Background: an optimization exercise with open tools, aiming at small area, a short achievable clock period and few clock cycles. Do not read the settings as production practice. RTL that was checked went through simulation tests only; none was proved equivalent to the original. Not every run is shown, and edits may drop behaviour that the tests do not exercise. Only the layout flow was run in runs 9 to 12; the RTL was not checked for function there.

==> run_1/layer_met1.png <==
Bar = 50 µm. Supply wires on this layer in grey. Cells faint in the background.
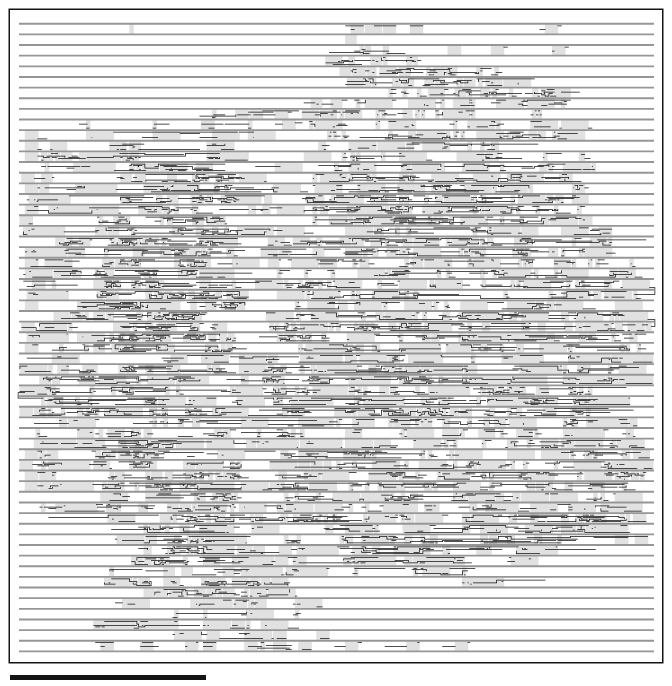
==> run_1/flops_by_reg.png <==
Other sequential cells in the stronger grey, the rest of the logic in the fainter grey.
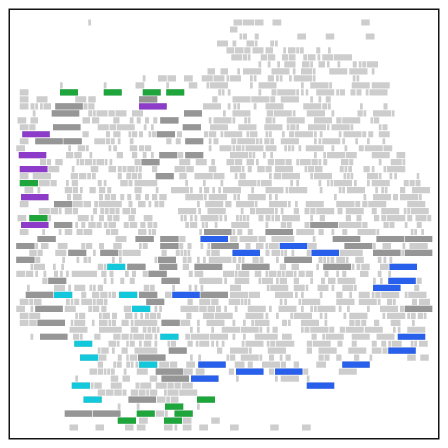
==> run_1/detail.png <==
Bar = 5 µm. Region (115, 32) to (135, 52) µm. Cells in grey, sequential cells in the stronger grey; small squares are vias.
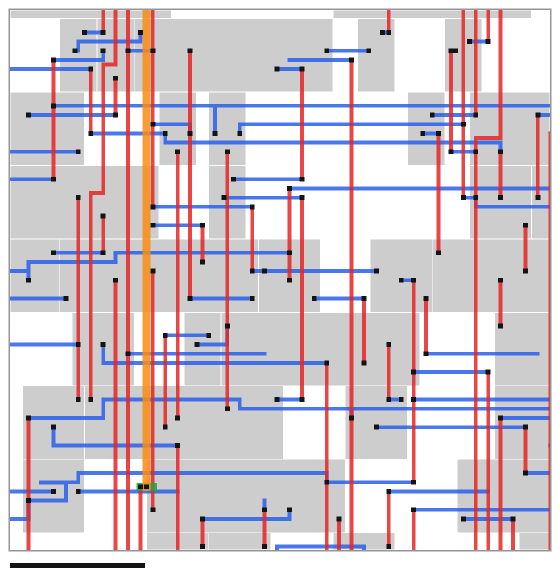
==> flow/design.v <==
module interpolation (
    input           clk,
    input           RST,
    input           START,
    input   [5:0]   H0,
    input   [5:0]   V0,
    input   [3:0]   SW,
    input   [3:0]   SH,
    output          REN,
    input   [7:0]   R_DATA,
    output  [11:0]  ADDR,
    output  [7:0]   O_DATA,
    output          O_VALID
);
reg [5:0] reg_H0, reg_H0_next;
reg [5:0] reg_V0, reg_V0_next;
reg [3:0] reg_SW, reg_SW_next;
reg [3:0] reg_SH, reg_SH_next;
reg [11:0] reg_ADDR, reg_ADDR_next;
reg        output_valid, output_valid_next;  
reg        done, done_next;  
assign ADDR = reg_ADDR;
assign REN = 1'b0;
assign O_VALID = output_valid;
reg [9:0] width_sum, width_sum_next;
reg [9:0] height_sum, height_sum_next;
wire [5:0] X_lower, X_upper, Y_lower, Y_upper;
reg [5:0] last_y_row, last_y_row_next;  
reg x_divide, y_divide, x_divide_next, y_divide_next;
assign X_lower = width_sum[9:4];
assign X_upper = x_divide_next ? width_sum[9:4] : width_sum[9:4] + 1;
assign Y_lower = height_sum[9:4];
assign Y_upper = y_divide_next ? height_sum[9:4] : height_sum[9:4] + 1;
wire [5:0] next_X_lower, next_X_upper, next_Y_lower, next_Y_upper;
assign next_X_lower = width_sum_next[9:4];
assign next_X_upper = (width_sum_next[3:0] == 0) ? width_sum_next[9:4] : width_sum_next[9:4] + 1;
assign next_Y_lower = height_sum_next[9:4];
assign next_Y_upper = (height_sum_next[3:0] == 0) ? height_sum_next[9:4] : height_sum_next[9:4] + 1;
reg [3:0] x_ratio, x_ratio_next;  
reg [3:0] y_ratio, y_ratio_next;  
wire [7:0] left_margin, right_margin;
reg [7:0] data_y_lower [0:1];
reg [7:0] data_y_lower_next [0:1];
reg [7:0] data_y_upper [0:1];
reg [7:0] data_y_upper_next [0:1];
reg [4:0] count_cycle, count_cycle_next;
reg [1:0] pre_pre_state, pre_state, state, state_next;
wire pre_pre_state_is_11, pre_pre_state_is_10, pre_pre_state_is_01, pre_pre_state_is_00;
assign pre_pre_state_is_11 = pre_pre_state[1] & pre_pre_state[1];
assign pre_pre_state_is_00 = ~pre_pre_state[1] & ~pre_pre_state[0];
wire [5:0] x_ADDR, y_ADDR;
assign x_ADDR = state[1] ? X_upper : X_lower;
assign y_ADDR = state[0] ? Y_upper : Y_lower;
    Cal_Interpolation cal_inter_left (
        .DATA_1(data_y_lower[0]),
        .DATA_2(data_y_upper[0]),
        .ratio(y_ratio),
        .Out_DATA(left_margin)
    );
    Cal_Interpolation cal_inter_right (
        .DATA_1(data_y_lower[1]),
        .DATA_2(data_y_upper[1]),
        .ratio(y_ratio),
        .Out_DATA(right_margin)
    );
    Cal_Interpolation cal_inter (
        .DATA_1(left_margin),
        .DATA_2(right_margin),
        .ratio(x_ratio),
        .Out_DATA(O_DATA)
    );
always @(*)begin
    count_cycle_next = count_cycle;
    case(state)
        2'b00: begin
            if(y_divide_next | x_divide_next) begin
                state_next = 2'b11;
            end
            else begin
                state_next = 2'b01;
            end
        end
        2'b01: begin
            state_next = 2'b10;
        end
        2'b10: begin
            state_next = 2'b11;
        end
        2'b11: begin
            count_cycle_next = (count_cycle == 5'd16) ? 0 : count_cycle + 1;
            if(X_lower == next_X_lower && Y_upper == next_Y_upper) begin
                state_next = (X_upper == next_X_upper) ? 2'b11 : 2'b01;
            end
            else if(X_upper == next_X_lower) begin
                state_next = 2'b10;
            end
            else begin
                state_next = 2'b00;
            end
        end
    endcase
end
always @(*)begin
    reg_ADDR_next[5:0] = x_ADDR + reg_H0;
    reg_ADDR_next[11:6] = y_ADDR + reg_V0;
    output_valid_next = pre_state[1] & pre_state[0];
end
always @(*)begin
    case(pre_state)
        2'b00: begin
            data_y_lower_next[0] = R_DATA;
            data_y_lower_next[1] = x_divide ? R_DATA : data_y_lower[1];
            data_y_upper_next[0] = y_divide ? R_DATA : data_y_upper[0];
            data_y_upper_next[1] = data_y_upper[1];
        end
        2'b01: begin
            data_y_upper_next[0] = R_DATA;
            data_y_lower_next[0] = data_y_lower[0];
            data_y_lower_next[1] = data_y_lower[1];
            data_y_upper_next[1] = data_y_upper[1];
        end
        2'b10: begin
            data_y_lower_next[1] = R_DATA;
            data_y_lower_next[0] = pre_pre_state_is_11 ? data_y_lower[1] : data_y_lower[0];  
            data_y_upper_next[0] = pre_pre_state_is_11 ? data_y_upper[1] : data_y_upper[0];
            data_y_upper_next[1] = data_y_upper[1];
        end
        2'b11: begin
            data_y_upper_next[1] = R_DATA;
            data_y_lower_next[1] = y_divide ? R_DATA : data_y_lower[1];
            data_y_upper_next[0] = x_divide ? R_DATA : data_y_upper[0];
            data_y_lower_next[0] = y_divide ? data_y_upper[0] :
                                    x_divide ? data_y_lower[1] : data_y_lower[0];
        end
    endcase
end
always @(*)begin
    if(START) begin
        reg_H0_next = H0;
        reg_V0_next = V0;
        reg_SW_next = SW - 1;
        reg_SH_next = SH - 1;
    end
    else begin
        reg_H0_next = reg_H0;
        reg_V0_next = reg_V0;
        reg_SW_next = reg_SW;
        reg_SH_next = reg_SH;
    end
end
always @(*)begin
    if(state == 2'b11) begin
        if(count_cycle == 5'd16) begin
            width_sum_next = 0;
            height_sum_next = height_sum + reg_SH;
        end
        else begin
            width_sum_next = width_sum + reg_SW;
            height_sum_next = height_sum;
        end
    end
    else begin
        width_sum_next = width_sum;
        height_sum_next = height_sum;
    end
    x_divide_next = (width_sum[3:0] == 0);
    y_divide_next = (height_sum[3:0] == 0);
    x_ratio_next = width_sum[3:0];
    y_ratio_next = height_sum[3:0];
    if(height_sum[9:4] == reg_V0_next) begin
        done_next = 0;
    end
    else begin
        done_next = 1;
    end
end
always @(negedge clk) begin
    reg_ADDR <= reg_ADDR_next;
    data_y_lower[0] <= data_y_lower_next[0];
    data_y_lower[1] <= data_y_lower_next[1];
    data_y_upper[0] <= data_y_upper_next[0];
    data_y_upper[1] <= data_y_upper_next[1];
    output_valid <= output_valid_next;
end
always @(posedge clk) begin
    if(RST | START) begin
        width_sum <= 0;
        height_sum <= 0;
        state <= 2'b00;
        pre_state <= 2'b00;
        pre_pre_state <= 2'b00;
        x_divide <= 0;
        y_divide <= 0;
        x_ratio <= 0;
        y_ratio <= 0;
        done <= 1;
        count_cycle <= 0;
    end
    else begin
        width_sum <= width_sum_next;
        height_sum <= height_sum_next;
        state <= state_next;
        pre_state <= state;
        pre_pre_state <= pre_state;
        x_divide <= x_divide_next;
        y_divide <= y_divide_next;
        x_ratio <= x_ratio_next;
        y_ratio <= y_ratio_next;
        done <= done_next;
        count_cycle <= count_cycle_next;
    end
    reg_H0 <= reg_H0_next;
    reg_V0 <= reg_V0_next;
    reg_SW <= reg_SW_next;
    reg_SH <= reg_SH_next;
end
endmodule
module Cal_Interpolation (
    input   [7:0]   DATA_1,
    input   [7:0]   DATA_2,
    input   [3:0]   ratio,
    output  [7:0]   Out_DATA
);
    reg [3:0] flip_ratio;
    wire [7:0] d1_3, d1_2, d1_1, d1_0, d2_3, d2_2, d2_1, d2_0;
    wire [11:0] output_inter;
    assign d1_3 = {8{flip_ratio[3]}} & DATA_1;
    assign d1_2 = {8{flip_ratio[2]}} & DATA_1;
    assign d1_1 = {8{flip_ratio[1]}} & DATA_1;
    assign d1_0 = {8{flip_ratio[0]}} & DATA_1;
    assign d2_3 = {8{ratio[3]}} & DATA_2;
    assign d2_2 = {8{ratio[2]}} & DATA_2;
    assign d2_1 = {8{ratio[1]}} & DATA_2;
    assign d2_0 = {8{ratio[0]}} & DATA_2;
    assign output_inter = {d1_3, 3'b000} + {d1_2, 2'b00} + {d1_1, 1'b0} + d1_0 
                        + {d2_3, 3'b000} + {d2_2, 2'b00} + {d2_1, 1'b0} + d2_0 ;
    assign Out_DATA = (ratio == 4'b0000) ? DATA_1 : output_inter[11:4];
    always @(*)begin
        flip_ratio = ~ratio[3:0] + 1;
    end
endmodule
==> flow/run.sh <==
#!/bin/bash
# synth_recipe.tcl (not shown) runs the flow's synth.tcl, then flattens the netlist and writes it again
# the make line also repeats each setting of config.mk as NAME=value (left out here)
make -C /OpenROAD-flow-scripts/flow DESIGN_CONFIG=/design/flow/config.mk WORK_HOME=/design/flow/orfs CLKGATE_MAP_FILE= SYNTH_SCRIPT=/design/flow/synth_recipe.tcl finish
==> flow/config.mk <==
export PLATFORM = sky130hd
export DESIGN_NAME = interpolation
export DESIGN_NICKNAME = interpolation
export VERILOG_FILES = /design/flow/design.v
export SDC_FILE = /design/flow/constraint.sdc
export NUM_CORES = 4
export LEC_CHECK = 0
export CAP_MARGIN = 20
export CORE_MARGIN = 2
export CORE_UTILIZATION = 40
export SLEW_MARGIN = 20
==> flow/constraint.sdc <==
create_clock -name core_clock -period 32.0 [get_ports {clk}]
set_input_delay 6.4000 -clock core_clock [delete_from_list [all_inputs] [get_ports {clk}]]
set_output_delay 6.4000 -clock core_clock [all_outputs]
set_load 0.01 [all_outputs]
==> results.toml, run 1 <==
[run_status]
status = "timing/DRC/antenna clean"

[place]
port_buffers = 51
hpwl_um = 17800
gp_congestion = 0.886

[worst_setup_path]
slowest_stage = "fa_1"
crit_required_ns = 25.60
timing.rr.start = "width_sum[1]"
path_delay_family = "adder cells"
worst-path-stages = 31
crit_top_cell = "fa_1"
r2r_cells = 9
critPathLaunch = "data_y_upper[0][2]"
r2r_end = "reg_ADDR[5]"
worstSetupStartpointType = "flop"
crit_fanout = 5
cp.buffers_inverters = 6
critPathKind = "flop to output pin"
arrival_ns = 25.04
rrSetupSlack_ns = 12.95
worst_setup_path_end_kind = "output pin"

[yosys]
synth_nets = 1358
yosys_warnings = 10
synthCells = 1133
synth_compound_area_share_pct = 8.45
synth.distinct_cells = 62
yosys.area.top_type = "fa_1"
yosysSeqAreaShare_pct = 24.8
synthSimpleGateAreaFrac_pct = 17.7
ys_top_cells_by_count = "inv_1 (162), fa_1 (133), nor2_1 (108)"
synth-async-reset-ratio_pct = 0
ys_top_cells_by_area = "fa_1 (25%), edfxtp_1 (15%), dfxtp_1 (10%)"
synthFlopType = "dfxtp_1"
yosys-mux-area-fraction_pct = 2.78
avgSynthCellArea_um2 = 9.35
synth-adder-area-share_pct = 32.3
yosysMostFrequentCell = "inv_1"
yosys.area_share.xor_xnor_pct = 6.45
synth_top_family_by_area = "adder cells"

[run]
max_cap_violations = 0

[floorplanning]
fp.dieW_um = 167
ios = 53
start_util_pct = 40.6
row_count = 59
core_um2 = 26100
die_h_um = 167

[clocking]
cts.sinks = 105
worstSkewPairLatency_ns = 0.43
cts_root_buf = "clkbuf_16"
cts_buffers = 9
clockBufferDepth = 2
cts_hold_buf = 0
cts_resized = 0
htree_levels = 3

[final_layout]
area_delta_synth_final_pct = 12.8
post-route-util_pct = 45.9
ff_latch_area_um2 = 2620
mostFrequentLayoutCell = "inv_1"
fin_nets = 1430
drive_gt1_share_pct = 4.63
multi_input_area_um2 = 7220
fillers = 2532
final_cell_mix = "inv_1 (206), fa_1 (133), nor2_1 (107)"

[timing]
worst_clock_skew_ns = 0.0732
setup_viol = 0
rsz0062_at_grt = "no"
fin_setup_tns_ns = 0
slew_headroom_pct = 30.9
worst_slew_pin_slew_ns = 1.04
maxSlewViolCount = 0
hold_ws_ns = 0.500

[routing]
wl_um = 22500
firstDrtPassIters = 4
wl_per_cell_um = 14.6
vias_per_cell = 4.96
routed-wl-met2_um = 11400
top_layer = "met4"
num_vias = 7661
ant_nets = 0
wl_met1_um = 10100
drc_errors = 0

[global_routing]
grt_util_met1_pct = 21.4
grt_pass1_vias = 8048
grt-busiest-layer = "met2"
grt_max_degree = 33
grt_pass1_wl_um = 38500
grt.total_usage_pct = 16.8
antenna_found_initial = 0

[worst_hold_path]
hold_class = "flop to flop"
holdCritStartpoint = "height_sum[0]"
Testbench counts for the RTL of run 1, summed over its fixed seeds: cycles 126,036.
Notes on layer_met1.png above:
wire length on this layer = 10,100 µm
longest straight run = 31.7 µm
nets with wire on the layer = 1,305
share of all routed wire = 45%

Notes on flops_by_reg.png above:
data_y_upper -> blue  # placed flops 16
reg_H0 -> purple  # placed flops 6
reg_ADDR -> green  # placed flops 12
height_sum -> cyan  # placed flops 10, where south-west
not coloured = 61

Notes on detail.png above:
metal 3 -> green
metal 1 -> blue
metal 2 -> red
metal 4 -> orange
most frequent = and2_1 (9), fa_1 (7), inv_1 (6)
sequential cells in the window = 0
cells with their middle in the window = 25

run 1: cell type report:
class | instances | area share, %
Inverter | 162 | 5.09
Tap cell | 335 | 3.51
Multi-Input combinational cell | 822 | 60.4
Timing Repair Buffer | 60 | 4.86
Clock inverter | 50 | 1.86
Sequential cell | 105 | 21.9
Clock buffer | 11 | 2.30
run 1: sequential cells by signal, indices dropped and copies added (netlist names), 5 cells and up:
signal	flops
data_y_lower	16
reg_ADDR	12
data_y_upper	16
reg_H0	6
reg_V0	6
count_cycle	5
height_sum	10
width_sum	10
run 1: worst min path at each step:
| stage | endpoint | slack [ns] |
|---|---|---|
| floorplan | height_sum[0] | 0.46 |
| global placement | height_sum[2] | 0.48 |
| detailed placement | height_sum[3] | 0.49 |
| CTS | height_sum[3] | 0.50 |
| global route | height_sum[0] | 0.54 |
| finish | height_sum[0] | 0.50 |
run 1: stage by stage:
step	cells	setup WS, ns
2_1_floorplan	1133	1.62
3_3_place_gp	1480	0.619
5_1_grt	1545	0.0794
4_1_cts	1540	0.0656
3_5_place_dp	1480	0.501
6_report	1545	0.565
==> run 2, diff against run 1 <==
==> flow/design.v (replaced) <==
module interpolation (
    input           clk,
    input           RST,
    input           START,
    input   [5:0]   H0,
    input   [5:0]   V0,
    input   [3:0]   SW,
    input   [3:0]   SH,
    output          REN,
    input   [7:0]   R_DATA,
    output  [11:0]  ADDR,
    output  [7:0]   O_DATA,
    output          O_VALID
);
assign REN = 1'b0;
reg [5:0] h0;
reg [3:0] sw, sh;            
reg [5:0] rrow;              
reg [3:0] ryf;               
reg [3:0] rc;                
reg       rsub;              
reg [11:0] addr;
reg        a_vld, a_bot;     
reg [3:0]  a_yr;
reg        r_vld, r_bot;     
reg [3:0]  r_yr;
reg [7:0] T, B;
reg [3:0] c_yr;
reg       cfull;
reg [7:0] N;
reg       nv;
reg [1:0] cnt;               
reg        active, loaded;
reg [4:0]  oj, oi;
reg [3:0]  xr;
reg [7:0]  vl, vu;
reg [7:0]  odata;
reg        ovalid;
assign ADDR = addr;
assign O_DATA = odata;
assign O_VALID = ovalid;
function [7:0] lerp;
    input [7:0] a, b;
    input [3:0] r;
    reg [8:0]  d;
    reg [11:0] p;
    begin
        d = {1'b0, b} - {1'b0, a};
        p = {{3{d[8]}}, d} * {8'd0, r};
        lerp = a + p[11:4];
    end
endfunction
wire [7:0] vcol = lerp(T, B, c_yr);
wire       row_end = (oj == 5'd16);
wire [4:0] xsum = {1'b0, xr} + {1'b0, sw};
wire       pop_next = row_end | ((xr == 4'd0) ? (sw != 4'd0) : (xsum[4] & (xsum[3:0] != 4'd0)));
wire       avail = nv | cfull;
wire       produce = active & loaded;
wire       want = active & (loaded ? (pop_next & ~(row_end & (oi == 5'd16))) : 1'b1);
wire       take = want & avail;
wire [7:0] src = nv ? N : vcol;
wire       issue = rsub | (cnt != 2'd2) | take;
wire       col_done = rsub | (ryf == 4'd0);
wire [4:0] ysum = {1'b0, ryf} + {1'b0, sh};
wire [7:0] lerp_a = (xr == 4'd0) ? vu : vl;
always @(posedge clk) begin
    addr <= {rrow + {5'd0, rsub}, h0 + {2'd0, rc}};
    a_yr <= ryf;
    a_bot <= rsub;
    r_yr <= a_yr;
    r_bot <= a_bot;
    odata <= lerp(lerp_a, vu, xr);
    if (START) begin
        h0 <= H0;
        sw <= SW - 4'd1;
        sh <= SH - 4'd1;
        rrow <= V0;
        ryf <= 4'd0;
        rc <= 4'd0;
        rsub <= 1'b0;
        a_vld <= 1'b0;
        r_vld <= 1'b0;
        cfull <= 1'b0;
        nv <= 1'b0;
        cnt <= 2'd0;
        active <= 1'b1;
        loaded <= 1'b0;
        oj <= 5'd0;
        oi <= 5'd0;
        xr <= 4'd0;
        ovalid <= 1'b0;
    end else begin
        a_vld <= issue;
        r_vld <= a_vld;
        if (issue) begin
            if (col_done) begin
                rsub <= 1'b0;
                if (rc == sw) begin
                    rc <= 4'd0;
                    ryf <= ysum[3:0];
                    rrow <= rrow + {5'd0, ysum[4]};
                end else begin
                    rc <= rc + 4'd1;
                end
            end else begin
                rsub <= 1'b1;
            end
        end
        cnt <= cnt + {1'b0, issue & ~rsub} - {1'b0, take};
        if (r_vld & ~r_bot)
            T <= R_DATA;
        if (r_vld & (r_bot | (r_yr == 4'd0))) begin
            B <= R_DATA;
            c_yr <= r_yr;
        end
        if (take) begin
            if (nv) begin
                N <= vcol;
                nv <= cfull;
                cfull <= 1'b0;
            end else begin
                cfull <= 1'b0;
            end
        end else if (cfull & ~nv) begin
            N <= vcol;
            nv <= 1'b1;
            cfull <= 1'b0;
        end
        if (r_vld & (r_bot | (r_yr == 4'd0)))
            cfull <= 1'b1;
        ovalid <= produce;
        if (take) begin
            vl <= vu;
            vu <= src;
        end
        if (produce) begin
            if (row_end) begin
                oj <= 5'd0;
                xr <= 4'd0;
                oi <= oi + 5'd1;
                if (oi == 5'd16)
                    active <= 1'b0;
            end else begin
                oj <= oj + 5'd1;
                xr <= xsum[3:0];
            end
            loaded <= ~pop_next | take;
        end else if (take) begin
            loaded <= 1'b1;
        end
        if (RST)
            active <= 1'b0;
    end
end
endmodule
==> run 2 against run 1 <==
Against the previous run:
- critical path type is now primary input to flop
- register-to-register slack gained 12 ns
- utilization grew 0.97 points
- still clean on timing, DRC and antenna
- area after synthesis shrank 20%
- global-route usage shrank 1.7 points
- flip-flop and latch count grew 21
==> results.toml, run 2 <==
[run_status]
status = "timing/DRC/antenna clean"

[floorplanning]
row_count = 53
start_util_pct = 40.4
tap_cells = 275
die_h_um = 149
fp.dieW_um = 149
die_area_um2 = 22300
ios = 53
core_um2 = 20900

[yosys]
synthFlopType = "edfxtp_1"
synth_nets = 994
synthCells = 837
yosys.area.top_type = "edfxtp_1"
avgSynthCellArea_um2 = 10.1
yosysMostFrequentCell = "inv_1"
synth.distinct_cells = 67
ys_top_cells_by_count = "inv_1 (115), ha_1 (91), edfxtp_1 (64)"
yosysSeqAreaShare_pct = 37.5
yosys_warnings = 1
synth-async-reset-ratio_pct = 0
ys_top_cells_by_area = "edfxtp_1 (23%), dfxtp_1 (15%), ha_1 (13%)"

[final_layout]
multi_input_comb_cells = 577
area_delta_synth_final_pct = 15.8
fin_nets = 1049
multi_input_area_um2 = 4760
seq_cell_count = 126
diodes = 0
final_cells = 1180
fillers = 1972
ff_latch_area_um2 = 3160
clk_share_pct = 5.67
num-nonclk-inverters = 116
sh_seq_area_pct = 32.3
mostFrequentLayoutCell = "inv_1"
final_cell_mix = "inv_1 (115), ha_1 (91), edfxtp_1 (64)"
top_area_cell_class = "multi-input gates"
signal_buffers = 54
largest_reg_flops = 12
layout.nonclk_buf_share_pct = 5.40
post-route-util_pct = 46.8
top_register = "addr"
clock_buffers = 28
drive_gt1_share_pct = 6.08
multi_input_area_share_pct = 48.6

[worst_setup_path]
arrival_ns = 7.80
critPathKind = "primary input to flop"
worstSetupStartpointType = "primary input"
r2r_end = "odata[7]"
timing.rr.start = "xr[0]"
crit_fanout = 56
crit_required_ns = 32.03
rrSetupSlack_ns = 25.20
crit_path_end = "c_yr[0]"
critPathLaunch = "START"
worst_setup_path_end_kind = "flop"
r2r_cells = 28

[global_routing]
grt_pass1_vias = 5719
grt_pass1_wl_um = 26900
grt_max_degree = 57
grt.total_usage_pct = 15.1
antenna_found_initial = 0

[clocking]
cts_root_buf = "clkbuf_16"
clockBufferDepth = 2
cts.sinks = 126
worstSkewPairLatency_ns = 0.41
clkTransAtPathRegs_ns = 0.05
htree_levels = 4
cts_resized = 0
cts_buffers = 17
cts_hold_buf = 0

[timing]
setup_viol = 0
finalHoldViolCount = 0
hold_ws_ns = 0.326
worst_slew_pin_slew_ns = 0.931
rsz0062_at_grt = "no"
worst_clock_skew_ns = 0.0162
setup_ws_ns = 24.22
slew_headroom_pct = 37.7
layout_min_cycle_time_ns = 7.78
maxSlewViolCount = 0
fin_setup_tns_ns = 0

[place]
port_buffers = 51
hpwl_um = 11700
gp_congestion = 0.798
dp.cells = 1148
dp_slack_ns = 23.76

[routing]
ant_nets = 0
wl_per_cell_um = 12.9
firstDrtPassIters = 5
num_vias = 5583
vias_per_cell = 4.73
drc_errors = 0
first_iter_violations = 240

[worst_hold_path]
hold_class = "flop to flop"
min_to = "r_yr[0]"
holdCritStartpoint = "a_yr[0]"
Testbench counts for the RTL of run 2, summed over its fixed seeds: cycles 87,218.
-- run 2: cell types whose count changed in the layout (fill, tap and decap cells not counted), moves of 12 or more --
cell      change
a21oi_1      -20
fa_1         -98
inv_1        -91
ha_1         +30
and2_1       -64
edfxtp_1     +12
nor2_1       -54
nand2_1      -23
nor2b_1      +17
xnor2_1      +13
-- run 2: metal layers --
layer	vias to the layer above	wire, µm	global-route usage (%)	part of all wire [%]
met4	0	277	4.86	1.8
met2	80	6960	24.7	46
li1	2901	-	-	-
met3	25	414	3.09	2.7
met1	2577	7530	20.2	50
met5	-	0	0	0
-- run 2: cells by family (layout without fill, tap and decap cells) --
group | count (synthesis) | after routing | share of synthesized area, %
AOI/OAI and AO/OA | 116 | 116 | 9.53
buffers and inverters | 134 | 202 | 6.21
adders and majority gates | 126 | 126 | 21.8
and+or+nand+nor | 234 | 234 | 14.2
DFF | 126 | 126 | 37.5
muxes | 17 | 17 | 2.15
xor gates and xnor gates | 83 | 83 | 8.61
other | 1 | 1 | 0.0444
-- run 2: critical path, cell delays in order --
cell      delay [ns]
buf_2           0.09
buf_4           0.30
nand2b_1        0.26
nor2_1          0.73
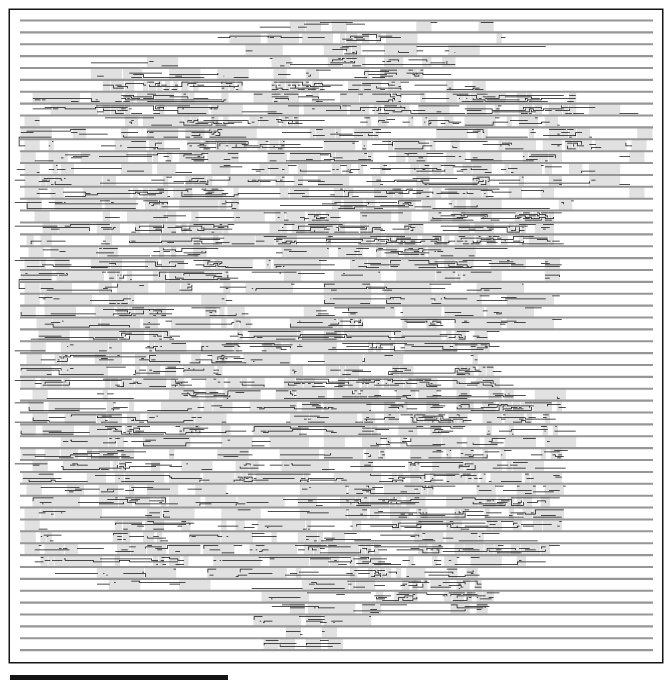
(run_2/layer_met1.png)
Bar = 50 µm. Supply wires on this layer in grey. Cells faint in the background.
share of all routed wire = 50%
nets with wire on the layer = 979
main direction = horizontal

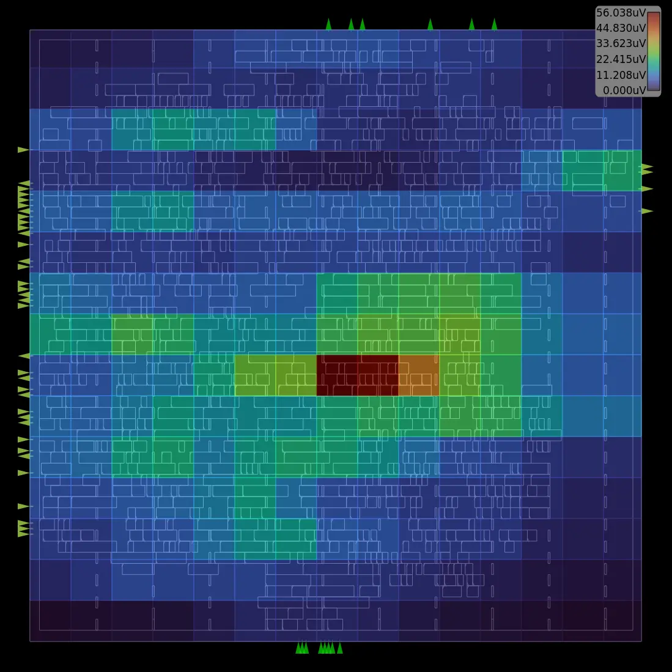
(run_2/ir_drop.png)

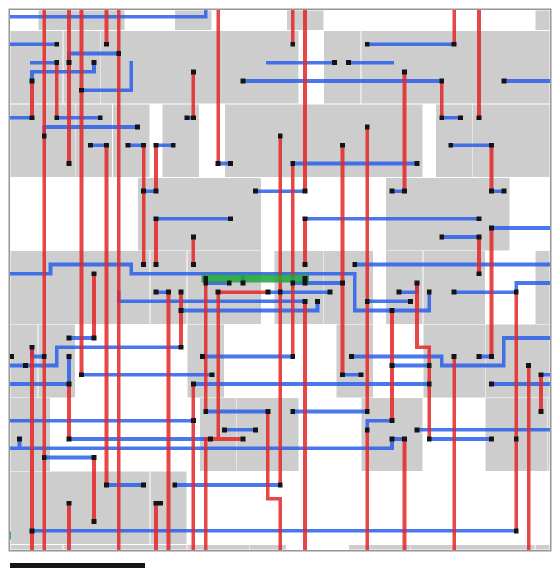
(run_2/detail.png)
Bar = 5 µm. Region (102, 27) to (122, 47) µm. Cells in grey, sequential cells in the stronger grey; small squares are vias.
metal 1 -> blue
metal 3 -> green
metal 2 -> red
cells with their middle in the window = 31
most frequent = inv_1 (11), and2_1 (5), fa_1 (5)
sequential cells in the window = 0

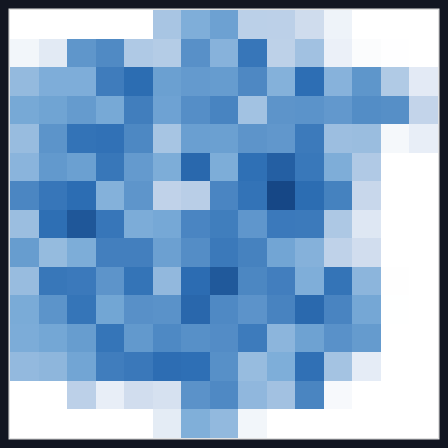
(run_2/cell_density.png)
15 x 15 tiles, from white (low) to dark blue (high), 0 to 100% covered.
emptiest ninth of the die = south-east
tiles over 75% full = 5.3%
mean over tiles = 42%

==> run 3, diff against run 2 <==
--- a/flow/design.v
+++ b/flow/design.v
@@ -24,4 +24,3 @@
 reg [3:0]  a_yr;
-reg        r_vld, r_bot;     
-reg [3:0]  r_yr;
+reg        r_top, r_last;    
 reg [7:0] T, B;
@@ -34,3 +33,3 @@
 reg [4:0]  oj, oi;
-reg [3:0]  xr;
+reg [3:0]  xq;                
 reg [7:0]  vl, vu;
@@ -44,8 +43,10 @@
     input [3:0] r;
-    reg [8:0]  d;
-    reg [11:0] p;
+    reg [11:0] s;
     begin
-        d = {1'b0, b} - {1'b0, a};
-        p = {{3{d[8]}}, d} * {8'd0, r};
-        lerp = a + p[11:4];
+        s = {4'd0, a}
+          + {4'd0, r[0] ? b : a}
+          + {3'd0, r[1] ? b : a, 1'b0}
+          + {2'd0, r[2] ? b : a, 2'b0}
+          + {1'd0, r[3] ? b : a, 3'b0};
+        lerp = s[11:4];
     end
@@ -54,7 +55,7 @@
 wire       row_end = (oj == 5'd16);
-wire [4:0] xsum = {1'b0, xr} + {1'b0, sw};
-wire       pop_next = row_end | ((xr == 4'd0) ? (sw != 4'd0) : (xsum[4] & (xsum[3:0] != 4'd0)));
+wire [4:0] xdif = {1'b0, xq} - {1'b0, sw};
+wire       pop_next = row_end | xdif[4];
 wire       avail = nv | cfull;
 wire       produce = active & loaded;
-wire       want = active & (loaded ? (pop_next & ~(row_end & (oi == 5'd16))) : 1'b1);
+wire       want = active & (~loaded | (pop_next & ~(row_end & (oi == 5'd16))));
 wire       take = want & avail;
@@ -64,3 +65,2 @@
 wire [4:0] ysum = {1'b0, ryf} + {1'b0, sh};
-wire [7:0] lerp_a = (xr == 4'd0) ? vu : vl;
 always @(posedge clk) begin
@@ -69,5 +69,15 @@
     a_bot <= rsub;
-    r_yr <= a_yr;
-    r_bot <= a_bot;
-    odata <= lerp(lerp_a, vu, xr);
+    odata <= lerp(vu, vl, xq);
+    if (r_top)
+        T <= R_DATA;
+    if (r_last)
+        B <= R_DATA;
+    if (a_vld & a_bot)
+        c_yr <= a_yr;
+    if (take) begin
+        vl <= vu;
+        vu <= src;
+    end
+    if (nv ? take : ~take)
+        N <= vcol;
     if (START) begin
@@ -76,2 +86,6 @@
         sh <= SH - 4'd1;
+    end
+end
+always @(posedge clk) begin
+    if (START) begin
         rrow <= V0;
@@ -81,3 +95,4 @@
         a_vld <= 1'b0;
-        r_vld <= 1'b0;
+        r_top <= 1'b0;
+        r_last <= 1'b0;
         cfull <= 1'b0;
@@ -89,3 +104,3 @@
         oi <= 5'd0;
-        xr <= 4'd0;
+        xq <= 4'd0;
         ovalid <= 1'b0;
@@ -93,3 +108,4 @@
         a_vld <= issue;
-        r_vld <= a_vld;
+        r_top <= a_vld & ~a_bot;
+        r_last <= a_vld & (a_bot | (a_yr == 4'd0));
         if (issue) begin
@@ -109,28 +125,8 @@
         cnt <= cnt + {1'b0, issue & ~rsub} - {1'b0, take};
-        if (r_vld & ~r_bot)
-            T <= R_DATA;
-        if (r_vld & (r_bot | (r_yr == 4'd0))) begin
-            B <= R_DATA;
-            c_yr <= r_yr;
-        end
-        if (take) begin
-            if (nv) begin
-                N <= vcol;
-                nv <= cfull;
-                cfull <= 1'b0;
-            end else begin
-                cfull <= 1'b0;
-            end
-        end else if (cfull & ~nv) begin
-            N <= vcol;
+        if (take)
+            nv <= nv & cfull;
+        else if (cfull)
             nv <= 1'b1;
-            cfull <= 1'b0;
-        end
-        if (r_vld & (r_bot | (r_yr == 4'd0)))
-            cfull <= 1'b1;
+        cfull <= r_last | (cfull & nv & ~take);
         ovalid <= produce;
-        if (take) begin
-            vl <= vu;
-            vu <= src;
-        end
         if (produce) begin
@@ -138,3 +134,3 @@
                 oj <= 5'd0;
-                xr <= 4'd0;
+                xq <= 4'd0;
                 oi <= oi + 5'd1;
@@ -144,3 +140,3 @@
                 oj <= oj + 5'd1;
-                xr <= xsum[3:0];
+                xq <= xdif[3:0];
             end
--- a/flow/config.mk
+++ b/flow/config.mk
@@ -10,2 +10,3 @@
 export CORE_UTILIZATION = 40
+export CTS_BUF_LIST = sky130_fd_sc_hd__clkbuf_4
 export SLEW_MARGIN = 20
==> run 3 against run 2 <==
Against the previous run:
- via count down 16%
- flip-flop and latch count down 4
- still clean
- critical path type is now flop to output pin
- clock skew down 0.0041 ns
- worst setup slack worse by 0.020 ns
==> results.toml, run 3 <==
[run_status]
status = "timing/DRC/antenna clean"

[worst_hold_path]
holdCritStartpoint = "ryf[3]"

[routing]
top_layer = "met4"
drc_errors = 0
firstDrtPassIters = 5
wl_met1_um = 5600
first_iter_violations = 214
ant_nets = 0
vias_per_cell = 4.95
num_vias = 4688
wl_um = 12400
wl_per_cell_um = 13.1

[clocking]
clockBufferDepth = 2
cts.sinks = 122
cts_buffers = 17
worstSkewPairLatency_ns = 0.53
cts_resized = 0
htree_levels = 4
cts_hold_buf = 0

[final_layout]
final_cell_mix = "inv_1 (92), edfxtp_1 (64), dfxtp_1 (58)"
final_cells = 948
diodes = 0
fillers = 1655
area_delta_synth_final_pct = 13.1
drive_gt1_share_pct = 7.93
mostFrequentLayoutCell = "inv_1"
fin_nets = 831
largest_reg_flops = 12
post-route-util_pct = 46.2
top_register = "addr"

[global_routing]
grt_pass1_wl_um = 21900
grt_max_degree = 60
grt_pass1_vias = 4946
grt.met3_usage_pct = 4.09
antenna_found_initial = 0

[timing]
layout_min_cycle_time_ns = 7.80
finalHoldViolCount = 0
fin_setup_tns_ns = 0
setup_viol = 0
slew_headroom_pct = 48.0
maxSlewViolCount = 0
worst_clock_skew_ns = 0.0121
hold_ws_ns = 0.402

[yosys]
yosys-mux-area-fraction_pct = 9.03
synth.distinct_cells = 60
avgSynthCellArea_um2 = 11.2
synth_nets = 782
ys_top_cells_by_area = "edfxtp_1 (26%), dfxtp_1 (16%), fa_1 (12%)"
synth_top_family_by_area = "adder cells"
synthSimpleGateAreaFrac_pct = 9.66
synth-async-reset-ratio_pct = 0
synth_compound_area_share_pct = 7.51
yosys.area.top_type = "edfxtp_1"
yosys.area_share.xor_xnor_pct = 5.13
yosys_warnings = 1
yosysMostFrequentCell = "inv_1"
synthCells = 657
synth-adder-area-share_pct = 20.6

[worst_setup_path]
critical-path-max-stage-delay_ns = 0.54
crit_required_ns = 25.60
crit_path_cell_trace = "clkdlybuf4s50_1"
r2r_end = "vu[5]"
rrSetupSlack_ns = 27.45
cp.buffers_inverters = 1
r2r_cells = 14
crit_fanout = 1
path_delay_family = "buffers and inverters"
worstSetupStartpointType = "flop"
worst_setup_path_end_kind = "output pin"
arrival_ns = 1.40
timing.rr.start = "c_yr[0]"
slowest_stage = "clkdlybuf4s50_1"

[floorplanning]
ios = 53
fp.dieW_um = 140
die_h_um = 140
start_util_pct = 40.9
row_count = 49
core_um2 = 18000

[place]
port_buffers = 51
dp.cells = 916
dp_slack_ns = 24.02
gp_congestion = 0.829

[run]
max_cap_violations = 0
Testbench counts for the RTL of run 3, summed over its fixed seeds: cycles 87,218.
==> run 3: cell count changes after synthesis, sizes merged, moves of 4 or more <==
cell / change
a21oi: -13
ha: -42
dfxtp: -4
nor2b: -13
fa: +10
mux2: +9
a21boi: -5
inv: -23
clkbuf: +5
xnor2: -38
nand2: -30
mux2i: +38
nor2: -25
and2: -30
==> run 3: layout make-up <==
class	count	area [µm²]	area share, %
clock inverter	14	130	1.57
sequential	122	3080	37.1
timing repair buffer	51	508	6.12
clock buffer	18	135	1.63
inverter	92	345	4.16
tap	229	287	3.45
multi-input combinational	422	3820	46.0
==> run 3: how the worst max path moves through the flow <==
| stage | from | to | slack, ns | cells past startpoint |
|---|---|---|---|---|
| after detailed placement | START | rrow[4] | 24.02 | 2 |
| after global placement | START | rrow[3] | 24.09 | 2 |
| final | addr[5] | ADDR[5] | 24.20 | 1 |
| after global routing | addr[3] | ADDR[3] | 24.09 | 1 |
| after floorplan | START | rrow[0] | 24.45 | 3 |
| after CTS | addr[5] | ADDR[5] | 24.13 | 1 |
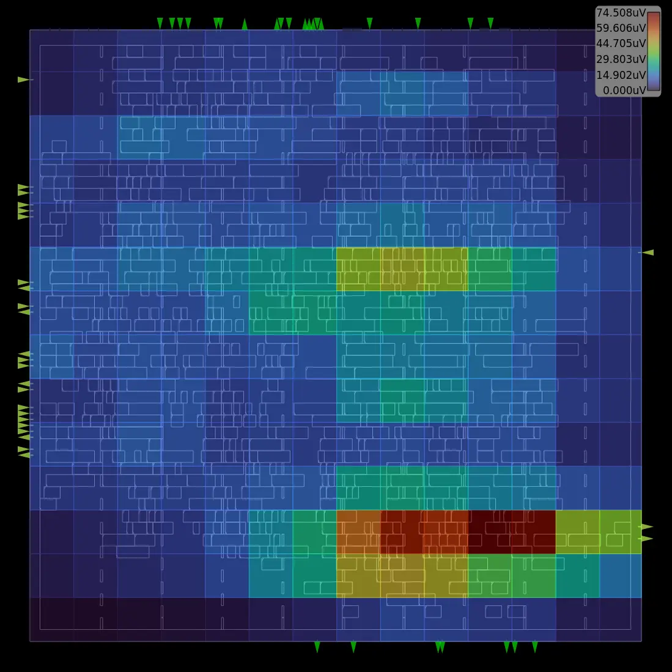
(run_3/ir_drop.png)

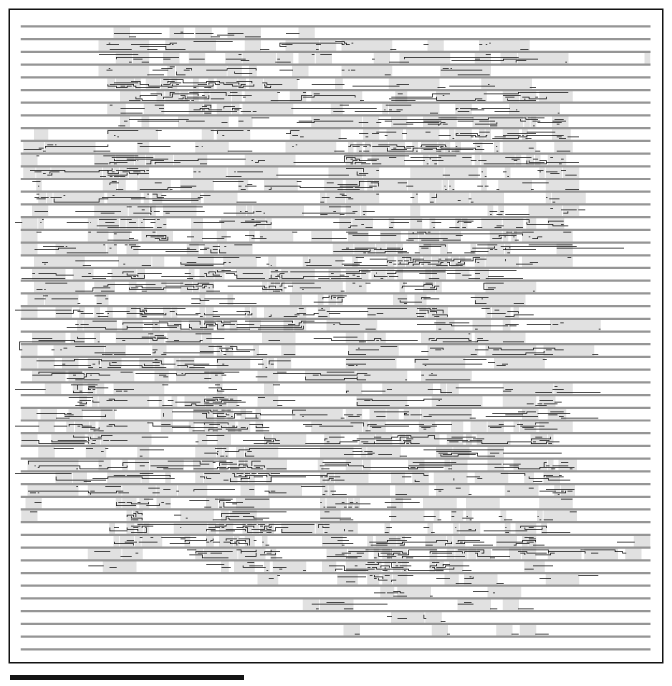
(run_3/layer_met1.png)
Bar = 50 µm. Supply wires on this layer in grey. Cells faint in the background.
longest straight run = 37.3 µm
main direction = horizontal
nets with wire on the layer = 774
wire length on this layer = 5,600 µm
share of all routed wire = 45%

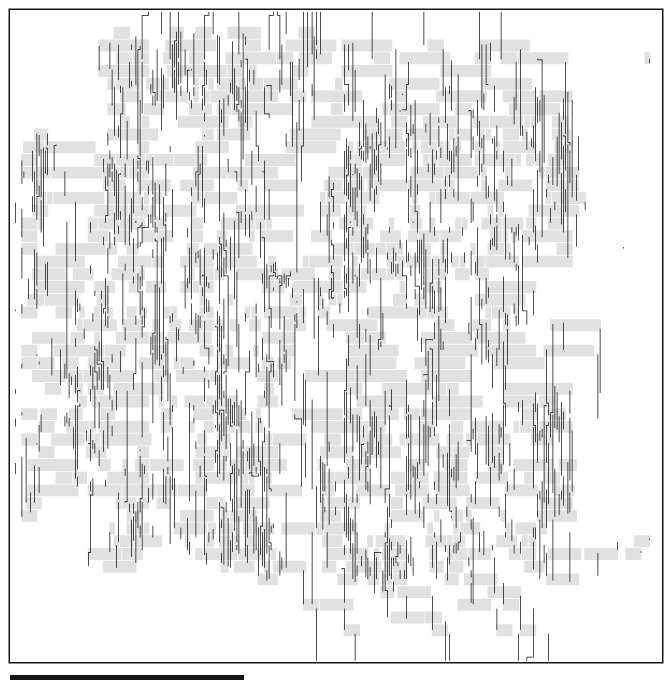
(run_3/layer_met2.png)
Bar = 50 µm. Cells faint in the background.
share of all routed wire = 51%
nets with wire on the layer = 723
wire length on this layer = 6,310 µm

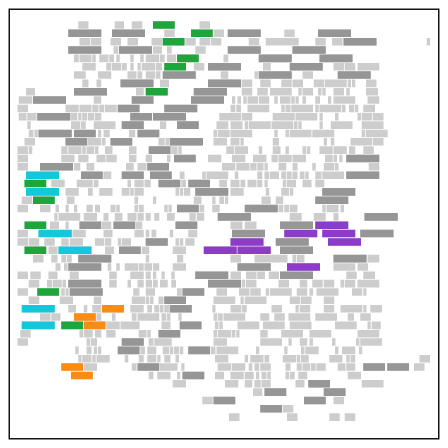
(run_3/flops_by_reg.png)
Other sequential cells in the stronger grey, the rest of the logic in the fainter grey.
oi -> orange  # placed flops 5, where south-west
h0 -> cyan  # placed flops 6, where west
vu -> purple  # placed flops 8
addr -> green  # placed flops 12
not coloured = 91

==> run 4, diff against run 3 <==
--- a/flow/config.mk
+++ b/flow/config.mk
@@ -10,3 +10,3 @@
 export CORE_UTILIZATION = 40
-export CTS_BUF_LIST = sky130_fd_sc_hd__clkbuf_4
+export CTS_BUF_LIST = sky130_fd_sc_hd__clkbuf_8
 export SLEW_MARGIN = 20
==> run 4 against run 3 <==
Against the previous run:
- via count barely moved
- worst hold slack got worse by 0.0058 ns
- utilization rose by 0.74 points
- global-route usage fell by 0.096 points
- critical path depth did not move
- clock-buffer cell count rose by 2
- still clean on timing, DRC and antenna
- worst setup slack improved by 0.11 ns
- highest routed layer unchanged
==> results.toml, run 4 <==
[global_routing]
grt_util_met1_pct = 16.4
grt.met3_usage_pct = 3.37
grt_use_met2_pct = 23.5
grt_pass1_wl_um = 21900
grt.total_usage_pct = 13.6
antenna_found_initial = 0
grt-busiest-layer = "met2"

[timing]
setup_viol = 0
maxSlewViolCount = 0
finalHoldViolCount = 0
hold_ws_ns = 0.397

[final_layout]
mostFrequentLayoutCell = "inv_1"
fin_nets = 831
top_register = "addr"
fillers = 1637
final_cells = 948
final_cell_mix = "inv_1 (93), edfxtp_1 (64), dfxtp_1 (58)"

[worst_setup_path]
worstSetupStartpointType = "flop"
slowest_stage = "clkdlybuf4s50_1"
timing.rr.start = "c_yr[0]"
path_delay_family = "buffers and inverters"
worst-path-stages = 1
rrSetupSlack_ns = 27.46
arrival_ns = 1.29
crit_required_ns = 25.60
crit_path_cell_trace = "clkdlybuf4s50_1"
worst_setup_path_end_kind = "output pin"
cp.buffers_inverters = 1
r2r_cells = 14
crit_path_end = "ADDR[5]"

[floorplanning]
row_count = 49
ios = 53
die_area_um2 = 19500

[worst_hold_path]
holdCritStartpoint = "ryf[3]"
hold_class = "flop to flop"

[clocking]
cts_hold_buf = 0
cts_buffers = 17
htree_levels = 4
clockBufferDepth = 2
clkTransAtPathRegs_ns = 0.07
cts_root_buf = "clkbuf_8"
cts_resized = 0
cts.sinks = 122

[place]
dp.cells = 916
dp_slack_ns = 24.02
hpwl_um = 9370

[routing]
first_iter_violations = 234
route.met3.wl_um = 363
routed-wl-met2_um = 6240
wl_per_cell_um = 13.2
drc_errors = 0
firstDrtPassIters = 5
vias_per_cell = 4.94
wl_met1_um = 5690

[yosys]
avgSynthCellArea_um2 = 11.2
synth_nets = 782
ys_top_cells_by_area = "edfxtp_1 (26%), dfxtp_1 (16%), fa_1 (12%)"
synth.distinct_cells = 60
synthCells = 657
ys_top_cells_by_count = "inv_1 (92), edfxtp_1 (64), dfxtp_1 (58)"
yosys_warnings = 1
yosysMostFrequentCell = "inv_1"

[run_status]
status = "timing/DRC/antenna clean"
==> run 4: cell counts after synthesis <==
No cell type changed its count.
==> run 4: cell type report <==
class                           count  area [µm²]  area share [%]
Multi-Input combinational cell    422        3820            45.2
Sequential cell                   122        3080            36.5
Timing Repair Buffer               51         508            6.02
Inverter                           92         345            4.09
Tap cell                          229         287            3.40
Clock buffer                       20         275            3.26
Clock inverter                     12         123            1.45
==> run 4: cell families (layout without fill, tap and decap cells) <==
kind of cell / count (synthesis) / after routing / synth area share, %
AND/OR/NAND/NOR: 133 / 133 / 9.66
flip-flops: 122 / 122 / 42.0
buffers and inverters: 113 / 175 / 6.06
adder cells (fa/ha/maj): 94 / 94 / 20.6
AO/OA/AOI/OAI: 87 / 87 / 7.51
multiplexers: 64 / 64 / 9.03
XOR/XNOR: 43 / 43 / 5.13
other: 1 / 1 / 0.0510
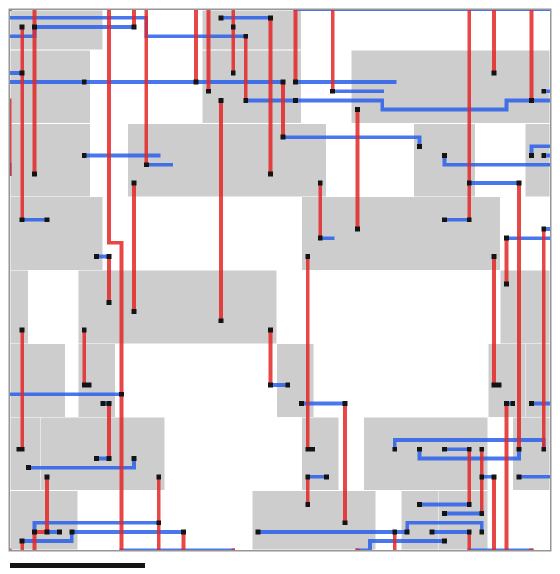
(run_4/detail.png)
Bar = 5 µm. Region (95, 25) to (115, 45) µm. Cells in grey, sequential cells in the stronger grey; small squares are vias.
metal 2 -> red
metal 1 -> blue
cells with their middle in the window = 22
most frequent = inv_1 (5), mux2i_1 (4), fa_1 (4)
sequential cells in the window = 0

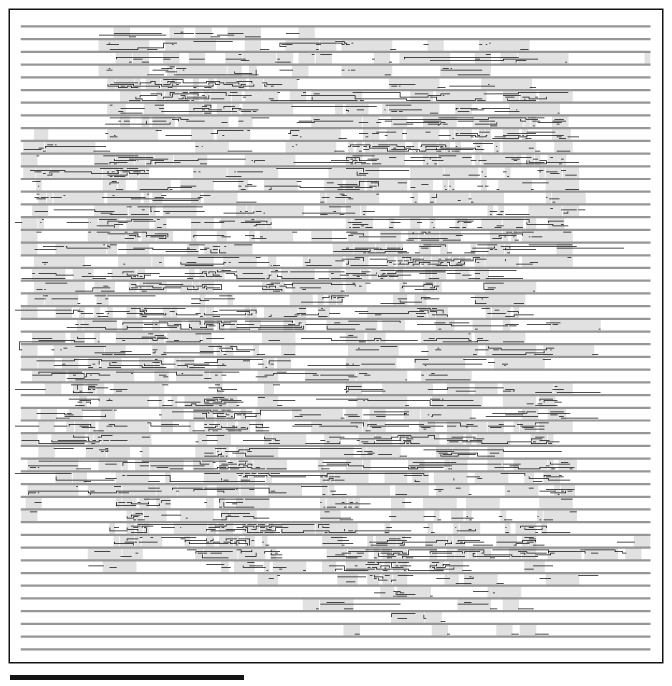
(run_4/layer_met1.png)
Bar = 50 µm. Supply wires on this layer in grey. Cells faint in the background.
main direction = horizontal
nets with wire on the layer = 773
wire length on this layer = 5,690 µm

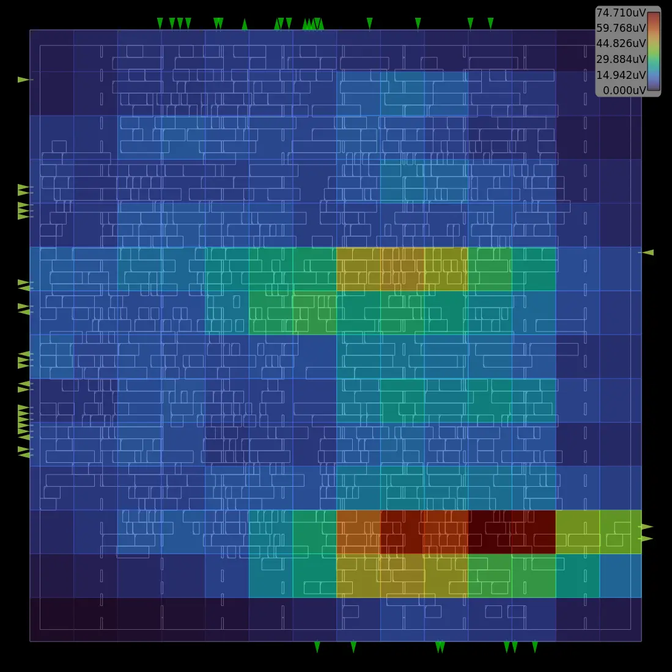
(run_4/ir_drop.png)

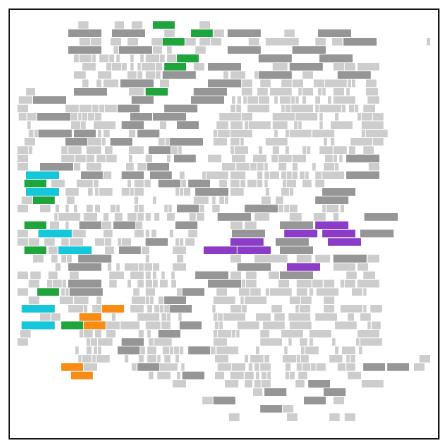
(run_4/flops_by_reg.png)
Other sequential cells in the stronger grey, the rest of the logic in the fainter grey.
addr -> green  # placed flops 12
h0 -> cyan  # placed flops 6, where west
vu -> purple  # placed flops 8
oi -> orange  # placed flops 5, where south-west
not coloured = 91

==> run 5, diff against run 4 <==
--- a/flow/config.mk
+++ b/flow/config.mk
@@ -11,2 +11,4 @@
 export CTS_BUF_LIST = sky130_fd_sc_hd__clkbuf_8
+export CTS_CLUSTER_DIAMETER = 200
+export CTS_CLUSTER_SIZE = 60
 export SLEW_MARGIN = 20
==> run 5 against run 4 <==
Against the previous run:
- non-clock buffer count unchanged
- flip-flop and latch count unchanged
- die area is the same
- clock skew stayed put
- critical path depth is the same
- worst hold slack did not move
- synthesized cell count unchanged
==> results.toml, run 5 <==
[run_status]
status = "timing/DRC/antenna clean"

[routing]
firstDrtPassIters = 5
wl_um = 12500
wl_per_cell_um = 13.2
vias_per_cell = 4.94
num_vias = 4684
drc_errors = 0
ant_nets = 0
first_iter_violations = 234

[place]
port_buffers = 51
gp_congestion = 0.829
dp.cells = 916
hpwl_um = 9370
dp_slack_ns = 24.02

[worst_setup_path]
worst_setup_path_end_kind = "output pin"
slowest_stage = "clkdlybuf4s50_1"
arrival_ns = 1.29
crit_fanout = 1
critical-path-max-stage-delay_ns = 0.54
crit_required_ns = 25.60
crit_path_cell_trace = "clkdlybuf4s50_1"
cp.buffers_inverters = 1
critPathKind = "flop to output pin"
worstSetupStartpointType = "flop"
path_delay_family = "buffers and inverters"

[clocking]
cts.sinks = 122
worstSkewPairLatency_ns = 0.44
cts_root_buf = "clkbuf_8"
htree_levels = 4
clockBufferDepth = 2
cts_hold_buf = 0
cts_buffers = 17
clkTransAtPathRegs_ns = 0.07
cts_resized = 0
post-cts-setup-buffers = 0

[yosys]
synth_compound_area_share_pct = 7.51
yosys_warnings = 1
synth-async-reset-ratio_pct = 0
yosysSeqAreaShare_pct = 42.0
synthSimpleGateAreaFrac_pct = 9.66
synth_top_area_share_pct = 26.2
synth_nets = 782
synth.distinct_cells = 60
yosys.area.top_type = "edfxtp_1"
synth_top_family_by_area = "adder cells"
synthFlopType = "edfxtp_1"
yosys-mux-area-fraction_pct = 9.03
avgSynthCellArea_um2 = 11.2
synthCells = 657
yosys.area_share.xor_xnor_pct = 5.13
synth-adder-area-share_pct = 20.6
ys_top_cells_by_area = "edfxtp_1 (26%), dfxtp_1 (16%), fa_1 (12%)"
synth_edf_count = 64
ys_top_cells_by_count = "inv_1 (92), edfxtp_1 (64), dfxtp_1 (58)"
yosysMostFrequentCell = "inv_1"
syn_area_um2 = 7350

[timing]
fmax_mhz = 130
rsz0062_at_grt = "no"
fin_setup_tns_ns = 0
worst_slew_pin_slew_ns = 0.782
setup_ws_ns = 24.31
setup_viol = 0
slew_headroom_pct = 47.9
maxSlewViolCount = 0
layout_min_cycle_time_ns = 7.69
worst_clock_skew_ns = 0.00900
finalHoldViolCount = 0
hold_ws_ns = 0.397
post-route-period-util_pct = 24.0

[final_layout]
drive_gt1_share_pct = 8.07
final_cell_mix = "inv_1 (93), edfxtp_1 (64), dfxtp_1 (58)"
diodes = 0
fin_nets = 831
top_register = "addr"
mostFrequentLayoutCell = "inv_1"
area_delta_synth_final_pct = 14.9
post-route-util_pct = 47.0
final_cells = 948
final_cell_area_um2 = 8440
largest_reg_flops = 12

[global_routing]
grt_pass1_wl_um = 21900
grt_max_degree = 60
antenna_found_initial = 0
grt.overflow.total = 0
grt_pass1_vias = 4915
grt.total_usage_pct = 13.6

[floorplanning]
die_h_um = 140
fp.dieW_um = 140
start_util_pct = 40.9
ios = 53
core_um2 = 18000
row_count = 49
die_area_um2 = 19500

[run]
max_cap_violations = 0

[worst_hold_path]
hold_class = "flop to flop"
run 5: area by class of cell:
cell class | count | area [µm²]
Fill cell | 1637 | 9520
Sequential cell | 122 | 3080
Clock inverter | 12 | 123
Tap cell | 229 | 287
Clock buffer | 20 | 275
Multi-Input combinational cell | 422 | 3820
Inverter | 92 | 345
Timing Repair Buffer | 51 | 508
run 5: final timing paths:
| kind | cells after the start | slack (ns) | end | start |
|---|---|---|---|---|
| min reg2reg | 0 | 0.40 | a_yr[3] | ryf[3] |
| max | 1 | 24.31 | ADDR[5] | addr[5] |
| min | 0 | 0.40 | a_yr[3] | ryf[3] |
| max reg2reg | 14 | 27.46 | vu[5] | c_yr[0] |
run 5: kinds of logic after synthesis:
kind of cell	after synthesis
flops	122
simple gates	133
mux	64
buf+inv	113
compound gates	87
fa+ha+maj	94
other cells	1
xor+xnor	43
run 5: layer usage:
layer | wire [µm] | track usage [%]
met1 | 5690 | 16.4
met2 | 6240 | 23.5
met3 | 363 | 3.37
met4 | 205 | 4.84
met5 | 0 | 0
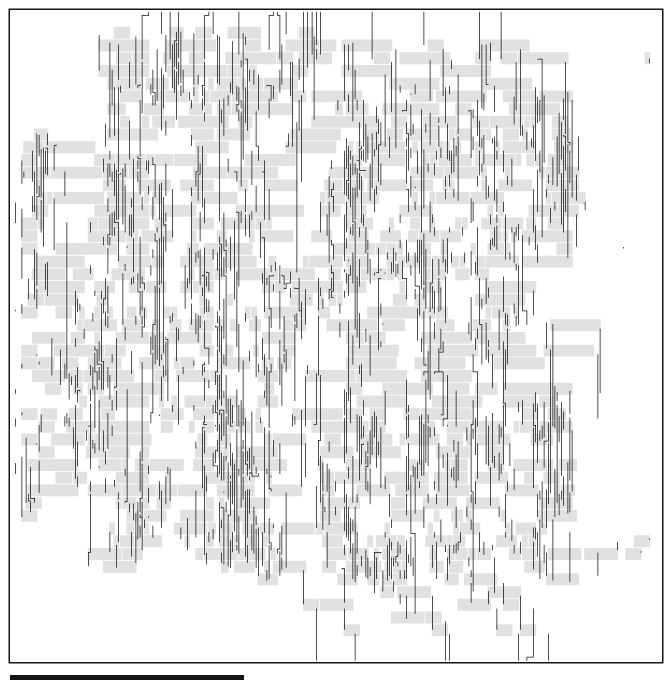
(run_5/layer_met2.png)
Bar = 50 µm. Cells faint in the background.
wire length on this layer = 6,240 µm
longest straight run = 38.1 µm
share of all routed wire = 50%

==> run 6, diff against run 5 <==
--- a/flow/config.mk
+++ b/flow/config.mk
@@ -10,5 +10,2 @@
 export CORE_UTILIZATION = 40
-export CTS_BUF_LIST = sky130_fd_sc_hd__clkbuf_8
-export CTS_CLUSTER_DIAMETER = 200
-export CTS_CLUSTER_SIZE = 60
 export SLEW_MARGIN = 20
==> run 6 against run 5 <==
Against the previous run:
- critical path depth did not move
- sequential share of layout area fell by 0.77 points
- worst hold slack barely moved
- design area rose by 2.1%
- clock skew fell by 0.0037 ns
- wire length rose by 0.42%
- fmax rose by 0.33%
- critical path type unchanged
- utilization rose by 1.0 points
==> results.toml, run 6 <==
[routing]
num_vias = 4675
firstDrtPassIters = 4
drc_errors = 0
wl_um = 12600
ant_nets = 0
first_iter_violations = 215
vias_per_cell = 4.93

[yosys]
yosys_warnings = 1
ys_top_cells_by_area = "edfxtp_1 (26%), dfxtp_1 (16%), fa_1 (12%)"
synth_nets = 782
yosysSeqAreaShare_pct = 42.0
synth_top_area_share_pct = 26.2
synth-async-reset-ratio_pct = 0
synthFlopType = "edfxtp_1"
synth.distinct_cells = 60
yosysMostFrequentCell = "inv_1"
avgSynthCellArea_um2 = 11.2
ys_top_cells_by_count = "inv_1 (92), edfxtp_1 (64), dfxtp_1 (58)"
yosys.area.top_type = "edfxtp_1"
synth_edf_count = 64

[run_status]
status = "timing/DRC/antenna clean"

[worst_setup_path]
timing.rr.start = "c_yr[0]"
worst-path-stages = 1
critical-path-max-stage-delay_ns = 0.54
rrSetupSlack_ns = 27.45
cp.buffers_inverters = 1
r2r_end = "vu[5]"
critPathLaunch = "addr[5]"
worst_setup_path_end_kind = "output pin"
arrival_ns = 1.26
r2r_cells = 14
critPathKind = "flop to output pin"
path_delay_family = "buffers and inverters"
crit_path_cell_trace = "clkdlybuf4s50_1"
crit_fanout = 1
slowest_stage = "clkdlybuf4s50_1"

[final_layout]
ff_latch_area_um2 = 3080
final_cells = 948
fillers = 1613
multi_input_area_um2 = 3820
area_delta_synth_final_pct = 17.3
diodes = 0
top_register = "addr"
drive_gt1_share_pct = 8.07
mostFrequentLayoutCell = "inv_1"
final_cell_mix = "inv_1 (92), edfxtp_1 (64), dfxtp_1 (58)"
fin_nets = 831

[clocking]
cts_buffers = 17
cts_resized = 0
clockBufferDepth = 2
cts.sinks = 122
htree_levels = 4
cts_hold_buf = 0
clkTransAtPathRegs_ns = 0.05
cts_root_buf = "clkbuf_16"
post-cts-setup-buffers = 0
worstSkewPairLatency_ns = 0.41

[place]
port_buffers = 51
dp.cells = 916
hpwl_um = 9370
gp_congestion = 0.829

[worst_hold_path]
whs_path_depth = 0
hold_class = "flop to flop"
holdCritStartpoint = "ryf[3]"

[global_routing]
grt_max_degree = 60
grt.overflow.total = 0
grt_pass1_wl_um = 22100
grt_pass1_vias = 4983

[floorplanning]
start_util_pct = 40.9
fp.dieW_um = 140
core_um2 = 18000
die_h_um = 140
ios = 53
die_area_um2 = 19500

[run]
max_cap_violations = 0

[timing]
hold_ws_ns = 0.396
slew_headroom_pct = 48.7
worst_clock_skew_ns = 0.00531
==> run 6: kinds of logic (layout without fill, tap and decap cells) <==
group	after synthesis	after routing	synth area share [%]
flops	122	122	42.0
fa+ha+maj	94	94	20.6
mux	64	64	9.03
simple gates	133	133	9.66
buf+inv	113	175	6.06
xor+xnor	43	43	5.13
other cells	1	1	0.0510
compound gates	87	87	7.51
==> run 6: final cells by class <==
cell class	count	area share, %
well taps	229	3.32
clock buffers	23	6.04
multi-input cells	422	44.3
flip-flops and latches	122	35.8
clock inverters	9	0.682
repair buffers	51	5.89
inverters	92	4.01
==> run 6: per-stage QoR <==
stage,instance area [µm²],utilization (%),setup slack (ns)
floorplan,7350,-,24.45
global placement,8040,44.8,24.09
detailed placement,8040,44.8,24.02
CTS,8620,48.0,24.31
global route,8620,48.0,24.29
finish,8620,48.0,24.34
==> run 6: layer usage <==
| metal | global-route usage (%) | part of all wire (%) | up-vias |
|---|---|---|---|
| met5 | 0 | 0 | - |
| met4 | 5.64 | 1.9 | 0 |
| met3 | 2.75 | 2.3 | 16 |
| met2 | 24.1 | 51 | 50 |
| met1 | 16.5 | 45 | 2264 |
| li1 | - | - | 2345 |
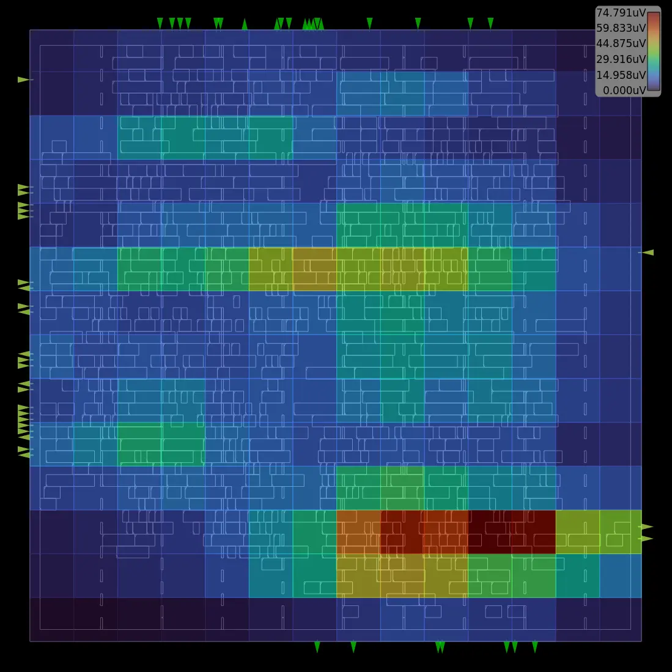
(run_6/ir_drop.png)

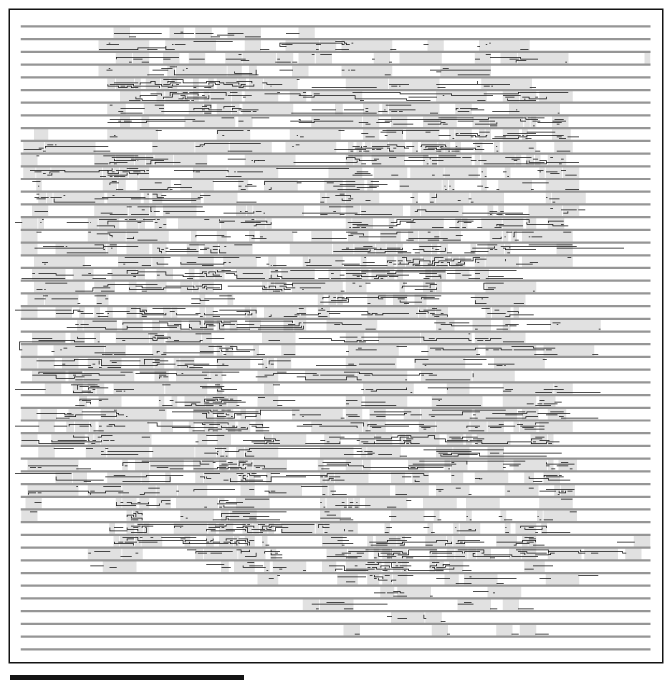
(run_6/layer_met1.png)
Bar = 50 µm. Supply wires on this layer in grey. Cells faint in the background.
longest straight run = 48.3 µm
nets with wire on the layer = 776
share of all routed wire = 45%
main direction = horizontal
wire length on this layer = 5,650 µm

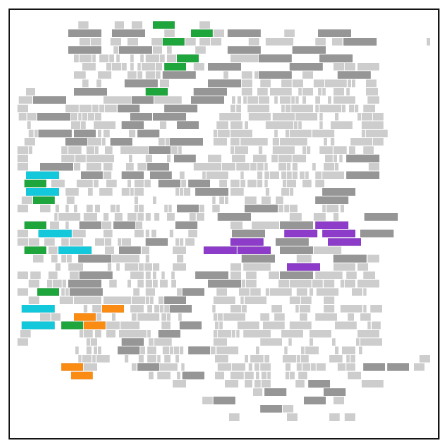
(run_6/flops_by_reg.png)
Other sequential cells in the stronger grey, the rest of the logic in the fainter grey.
addr -> green  # placed flops 12
vu -> purple  # placed flops 8
h0 -> cyan  # placed flops 6, where west
oi -> orange  # placed flops 5, where south-west
not coloured = 91

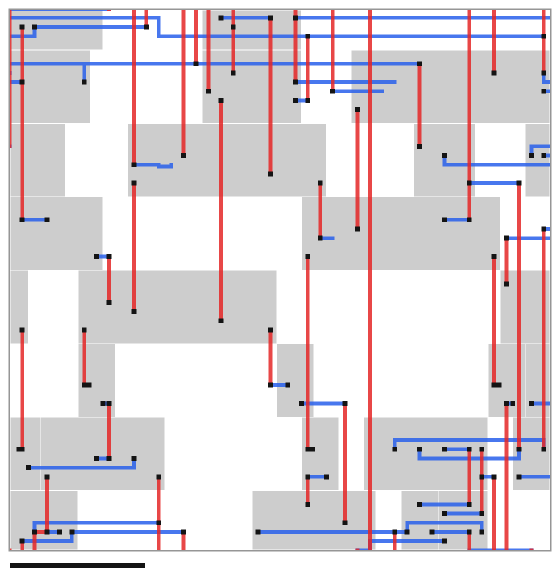
(run_6/detail.png)
Bar = 5 µm. Region (95, 25) to (115, 45) µm. Cells in grey, sequential cells in the stronger grey; small squares are vias.
metal 2 -> red
metal 1 -> blue
cells with their middle in the window = 22
most frequent = inv_1 (5), mux2i_1 (4), fa_1 (4)
sequential cells in the window = 0

==> run 7, diff against run 6 <==
--- a/flow/config.mk
+++ b/flow/config.mk
@@ -10,2 +10,5 @@
 export CORE_UTILIZATION = 40
+export CTS_BUF_LIST = sky130_fd_sc_hd__clkbuf_16
+export CTS_CLUSTER_DIAMETER = 300
+export CTS_CLUSTER_SIZE = 100
 export SLEW_MARGIN = 20
==> run 7 against run 6 <==
Against the previous run:
- global-route usage hardly changed
- cell count stayed put
- highest routed layer unchanged
- via count is 0.24% higher
- register-to-register slack hardly changed
==> results.toml, run 7 <==
[place]
dp.cells = 916
place_area_um2 = 8040
hpwl_um = 9370
dp_slack_ns = 24.02
gp_congestion = 0.829

[global_routing]
grt_pass1_wl_um = 22200
grt_pass1_vias = 5003
antenna_found_initial = 0
grt.total_usage_pct = 13.8

[final_layout]
top_register = "addr"
largest_reg_flops = 12
fillers = 1618
mostFrequentLayoutCell = "inv_1"
final_cell_mix = "inv_1 (93), edfxtp_1 (64), dfxtp_1 (58)"
multi_input_area_um2 = 3820
final_cell_area_um2 = 8590
drive_gt1_share_pct = 7.79
diodes = 0
fin_nets = 831
area_delta_synth_final_pct = 16.9
ff_latch_area_um2 = 3080
post-route-util_pct = 47.8

[worst_hold_path]
hold_class = "flop to flop"
holdCritStartpoint = "ryf[3]"

[floorplanning]
die_area_um2 = 19500
row_count = 49
fp.dieW_um = 140
start_util_pct = 40.9
core_um2 = 18000
die_h_um = 140
ios = 53

[clocking]
clkTransAtPathRegs_ns = 0.05
cts.sinks = 122
cts_root_buf = "clkbuf_16"
post-cts-setup-buffers = 0
cts_resized = 0
htree_levels = 4
clockBufferDepth = 2
cts_buffers = 17
worstSkewPairLatency_ns = 0.41
cts_hold_buf = 0

[worst_setup_path]
r2r_end = "vu[5]"
cp.buffers_inverters = 1
worst_setup_path_end_kind = "output pin"
crit_required_ns = 25.60
critPathKind = "flop to output pin"
slowest_stage = "clkdlybuf4s50_1"
crit_path_cell_trace = "clkdlybuf4s50_1"
rrSetupSlack_ns = 27.45
timing.rr.start = "c_yr[0]"
crit_path_end = "ADDR[5]"
critPathLaunch = "addr[5]"
r2r_cells = 14
worst-path-stages = 1
critical-path-max-stage-delay_ns = 0.54
crit_fanout = 1
worstSetupStartpointType = "flop"
arrival_ns = 1.26

[timing]
finalHoldViolCount = 0
fmax_mhz = 130
fin_setup_tns_ns = 0
post-route-period-util_pct = 24.0
layout_min_cycle_time_ns = 7.66
hold_ws_ns = 0.397
setup_viol = 0
slew_headroom_pct = 48.7
maxSlewViolCount = 0
worst_slew_pin_slew_ns = 0.769
worst_clock_skew_ns = 0.00563
setup_ws_ns = 24.34

[yosys]
synth_compound_area_share_pct = 7.51
synth.distinct_cells = 60
yosys.area.top_type = "edfxtp_1"
avgSynthCellArea_um2 = 11.2
yosys-mux-area-fraction_pct = 9.03
syn_area_um2 = 7350
yosys.area_share.xor_xnor_pct = 5.13
yosysMostFrequentCell = "inv_1"
synthFlopType = "edfxtp_1"
synth_edf_count = 64
synth_top_area_share_pct = 26.2
ys_top_cells_by_count = "inv_1 (92), edfxtp_1 (64), dfxtp_1 (58)"
yosys_warnings = 1
synth-adder-area-share_pct = 20.6
synth_top_family_by_area = "adder cells"
yosysSeqAreaShare_pct = 42.0

[routing]
vias_per_cell = 4.94
wl_per_cell_um = 13.3
ant_nets = 0

[run]
max_cap_violations = 0

[run_status]
status = "timing/DRC/antenna clean"
[run 7: cell counts after synthesis]
No cell type changed its count.
[run 7: metal layers]
layer / GRT usage (%) / vias up / share of wire [%] / wire length [µm]
li1: - / 2346 / - / -
met1: 16.5 / 2273 / 45 / 5670
met2: 24.2 / 51 / 51 / 6400
met3: 2.75 / 16 / 2.4 / 301
met4: 5.64 / 0 / 1.7 / 219
met5: 0 / - / 0 / 0
[run 7: cells by family (layout without fill, tap and decap cells)]
kind of cell | count (synthesis) | after routing
AOI/OAI and AO/OA | 87 | 87
xor gates and xnor gates | 43 | 43
adders and majority gates | 94 | 94
buffers and inverters | 113 | 175
DFF | 122 | 122
muxes | 64 | 64
other | 1 | 1
and+or+nand+nor | 133 | 133
[run 7: cell type report]
class / instances / area share, %
multi-input cells: 422 / 44.5
flip-flops and latches: 122 / 35.9
repair buffers: 51 / 5.91
clock buffers: 19 / 5.53
inverters: 92 / 4.02
well taps: 229 / 3.34
clock inverters: 13 / 0.859
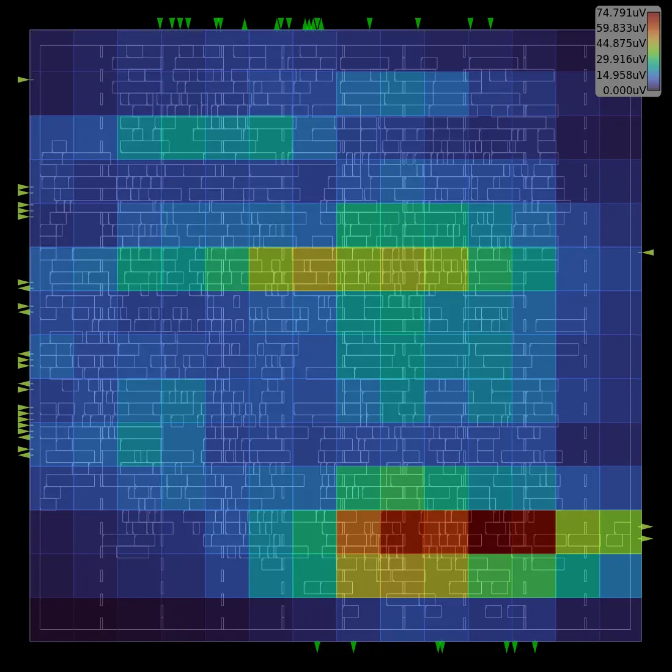
(run_7/ir_drop.png)

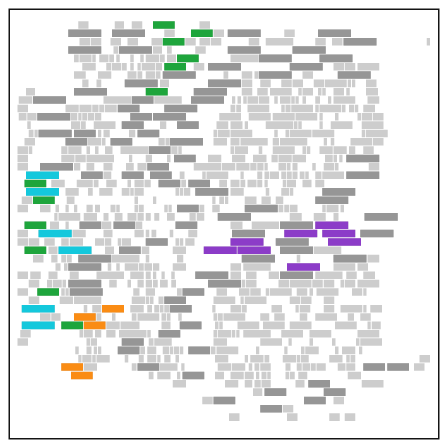
(run_7/flops_by_reg.png)
Other sequential cells in the stronger grey, the rest of the logic in the fainter grey.
oi -> orange  # placed flops 5, where south-west
vu -> purple  # placed flops 8
h0 -> cyan  # placed flops 6, where west
addr -> green  # placed flops 12
not coloured = 91

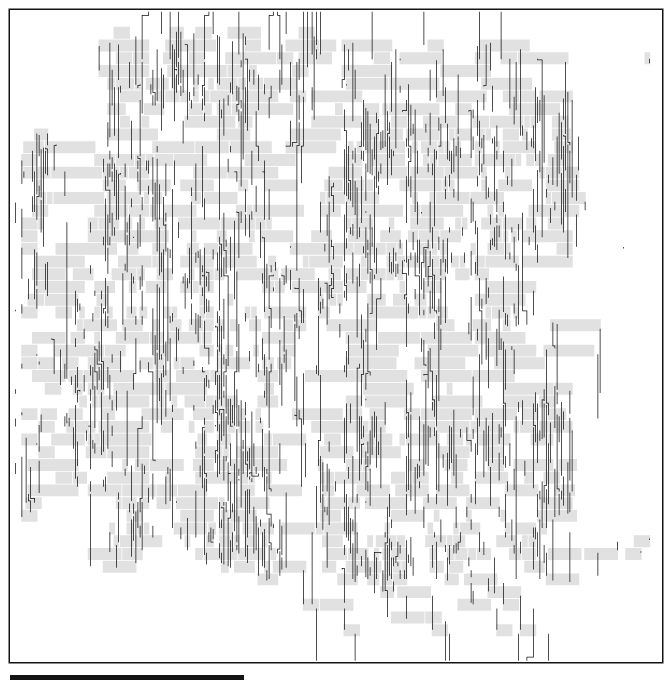
(run_7/layer_met2.png)
Bar = 50 µm. Cells faint in the background.
share of all routed wire = 51%
main direction = vertical

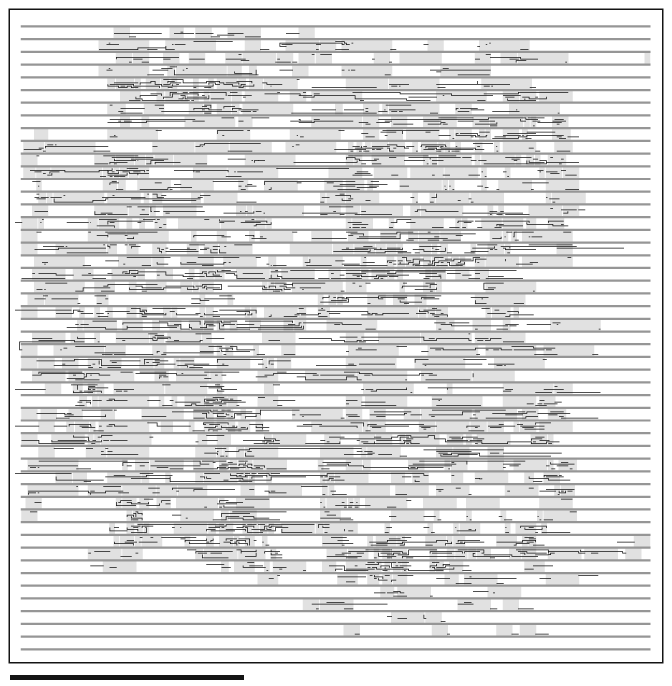
(run_7/layer_met1.png)
Bar = 50 µm. Supply wires on this layer in grey. Cells faint in the background.
main direction = horizontal
wire length on this layer = 5,670 µm
nets with wire on the layer = 776
longest straight run = 48.3 µm
share of all routed wire = 45%

==> run 8, diff against run 7 <==
==> flow/flow/run.sh (new file) <==
#!/bin/bash
# Standard ORFS flow; the port buffers are buf_2 cells instead of the
# default choice. Each tool's output is logged by ORFS under orfs/logs/;
# the make output goes to flow_make.log here.
set -euo pipefail
export BUFFER_PORTS_ARGS="-buffer_cell sky130_fd_sc_hd__buf_2"
bash standard.sh > flow_make.log 2>&1
==> flow/standard.sh (new file) <==
#!/bin/bash
# synth_recipe.tcl (not shown) runs the flow's synth.tcl, then flattens the netlist and writes it again
# the make line also repeats each setting of config.mk as NAME=value (left out here)
make -C /OpenROAD-flow-scripts/flow DESIGN_CONFIG=/design/flow/config.mk WORK_HOME=/design/flow/orfs CLKGATE_MAP_FILE= SYNTH_SCRIPT=/design/flow/synth_recipe.tcl "${@:-finish}"
--- a/flow/config.mk
+++ b/flow/config.mk
@@ -10,5 +10,2 @@
 export CORE_UTILIZATION = 40
-export CTS_BUF_LIST = sky130_fd_sc_hd__clkbuf_16
-export CTS_CLUSTER_DIAMETER = 300
-export CTS_CLUSTER_SIZE = 100
 export SLEW_MARGIN = 20
removed: flow/run.sh
==> run 8 against run 7 <==
Against the previous run:
- die area unchanged
- fmax increased by 5.6%
- utilization decreased by 1.0 points
- non-clock buffer count unchanged
- critical endpoint is now ADDR[1]
- largest cell class unchanged
==> results.toml, run 8 <==
[worst_setup_path]
crit_path_cell_trace = "buf_2"
crit_fanout = 1
slowest_stage = "dfxtp_1"
timing.rr.start = "c_yr[0]"
r2r_cells = 14
critPathLaunch = "addr[1]"
crit_required_ns = 25.60
arrival_ns = 0.86
worst_setup_path_end_kind = "output pin"
path_delay_family = "flip-flops"

[clocking]
worstSkewPairLatency_ns = 0.41
clkTransAtPathRegs_ns = 0.05
clockBufferDepth = 2
cts_buffers = 17
post-cts-setup-buffers = 0

[yosys]
yosys.area_share.xor_xnor_pct = 5.13
synthFlopType = "edfxtp_1"
synth_top_family_by_area = "adder cells"
avgSynthCellArea_um2 = 11.2
synthCells = 657
yosysSeqAreaShare_pct = 42.0
synth.distinct_cells = 60
ys_top_cells_by_area = "edfxtp_1 (26%), dfxtp_1 (16%), fa_1 (12%)"
synthSimpleGateAreaFrac_pct = 9.66
yosysMostFrequentCell = "inv_1"
ys_top_cells_by_count = "inv_1 (92), edfxtp_1 (64), dfxtp_1 (58)"
yosys_warnings = 1
synth_edf_count = 64
synth-async-reset-ratio_pct = 0
yosys-mux-area-fraction_pct = 9.03
synth_nets = 782
yosys.area.top_type = "edfxtp_1"

[final_layout]
seq_cell_count = 122
layout.nonclk_buf_share_pct = 3.07
drive_gt1_share_pct = 14.6
largest_reg_flops = 12
multi_input_comb_cells = 422
multi_input_area_share_pct = 45.4
sh_seq_area_pct = 36.7
num-nonclk-inverters = 92
mostFrequentLayoutCell = "inv_1"
clock_buffers = 20
fin_nets = 831
post-route-util_pct = 46.8
top_area_cell_class = "multi-input gates"

[global_routing]
grt.total_usage_pct = 13.6
grt.overflow.total = 0
antenna_found_initial = 0
grt_max_degree = 60
grt_pass1_vias = 4908

[place]
dp_slack_ns = 24.01
gp_congestion = 0.818
port_buffers = 51
hpwl_um = 9380

[floorplanning]
die_area_um2 = 19500
start_util_pct = 40.9
die_h_um = 140
core_um2 = 18000

[timing]
setup_ws_ns = 24.74
worst_clock_skew_ns = 0.00764
post-route-period-util_pct = 22.7
layout_min_cycle_time_ns = 7.26
fmax_mhz = 138
rsz0062_at_grt = "no"
setup_viol = 0
slew_headroom_pct = 49.4
worst_slew_pin_slew_ns = 0.759
maxSlewViolCount = 0
hold_ws_ns = 0.394

[routing]
firstDrtPassIters = 4
vias_per_cell = 4.96
num_vias = 4698
first_iter_violations = 222

[run]
max_cap_violations = 0

[run_status]
status = "timing/DRC/antenna clean"

[worst_hold_path]
hold_class = "flop to flop"
-- run 8: cell counts after synthesis --
Identical to the previous run, type by type.
-- run 8: metal layers --
| layer | up-vias | GRT usage, % | part of all wire (%) | routed length, µm |
|---|---|---|---|---|
| li1 | 2348 | - | - | - |
| met1 | 2284 | 16.3 | 46 | 5720 |
| met2 | 53 | 23.5 | 50 | 6310 |
| met3 | 13 | 3.75 | 2.5 | 317 |
| met4 | 0 | 5.16 | 1.4 | 172 |
| met5 | - | 0 | 0 | 0 |
-- run 8: per-stage QoR --
stage / instances / area (µm²)
2_1_floorplan: 657 / 7350
3_3_place_gp: 916 / 7790
3_5_place_dp: 916 / 7790
4_1_cts: 948 / 8400
5_1_grt: 948 / 8400
6_report: 948 / 8400
-- run 8: kinds of logic after synthesis --
group	after synthesis
compound gates	87
xor+xnor	43
fa+ha+maj	94
buf+inv	113
flops	122
mux	64
other cells	1
simple gates	133
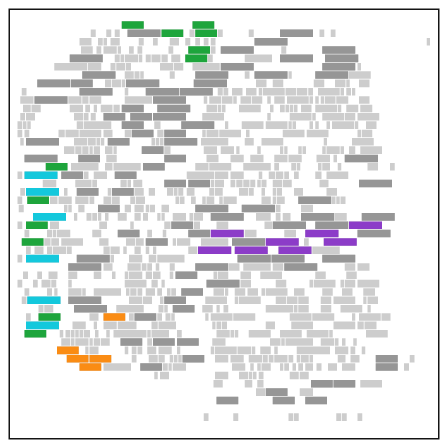
(run_8/flops_by_reg.png)
Other sequential cells in the stronger grey, the rest of the logic in the fainter grey.
oi -> orange  # placed flops 5, where south-west
h0 -> cyan  # placed flops 6, where west
vu -> purple  # placed flops 8
addr -> green  # placed flops 12
not coloured = 91

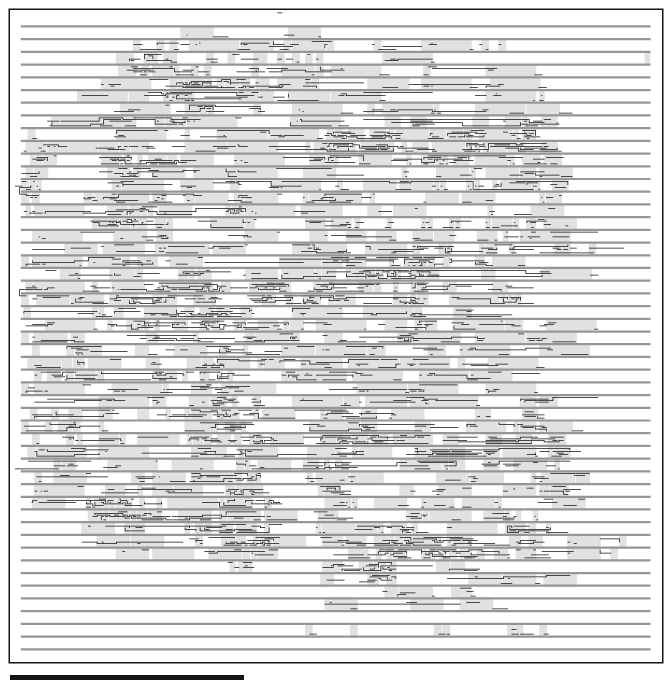
(run_8/layer_met1.png)
Bar = 50 µm. Supply wires on this layer in grey. Cells faint in the background.
nets with wire on the layer = 772
longest straight run = 35.4 µm
share of all routed wire = 46%

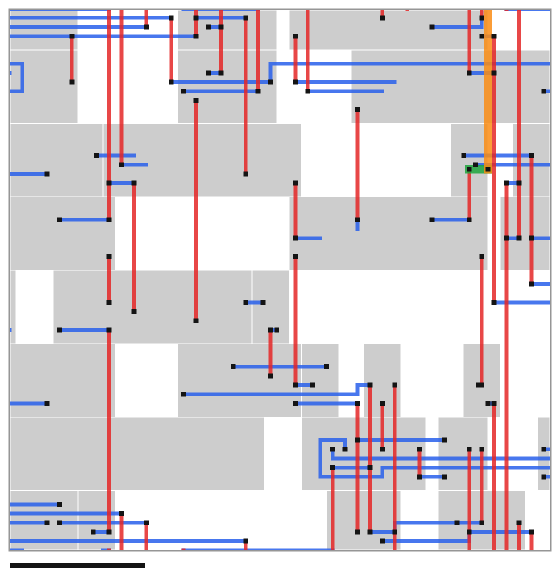
(run_8/detail.png)
Bar = 5 µm. Region (95, 25) to (115, 45) µm. Cells in grey, sequential cells in the stronger grey; small squares are vias.
metal 3 -> green
metal 1 -> blue
metal 4 -> orange
metal 2 -> red
cells with their middle in the window = 24
most frequent = fa_1 (6), inv_1 (5), mux2i_1 (4)
sequential cells in the window = 0

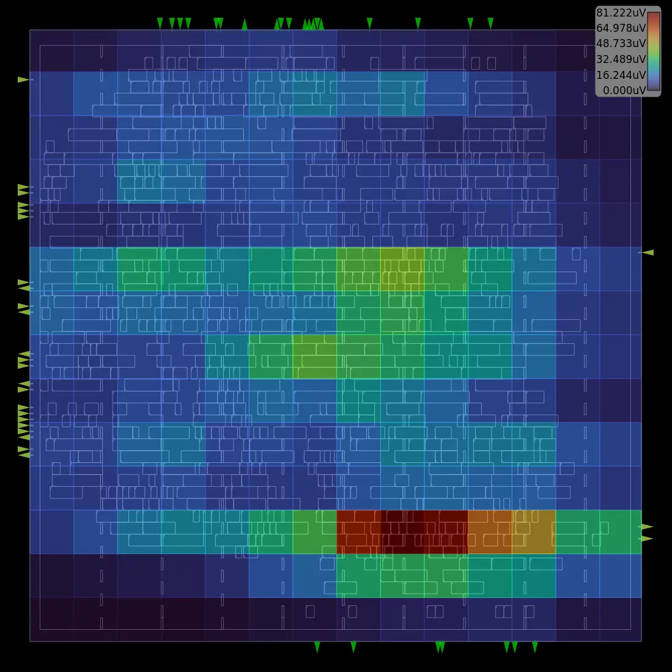
(run_8/ir_drop.png)

==> run 9, diff against run 8 <==
--- a/flow/design.v
+++ b/flow/design.v
@@ -32,3 +32,3 @@
 reg        active, loaded;
-reg [4:0]  oj, oi;
+reg [4:0]  oj, oi;            
 reg [3:0]  xq;                
@@ -54,3 +54,3 @@
 wire [7:0] vcol = lerp(T, B, c_yr);
-wire       row_end = (oj == 5'd16);
+wire       row_end = (oj == 5'b11000);
 wire [4:0] xdif = {1'b0, xq} - {1'b0, sw};
@@ -59,3 +59,3 @@
 wire       produce = active & loaded;
-wire       want = active & (~loaded | (pop_next & ~(row_end & (oi == 5'd16))));
+wire       want = active & (~loaded | (pop_next & ~(row_end & (oi == 5'b11000))));
 wire       take = want & avail;
@@ -102,4 +102,4 @@
         loaded <= 1'b0;
-        oj <= 5'd0;
-        oi <= 5'd0;
+        oj <= 5'd1;
+        oi <= 5'd1;
         xq <= 4'd0;
@@ -133,9 +133,9 @@
             if (row_end) begin
-                oj <= 5'd0;
+                oj <= 5'd1;
                 xq <= 4'd0;
-                oi <= oi + 5'd1;
-                if (oi == 5'd16)
+                oi <= {oi[3:0], oi[4] ^ oi[2]};
+                if (oi == 5'b11000)
                     active <= 1'b0;
             end else begin
-                oj <= oj + 5'd1;
+                oj <= {oj[3:0], oj[4] ^ oj[2]};
                 xq <= xdif[3:0];
==> flow/flow/run.sh (replaced) <==
#!/bin/bash
# Standard ORFS flow with buf_2 port buffers and a clock tree built from
# clkbuf_8 cells with larger sink clusters. The make output goes to
# flow_make.log here; ORFS logs each tool under orfs/logs/.
set -euo pipefail
export BUFFER_PORTS_ARGS="-buffer_cell sky130_fd_sc_hd__buf_2"
export CTS_ARGS="-sink_clustering_enable -repair_clock_nets -sink_clustering_size 40 -sink_clustering_max_diameter 300 -sink_clustering_levels 1 -buf_list sky130_fd_sc_hd__clkbuf_16"
bash standard.sh > flow_make.log 2>&1
==> run 9 against run 8 <==
Against the previous run:
- worst hold slack improved by 0.036 ns
- critical path depth increased by 1
- sequential share of layout area increased by 1.0 points
- highest routed layer unchanged
==> results.toml, run 9 <==
[worst_setup_path]
worst-path-stages = 2
cp.buffers_inverters = 1
worst_setup_path_end_kind = "flop"
crit_fanout = 53
path_delay_family = "buffers and inverters"
crit_required_ns = 32.07

[timing]
post-route-period-util_pct = 23.5
hold_ws_ns = 0.430
rsz0062_at_grt = "no"
maxSlewViolCount = 0
setup_ws_ns = 24.46
setup_viol = 0
layout_min_cycle_time_ns = 7.54
fmax_mhz = 133
worst_clock_skew_ns = 0.00887
worst_slew_pin_slew_ns = 0.972

[yosys]
synthCells = 628
synthFlopType = "edfxtp_1"
synth_top_area_share_pct = 26.9
ys_top_cells_by_count = "inv_1 (80), edfxtp_1 (64), dfxtp_1 (58)"
syn_area_um2 = 7130
synth_nets = 749

[routing]
first_iter_violations = 202
top_layer = "met4"
firstDrtPassIters = 4
routed-wl-met2_um = 6410
ant_nets = 0
drc_errors = 0

[clocking]
cts.sinks = 122
htree_levels = 4
cts_resized = 0
cts_hold_buf = 0
post-cts-setup-buffers = 0

[final_layout]
layout.nonclk_buf_share_pct = 3.21
fillers = 1593
mostFrequentLayoutCell = "inv_1"
top_register = "addr"
ff_latch_area_um2 = 3080
multi_input_comb_cells = 407
signal_buffers = 52
top_area_cell_class = "multi-input gates"

[global_routing]
grt.overflow.total = 0
grt_pass1_vias = 4601

[run_status]
status = "timing/DRC/antenna clean"

[floorplanning]
die_area_um2 = 18900
ios = 53
tap_cells = 225

[place]
dp_slack_ns = 24.01
run 9: cell count changes in the layout (fill, tap and decap cells not counted), moves of 3 or more:
cell / before / now
a21o_1: 7 / 10
and3_1: 4 / 1
ha_1: 49 / 45
inv_1: 92 / 81
inv_6: 0 / 3
mux2i_1: 46 / 50
nand2_1: 33 / 44
nand2b_1: 7 / 4
nor2_1: 28 / 40
nor2b_1: 10 / 4
nor3_1: 15 / 6
o211ai_1: 4 / 0
xnor2_1: 21 / 29
xor2_1: 22 / 13
run 9: cell families after synthesis:
kind of cell	after synthesis	share of synthesized area, %
AOI/OAI and AO/OA	79	7.61
xor gates and xnor gates	42	5.16
adders and majority gates	90	20.5
buffers and inverters	99	5.31
DFF	122	43.2
muxes	67	9.70
other	1	0.0526
and+or+nand+nor	128	8.44
run 9: how the worst min path moves through the flow:
stage / end / cells past startpoint / slack (ns)
6_report: a_yr[0] / 0 / 0.43
5_1_grt: a_yr[0] / 0 / 0.44
4_1_cts: a_yr[0] / 0 / 0.43
3_5_place_dp: a_yr[0] / 0 / 0.41
3_3_place_gp: c_yr[0] / 0 / 0.42
2_1_floorplan: a_bot / 0 / 0.37
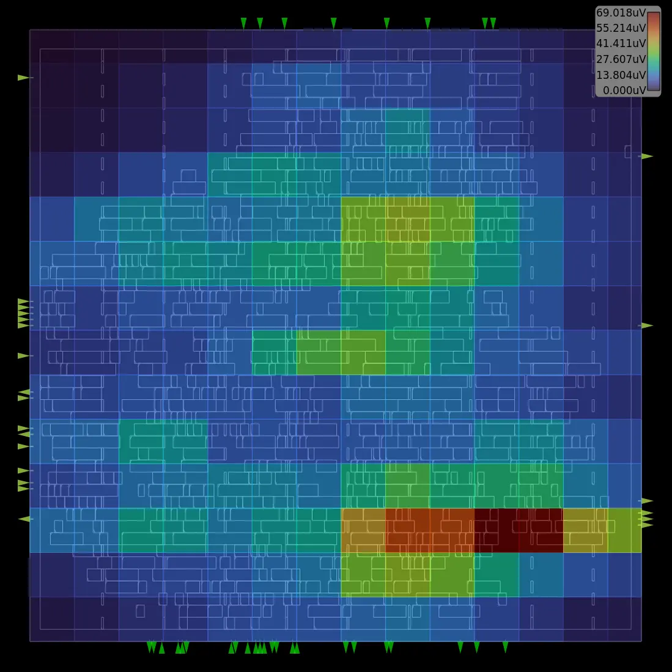
(run_9/ir_drop.png)

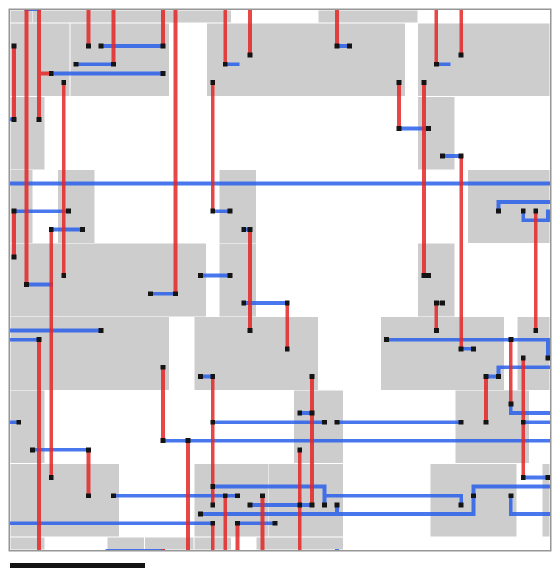
(run_9/detail.png)
Bar = 5 µm. Region (93, 24) to (113, 44) µm. Cells in grey, sequential cells in the stronger grey; small squares are vias.
metal 1 -> blue
metal 2 -> red
sequential cells in the window = 0
most frequent = inv_1 (6), fa_1 (3), ha_1 (3)
cells with their middle in the window = 21

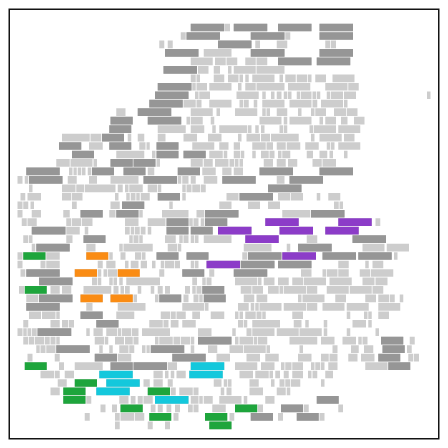
(run_9/flops_by_reg.png)
Other sequential cells in the stronger grey, the rest of the logic in the fainter grey.
h0 -> cyan  # placed flops 6
oi -> orange  # placed flops 5, where west
vu -> purple  # placed flops 8
addr -> green  # placed flops 12

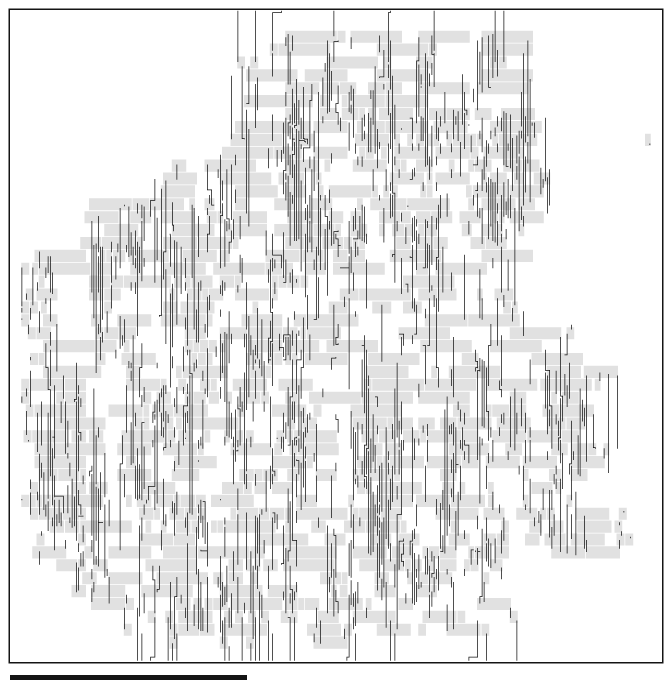
(run_9/layer_met2.png)
Bar = 50 µm. Cells faint in the background.
longest straight run = 37.1 µm
share of all routed wire = 53%
wire length on this layer = 6,410 µm

==> run 10, diff against run 9 <==
==> flow/flow/run.sh (replaced) <==
#!/bin/bash
# Standard ORFS flow with buf_2 port buffers and a clock tree built from
# clkbuf_8 cells with larger sink clusters. The make output goes to
# flow_make.log here; ORFS logs each tool under orfs/logs/.
set -euo pipefail
export BUFFER_PORTS_ARGS="-buffer_cell sky130_fd_sc_hd__buf_2"
export CTS_ARGS="-sink_clustering_enable -repair_clock_nets -sink_clustering_size 30 -sink_clustering_max_diameter 200 -buf_list sky130_fd_sc_hd__clkbuf_8"
bash standard.sh > flow_make.log 2>&1
==> run 10 against run 9 <==
Against the previous run:
- fmax is 0.52% higher
- global-route usage down 0.20 points
- cell count is the same
- design area fell by 2.0%
- critical endpoint is now rrow[1]
- still clean on timing, DRC and antenna
- critical path type unchanged
==> results.toml, run 10 <==
[routing]
vias_per_cell = 4.88
wl_um = 12100
ant_nets = 0
first_iter_violations = 200
firstDrtPassIters = 4
drc_errors = 0

[worst_setup_path]
cp.buffers_inverters = 1
path_delay_family = "buffers and inverters"
critPathKind = "primary input to flop"
arrival_ns = 7.60
crit_path_cell_trace = "buf_2 -> or2_1"
crit_fanout = 53
critical-path-max-stage-delay_ns = 0.73

[floorplanning]
ios = 53
tap_cells = 225
die_area_um2 = 18900
core_um2 = 17400
fp.dieW_um = 138
row_count = 48

[final_layout]
clk_share_pct = 5.05
seq_cell_count = 122
final_cell_mix = "inv_1 (81), edfxtp_1 (64), dfxtp_1 (58)"
ff_latch_area_um2 = 3080
post-route-util_pct = 46.1
top_area_cell_class = "multi-input gates"
fillers = 1617
num-nonclk-inverters = 81
fin_nets = 802
multi_input_comb_cells = 407

[yosys]
yosys.area.top_type = "edfxtp_1"
avgSynthCellArea_um2 = 11.4
ys_top_cells_by_area = "edfxtp_1 (27%), dfxtp_1 (16%), fa_1 (13%)"
yosys-mux-area-fraction_pct = 9.70
yosysMostFrequentCell = "inv_1"
synth_edf_count = 64
yosys_warnings = 1

[place]
dp_slack_ns = 24.01
hpwl_um = 9160
port_buffers = 51

[run_status]
status = "timing/DRC/antenna clean"

[clocking]
clkTransAtPathRegs_ns = 0.08
worstSkewPairLatency_ns = 0.44
clockBufferDepth = 2

[global_routing]
antenna_found_initial = 0
grt_max_degree = 54
grt.total_usage_pct = 13.7
grt_pass1_vias = 4590

[timing]
worst_clock_skew_ns = 0.0110
setup_viol = 0
fmax_mhz = 133
slew_headroom_pct = 35.1
maxSlewViolCount = 0
-- run 10: logic make-up after synthesis --
logic type	count (synthesis)
AO/OA/AOI/OAI	79
XOR/XNOR	42
adder cells (fa/ha/maj)	90
buffers and inverters	99
flip-flops	122
multiplexers	67
other	1
AND/OR/NAND/NOR	128
-- run 10: metal layers --
metal  share of wire (%)  wire length, µm  global-route usage, %
met1                  43             5210                   15.6
met2                  52             6320                   24.5
met3                 2.9              351                   3.57
met4                 1.9              227                   5.61
met5                   0                0                      0
-- run 10: final timing paths --
| path | to | start | cells after the start |
|---|---|---|---|
| max | rrow[1] | START | 2 |
| min | r_top | a_bot | 1 |
| max reg2reg | vu[7] | c_yr[0] | 15 |
| min reg2reg | r_top | a_bot | 1 |
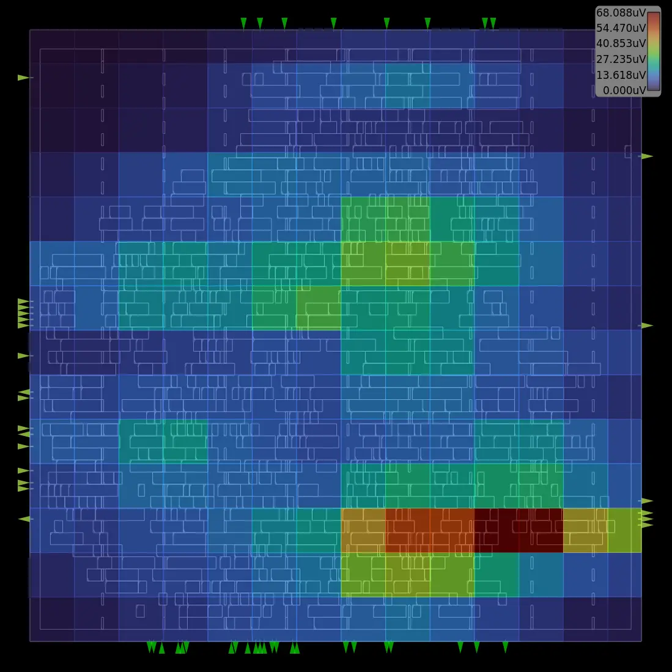
(run_10/ir_drop.png)

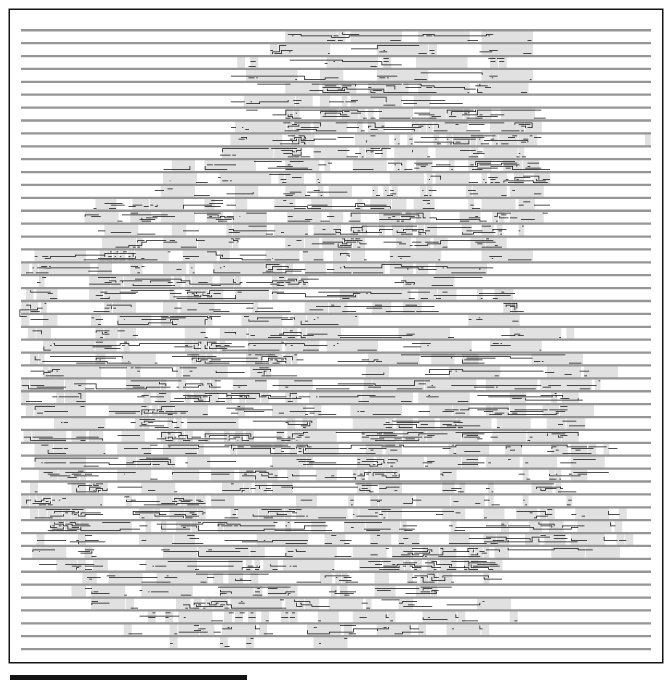
(run_10/layer_met1.png)
Bar = 50 µm. Supply wires on this layer in grey. Cells faint in the background.
main direction = horizontal
share of all routed wire = 43%
wire length on this layer = 5,210 µm

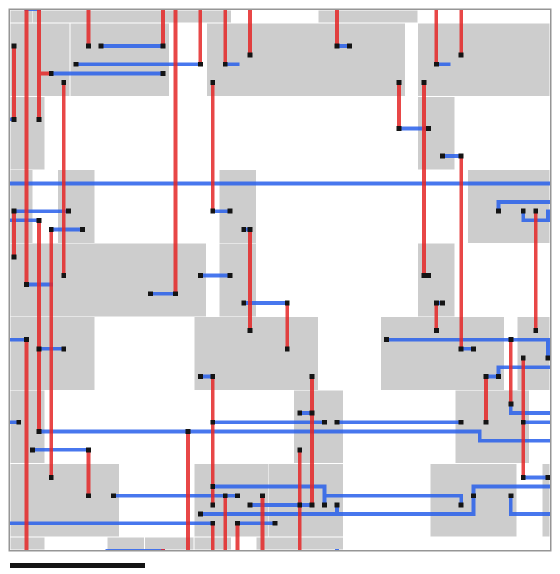
(run_10/detail.png)
Bar = 5 µm. Region (93, 24) to (113, 44) µm. Cells in grey, sequential cells in the stronger grey; small squares are vias.
metal 1 -> blue
metal 2 -> red
sequential cells in the window = 0
most frequent = inv_1 (6), fa_1 (3), ha_1 (3)
cells with their middle in the window = 21

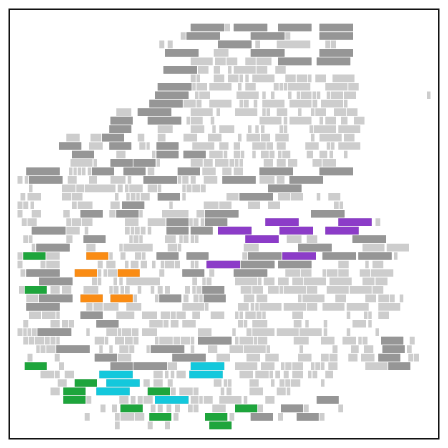
(run_10/flops_by_reg.png)
Other sequential cells in the stronger grey, the rest of the logic in the fainter grey.
h0 -> cyan  # placed flops 6
vu -> purple  # placed flops 8
addr -> green  # placed flops 12
oi -> orange  # placed flops 5, where west
not coloured = 91

==> run 11, diff against run 10 <==
==> flow/flow/run.sh (replaced) <==
#!/bin/bash
# Standard ORFS flow with buf_2 port buffers and a clock tree of clkbuf_8
# cells. The make output goes to flow_make.log here; ORFS logs each tool
# under orfs/logs/.
set -euo pipefail
export BUFFER_PORTS_ARGS="-buffer_cell sky130_fd_sc_hd__buf_2"
export CTS_ARGS="-sink_clustering_enable -repair_clock_nets -buf_list sky130_fd_sc_hd__clkbuf_8"
bash standard.sh > flow_make.log 2>&1
--- a/flow/config.mk
+++ b/flow/config.mk
@@ -10,2 +10,2 @@
 export CORE_UTILIZATION = 40
-export SLEW_MARGIN = 20
+export SLEW_MARGIN = 60
==> run 11 against run 10 <==
Against the previous run:
- die area unchanged
- flip-flop and latch count unchanged
- global-route usage increased by 0.096 points
- worst hold slack got worse by 0.0015 ns
- area after synthesis unchanged
- worst setup slack improved by 0.14 ns
- design area increased by 0.84%
- still clean
- critical path type is now flop to output pin
==> results.toml, run 11 <==
[clocking]
clockBufferDepth = 2
post-cts-setup-buffers = 0
clkTransAtPathRegs_ns = 0.07
htree_levels = 4
cts_resized = 0

[final_layout]
multi_input_comb_cells = 407
largest_reg_flops = 12
ff_latch_area_um2 = 3090
signal_buffers = 52
top_register = "addr"
sh_seq_area_pct = 38.2
area_delta_synth_final_pct = 13.2
clock_buffers = 18
num-nonclk-inverters = 81
multi_input_area_um2 = 3680
top_area_cell_class = "multi-input gates"

[place]
hpwl_um = 9170
gp_congestion = 0.773

[timing]
rsz0062_at_grt = "no"
post-route-period-util_pct = 23.0
worst_slew_pin_slew_ns = 0.504
fin_setup_tns_ns = 0
maxSlewViolCount = 0
slew_headroom_pct = 66.4
worst_clock_skew_ns = 0.0152

[worst_setup_path]
worstSetupStartpointType = "flop"
crit_path_cell_trace = "buf_2"
crit_fanout = 1
critPathKind = "flop to output pin"
path_delay_family = "flip-flops"
worst_setup_path_end_kind = "output pin"
critical-path-max-stage-delay_ns = 0.36
slowest_stage = "dfxtp_1"

[yosys]
synth_edf_count = 64
yosys.area_share.xor_xnor_pct = 5.16
synth_top_family_by_area = "adder cells"
synth_top_area_share_pct = 26.9
ys_top_cells_by_area = "edfxtp_1 (27%), dfxtp_1 (16%), fa_1 (13%)"
ys_top_cells_by_count = "inv_1 (80), edfxtp_1 (64), dfxtp_1 (58)"

[routing]
top_layer = "met4"
wl_met1_um = 5200
wl_per_cell_um = 13.2
routed-wl-met2_um = 6410
num_vias = 4494
drc_errors = 0

[floorplanning]
row_count = 48
die_h_um = 138

[global_routing]
grt-busiest-layer = "met2"
grt.overflow.total = 0
grt_util_met1_pct = 15.6

[run_status]
status = "timing/DRC/antenna clean"
-- run 11: final timing paths --
path,end,cells past startpoint,slack (ns),start
setup / recovery,O_VALID,1,24.64,ovalid
hold / removal,a_bot,0,0.43,rsub
setup reg to reg,vu[7],15,27.33,c_yr[1]
hold reg to reg,a_bot,0,0.43,rsub
-- run 11: metrics by stage --
| step | setup slack (ns) | utilization [%] | hold slack [ns] | instances |
|---|---|---|---|---|
| after floorplan | 24.74 | - | 0.368 | 628 |
| after global placement | 24.04 | 43.8 | 0.422 | 887 |
| after detailed placement | 24.31 | 43.8 | 0.416 | 887 |
| after CTS | 24.62 | 46.5 | 0.435 | 919 |
| after global routing | 24.59 | 46.5 | 0.438 | 919 |
| final | 24.64 | 46.5 | 0.432 | 919 |
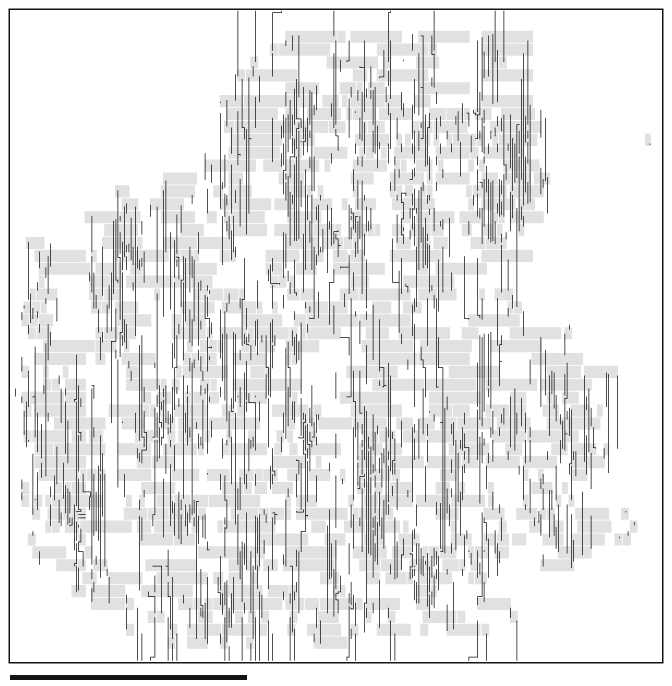
(run_11/layer_met2.png)
Bar = 50 µm. Cells faint in the background.
wire length on this layer = 6,410 µm
longest straight run = 40.5 µm
share of all routed wire = 53%

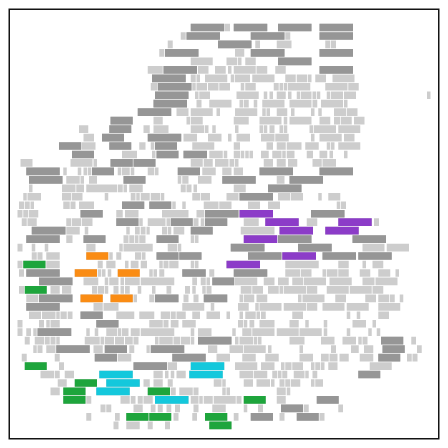
(run_11/flops_by_reg.png)
Other sequential cells in the stronger grey, the rest of the logic in the fainter grey.
addr -> green  # placed flops 12
h0 -> cyan  # placed flops 6
vu -> purple  # placed flops 8
oi -> orange  # placed flops 5, where west
not coloured = 91

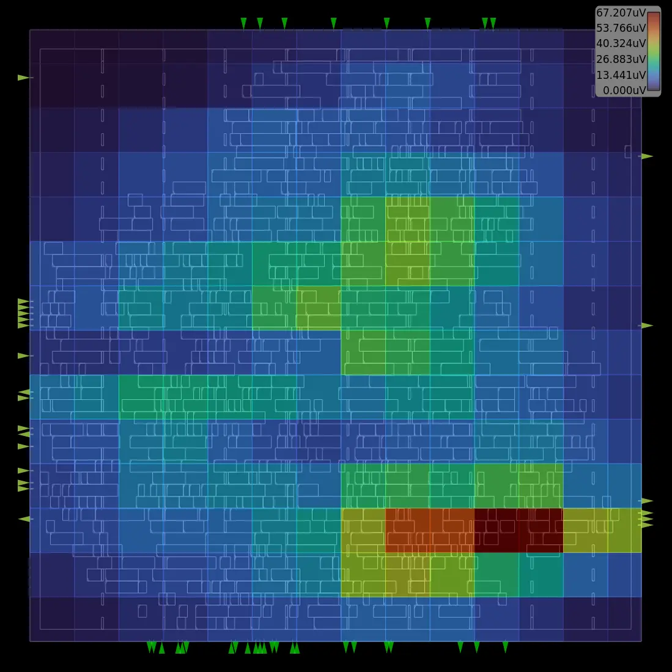
(run_11/ir_drop.png)

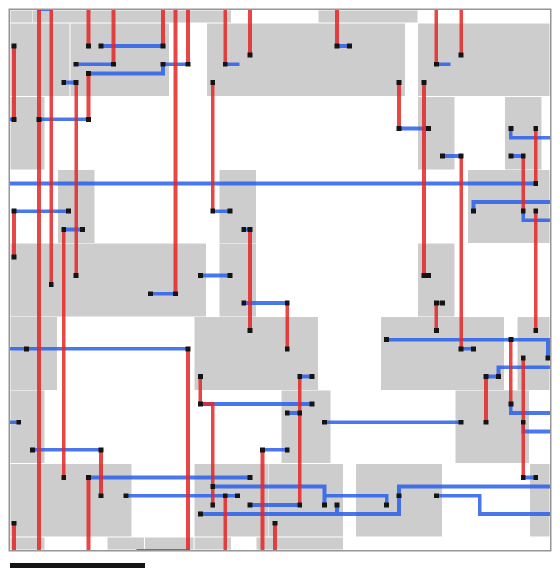
(run_11/detail.png)
Bar = 5 µm. Region (93, 24) to (113, 44) µm. Cells in grey, sequential cells in the stronger grey; small squares are vias.
metal 2 -> red
metal 1 -> blue
most frequent = inv_1 (6), fa_1 (3), ha_1 (3)
cells with their middle in the window = 21
sequential cells in the window = 0

==> run 12, diff against run 11 <==
--- a/flow/config.mk
+++ b/flow/config.mk
@@ -10,2 +10,2 @@
 export CORE_UTILIZATION = 40
-export SLEW_MARGIN = 60
+export SLEW_MARGIN = 75
==> run 12 against run 11 <==
Against the previous run:
- largest cell class unchanged
- first-iteration DRC count shrank 6.7%
- critical path type unchanged
- still clean
- global-route usage shrank 0.11 points
- critical path depth is the same
- fmax is essentially flat
- area after synthesis is the same
- non-clock buffer count grew 8
==> results.toml, run 12 <==
[timing]
fmax_mhz = 136
post-route-period-util_pct = 23.0
hold_ws_ns = 0.425
rsz0062_at_grt = "no"

[place]
dp_slack_ns = 24.65
dp.cells = 895
gp_congestion = 0.773
hpwl_um = 9330
place_area_um2 = 7710

[floorplanning]
core_um2 = 17400
ios = 53
fp.dieW_um = 138
row_count = 48
die_h_um = 138

[yosys]
synth_compound_area_share_pct = 7.61
synthFlopType = "edfxtp_1"
synthSimpleGateAreaFrac_pct = 8.44
yosysSeqAreaShare_pct = 43.2
ys_top_cells_by_area = "edfxtp_1 (27%), dfxtp_1 (16%), fa_1 (13%)"
synth-adder-area-share_pct = 20.5
ys_top_cells_by_count = "inv_1 (80), edfxtp_1 (64), dfxtp_1 (58)"
yosys.area.top_type = "edfxtp_1"
yosys_warnings = 1
avgSynthCellArea_um2 = 11.4
synth_top_family_by_area = "adder cells"
synth.distinct_cells = 53

[global_routing]
grt_pass1_wl_um = 20300
grt.total_usage_pct = 13.7
grt.overflow.total = 0
grt_util_met1_pct = 16.0
grt_use_met2_pct = 24.4

[final_layout]
drive_gt1_share_pct = 19.4
mostFrequentLayoutCell = "inv_1"
post-route-util_pct = 46.6
top_register = "addr"
final_cells = 927
largest_reg_flops = 12
final_cell_area_um2 = 8090
area_delta_synth_final_pct = 13.3

[routing]
vias_per_cell = 4.90
top_layer = "met4"
wl_um = 12100
wl_met1_um = 5270
first_iter_violations = 168
drc_errors = 0

[clocking]
worstSkewPairLatency_ns = 0.44
post-cts-setup-buffers = 0
cts_hold_buf = 0
clkTransAtPathRegs_ns = 0.07
cts_root_buf = "clkbuf_8"
cts_resized = 0
cts.sinks = 122
cts_buffers = 17
clockBufferDepth = 2

[worst_setup_path]
slowest_stage = "dfxtp_1"
crit_required_ns = 25.60
timing.rr.start = "c_yr[0]"
crit_path_cell_trace = "buf_2"
critPathLaunch = "ovalid"
cp.buffers_inverters = 1
worstSetupStartpointType = "flop"
arrival_ns = 0.96
critical-path-max-stage-delay_ns = 0.37

[run]
max_cap_violations = 0

[worst_hold_path]
holdCritStartpoint = "rsub"
hold_class = "flop to flop"

[run_status]
status = "timing/DRC/antenna clean"
[run 12: cell types whose count changed in the layout (fill, tap and decap cells not counted), moves of 2 or more]
cell        before  now
bufinv_16        4    0
buf_2           50   56
dfxtp_2          4    7
clkinv_2         0    2
clkinvlp_4       1    3
dfxtp_1         54   51
[run 12: area by class of cell]
class | instances | area share (%)
Clock inverter | 14 | 1.41
Timing Repair Buffer | 60 | 3.91
Sequential cell | 122 | 38.2
Clock buffer | 18 | 3.06
Tap cell | 225 | 3.48
Inverter | 81 | 3.76
Multi-Input combinational cell | 407 | 46.1
[run 12: cell families after synthesis]
logic type / after synthesis
multiplexers: 67
other: 1
AND/OR/NAND/NOR: 128
XOR/XNOR: 42
adder cells (fa/ha/maj): 90
buffers and inverters: 99
flip-flops: 122
AO/OA/AOI/OAI: 79
[run 12: final timing paths]
check / endpoint / slack, ns / cells past startpoint
max reg2reg: vu[7] / 27.36 / 17
min: a_bot / 0.42 / 0
max: O_VALID / 24.64 / 1
min reg2reg: a_bot / 0.42 / 0
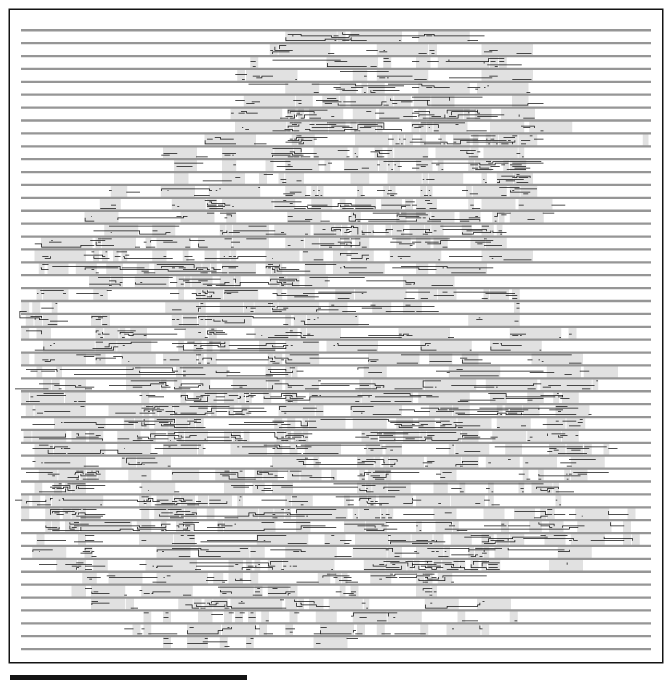
(run_12/layer_met1.png)
Bar = 50 µm. Supply wires on this layer in grey. Cells faint in the background.
nets with wire on the layer = 756
wire length on this layer = 5,270 µm

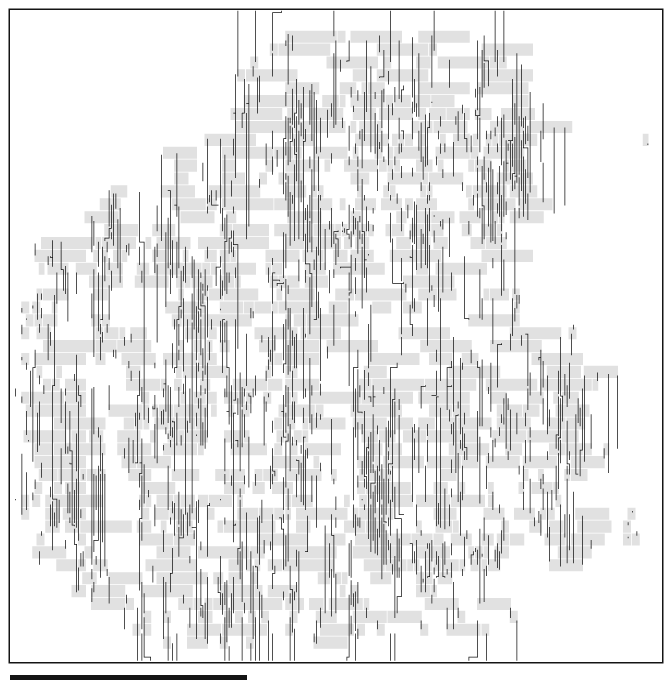
(run_12/layer_met2.png)
Bar = 50 µm. Cells faint in the background.
main direction = vertical
nets with wire on the layer = 722
share of all routed wire = 52%
wire length on this layer = 6,340 µm
longest straight run = 40.1 µm

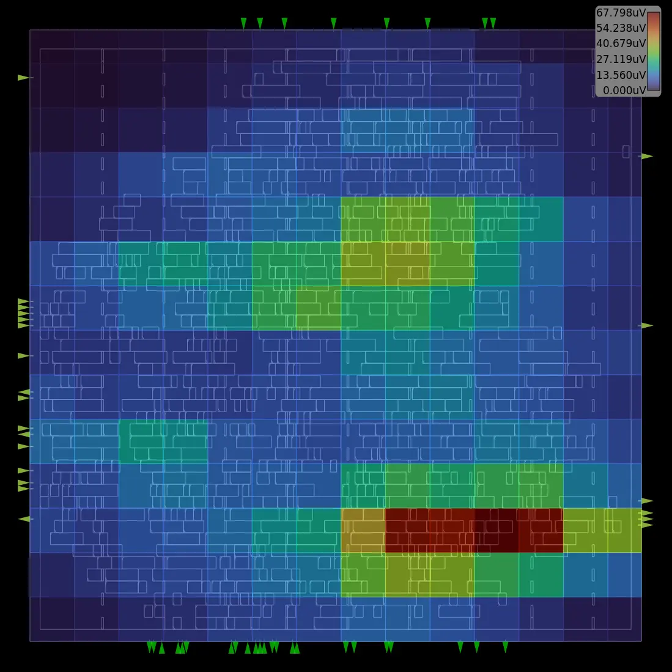
(run_12/ir_drop.png)

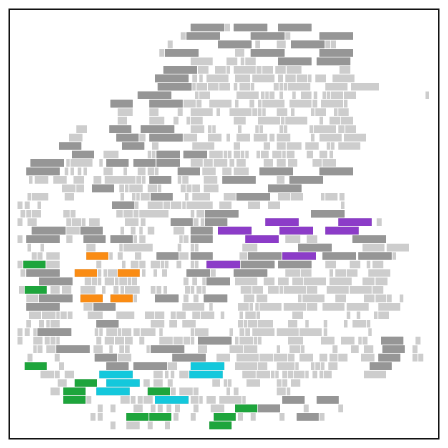
(run_12/flops_by_reg.png)
Other sequential cells in the stronger grey, the rest of the logic in the fainter grey.
h0 -> cyan  # placed flops 6
oi -> orange  # placed flops 5, where west
addr -> green  # placed flops 12
vu -> purple  # placed flops 8


==> gallery <==
Met2 routing.
Bar = 50 µm. Cells faint in the background.
picture 1
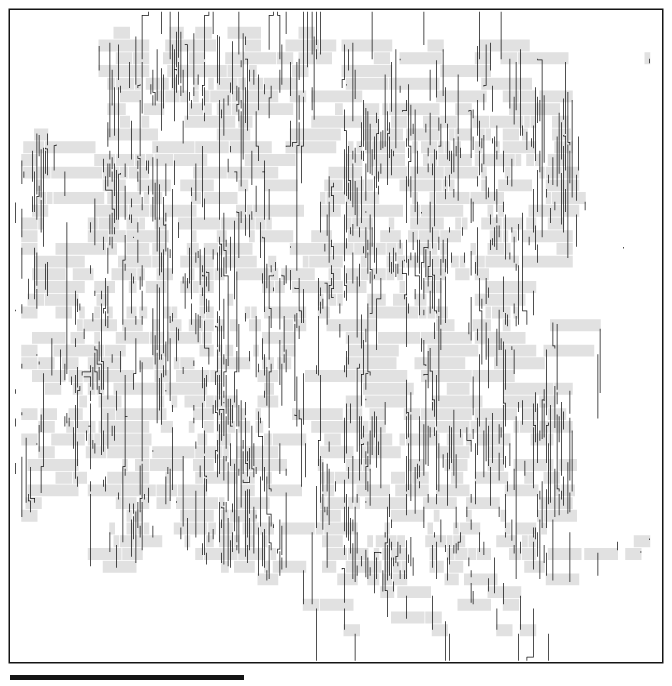
picture 2
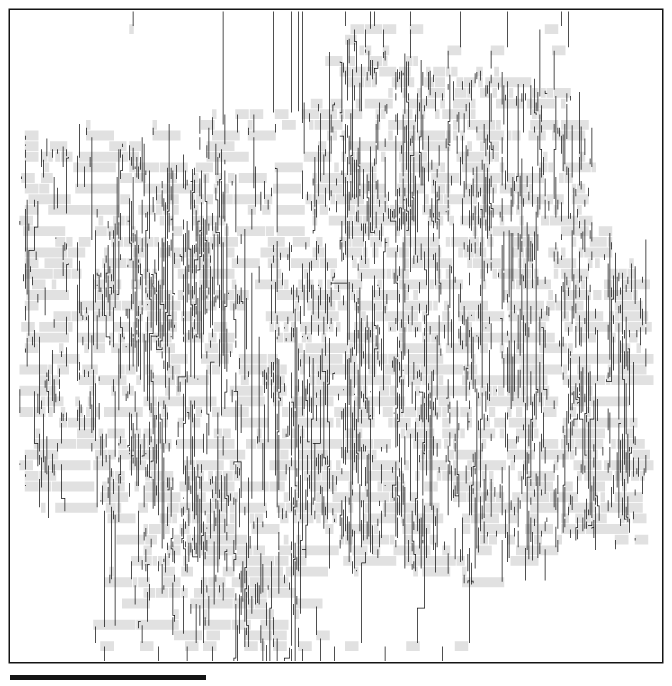
picture 3
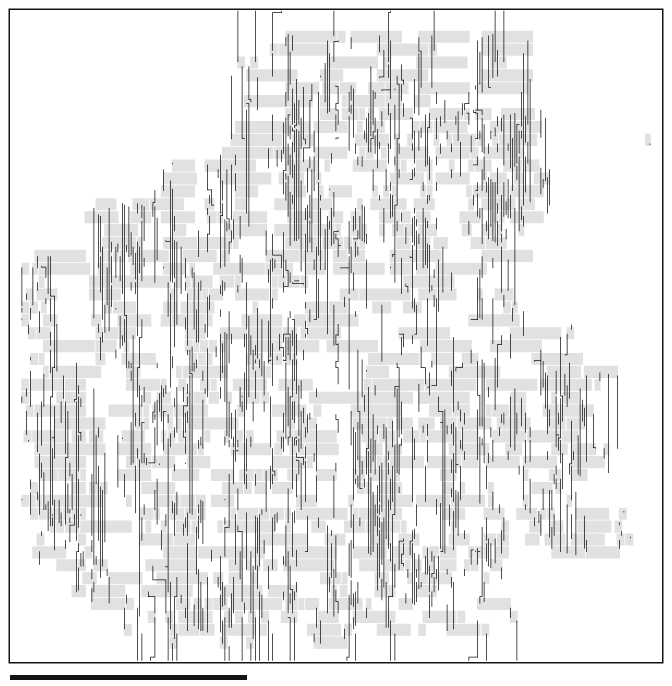
- largest die: picture 2
picture 2: run 1
picture 3: run 10
picture 1: run 6

Key to picture 2:
main direction = vertical
longest straight run = 59.8 µm
nets with wire on the layer = 1,198

port drivers added, routing unchanged:
In the flow no input, the clock included, has a driving cell. The finished layouts below were timed again as built, in two steps.
Step 1: set_driving_cell puts a clkbuf_16 on clk and a buf_2 on each other input, an assumption about the parent block.
Step 2, shift: input delay + t, output delay - t, t = (earliest + latest rising clock arrival at the registers) / 2. This alone moves slack from input paths to output paths.
Three values: ideal, step 1, step 2; two values: the first two.
| run | t, ns | setup WS [ns] | hold WS [ns] | worst setup path at the end | worst register clock-pin slew, ns |
|---|---|---|---|---|---|
| run 2 | 0.451 | 24.224 / 24.247 / 23.796 | 0.326 / 0.326 / 0.326 | input to register | 0.06 / 0.06 |
| run 3 | 0.562 | 24.204 / 24.169 / 24.400 | 0.402 / 0.402 / 0.402 | input to register | 0.12 / 0.12 |
| run 4 | 0.469 | 24.313 / 24.276 / 24.384 | 0.397 / 0.397 / 0.397 | input to register | 0.08 / 0.08 |
| run 5 | 0.469 | 24.313 / 24.276 / 24.384 | 0.397 / 0.397 / 0.397 | input to register | 0.08 / 0.08 |
| run 6 | 0.450 | 24.338 / 24.300 / 24.392 | 0.396 / 0.396 / 0.396 | input to register | 0.06 / 0.06 |
| run 7 | 0.451 | 24.336 / 24.297 / 24.388 | 0.397 / 0.397 / 0.397 | input to register | 0.06 / 0.06 |
| run 8 | 0.453 | 24.743 / 24.699 / 24.382 | 0.394 / 0.394 / 0.394 | input to register | 0.06 / 0.06 |
| run 9 | 0.455 | 24.464 / 24.484 / 24.029 | 0.430 / 0.430 / 0.430 | input to register | 0.06 / 0.06 |
| run 10 | 0.474 | 24.503 / 24.515 / 24.042 | 0.433 / 0.433 / 0.433 | input to register | 0.08 / 0.08 |
| run 11 | 0.480 | 24.644 / 24.608 / 24.448 | 0.432 / 0.432 / 0.432 | input to register | 0.08 / 0.08 |
| run 12 | 0.474 | 24.642 / 24.607 / 24.631 | 0.425 / 0.425 / 0.425 | input to register | 0.08 / 0.08 |
After both steps every run listed still meets setup and hold. The setup slack of run 10, which loses most, moves by +0.012 ns with the drivers and by -0.461 ns with both steps.
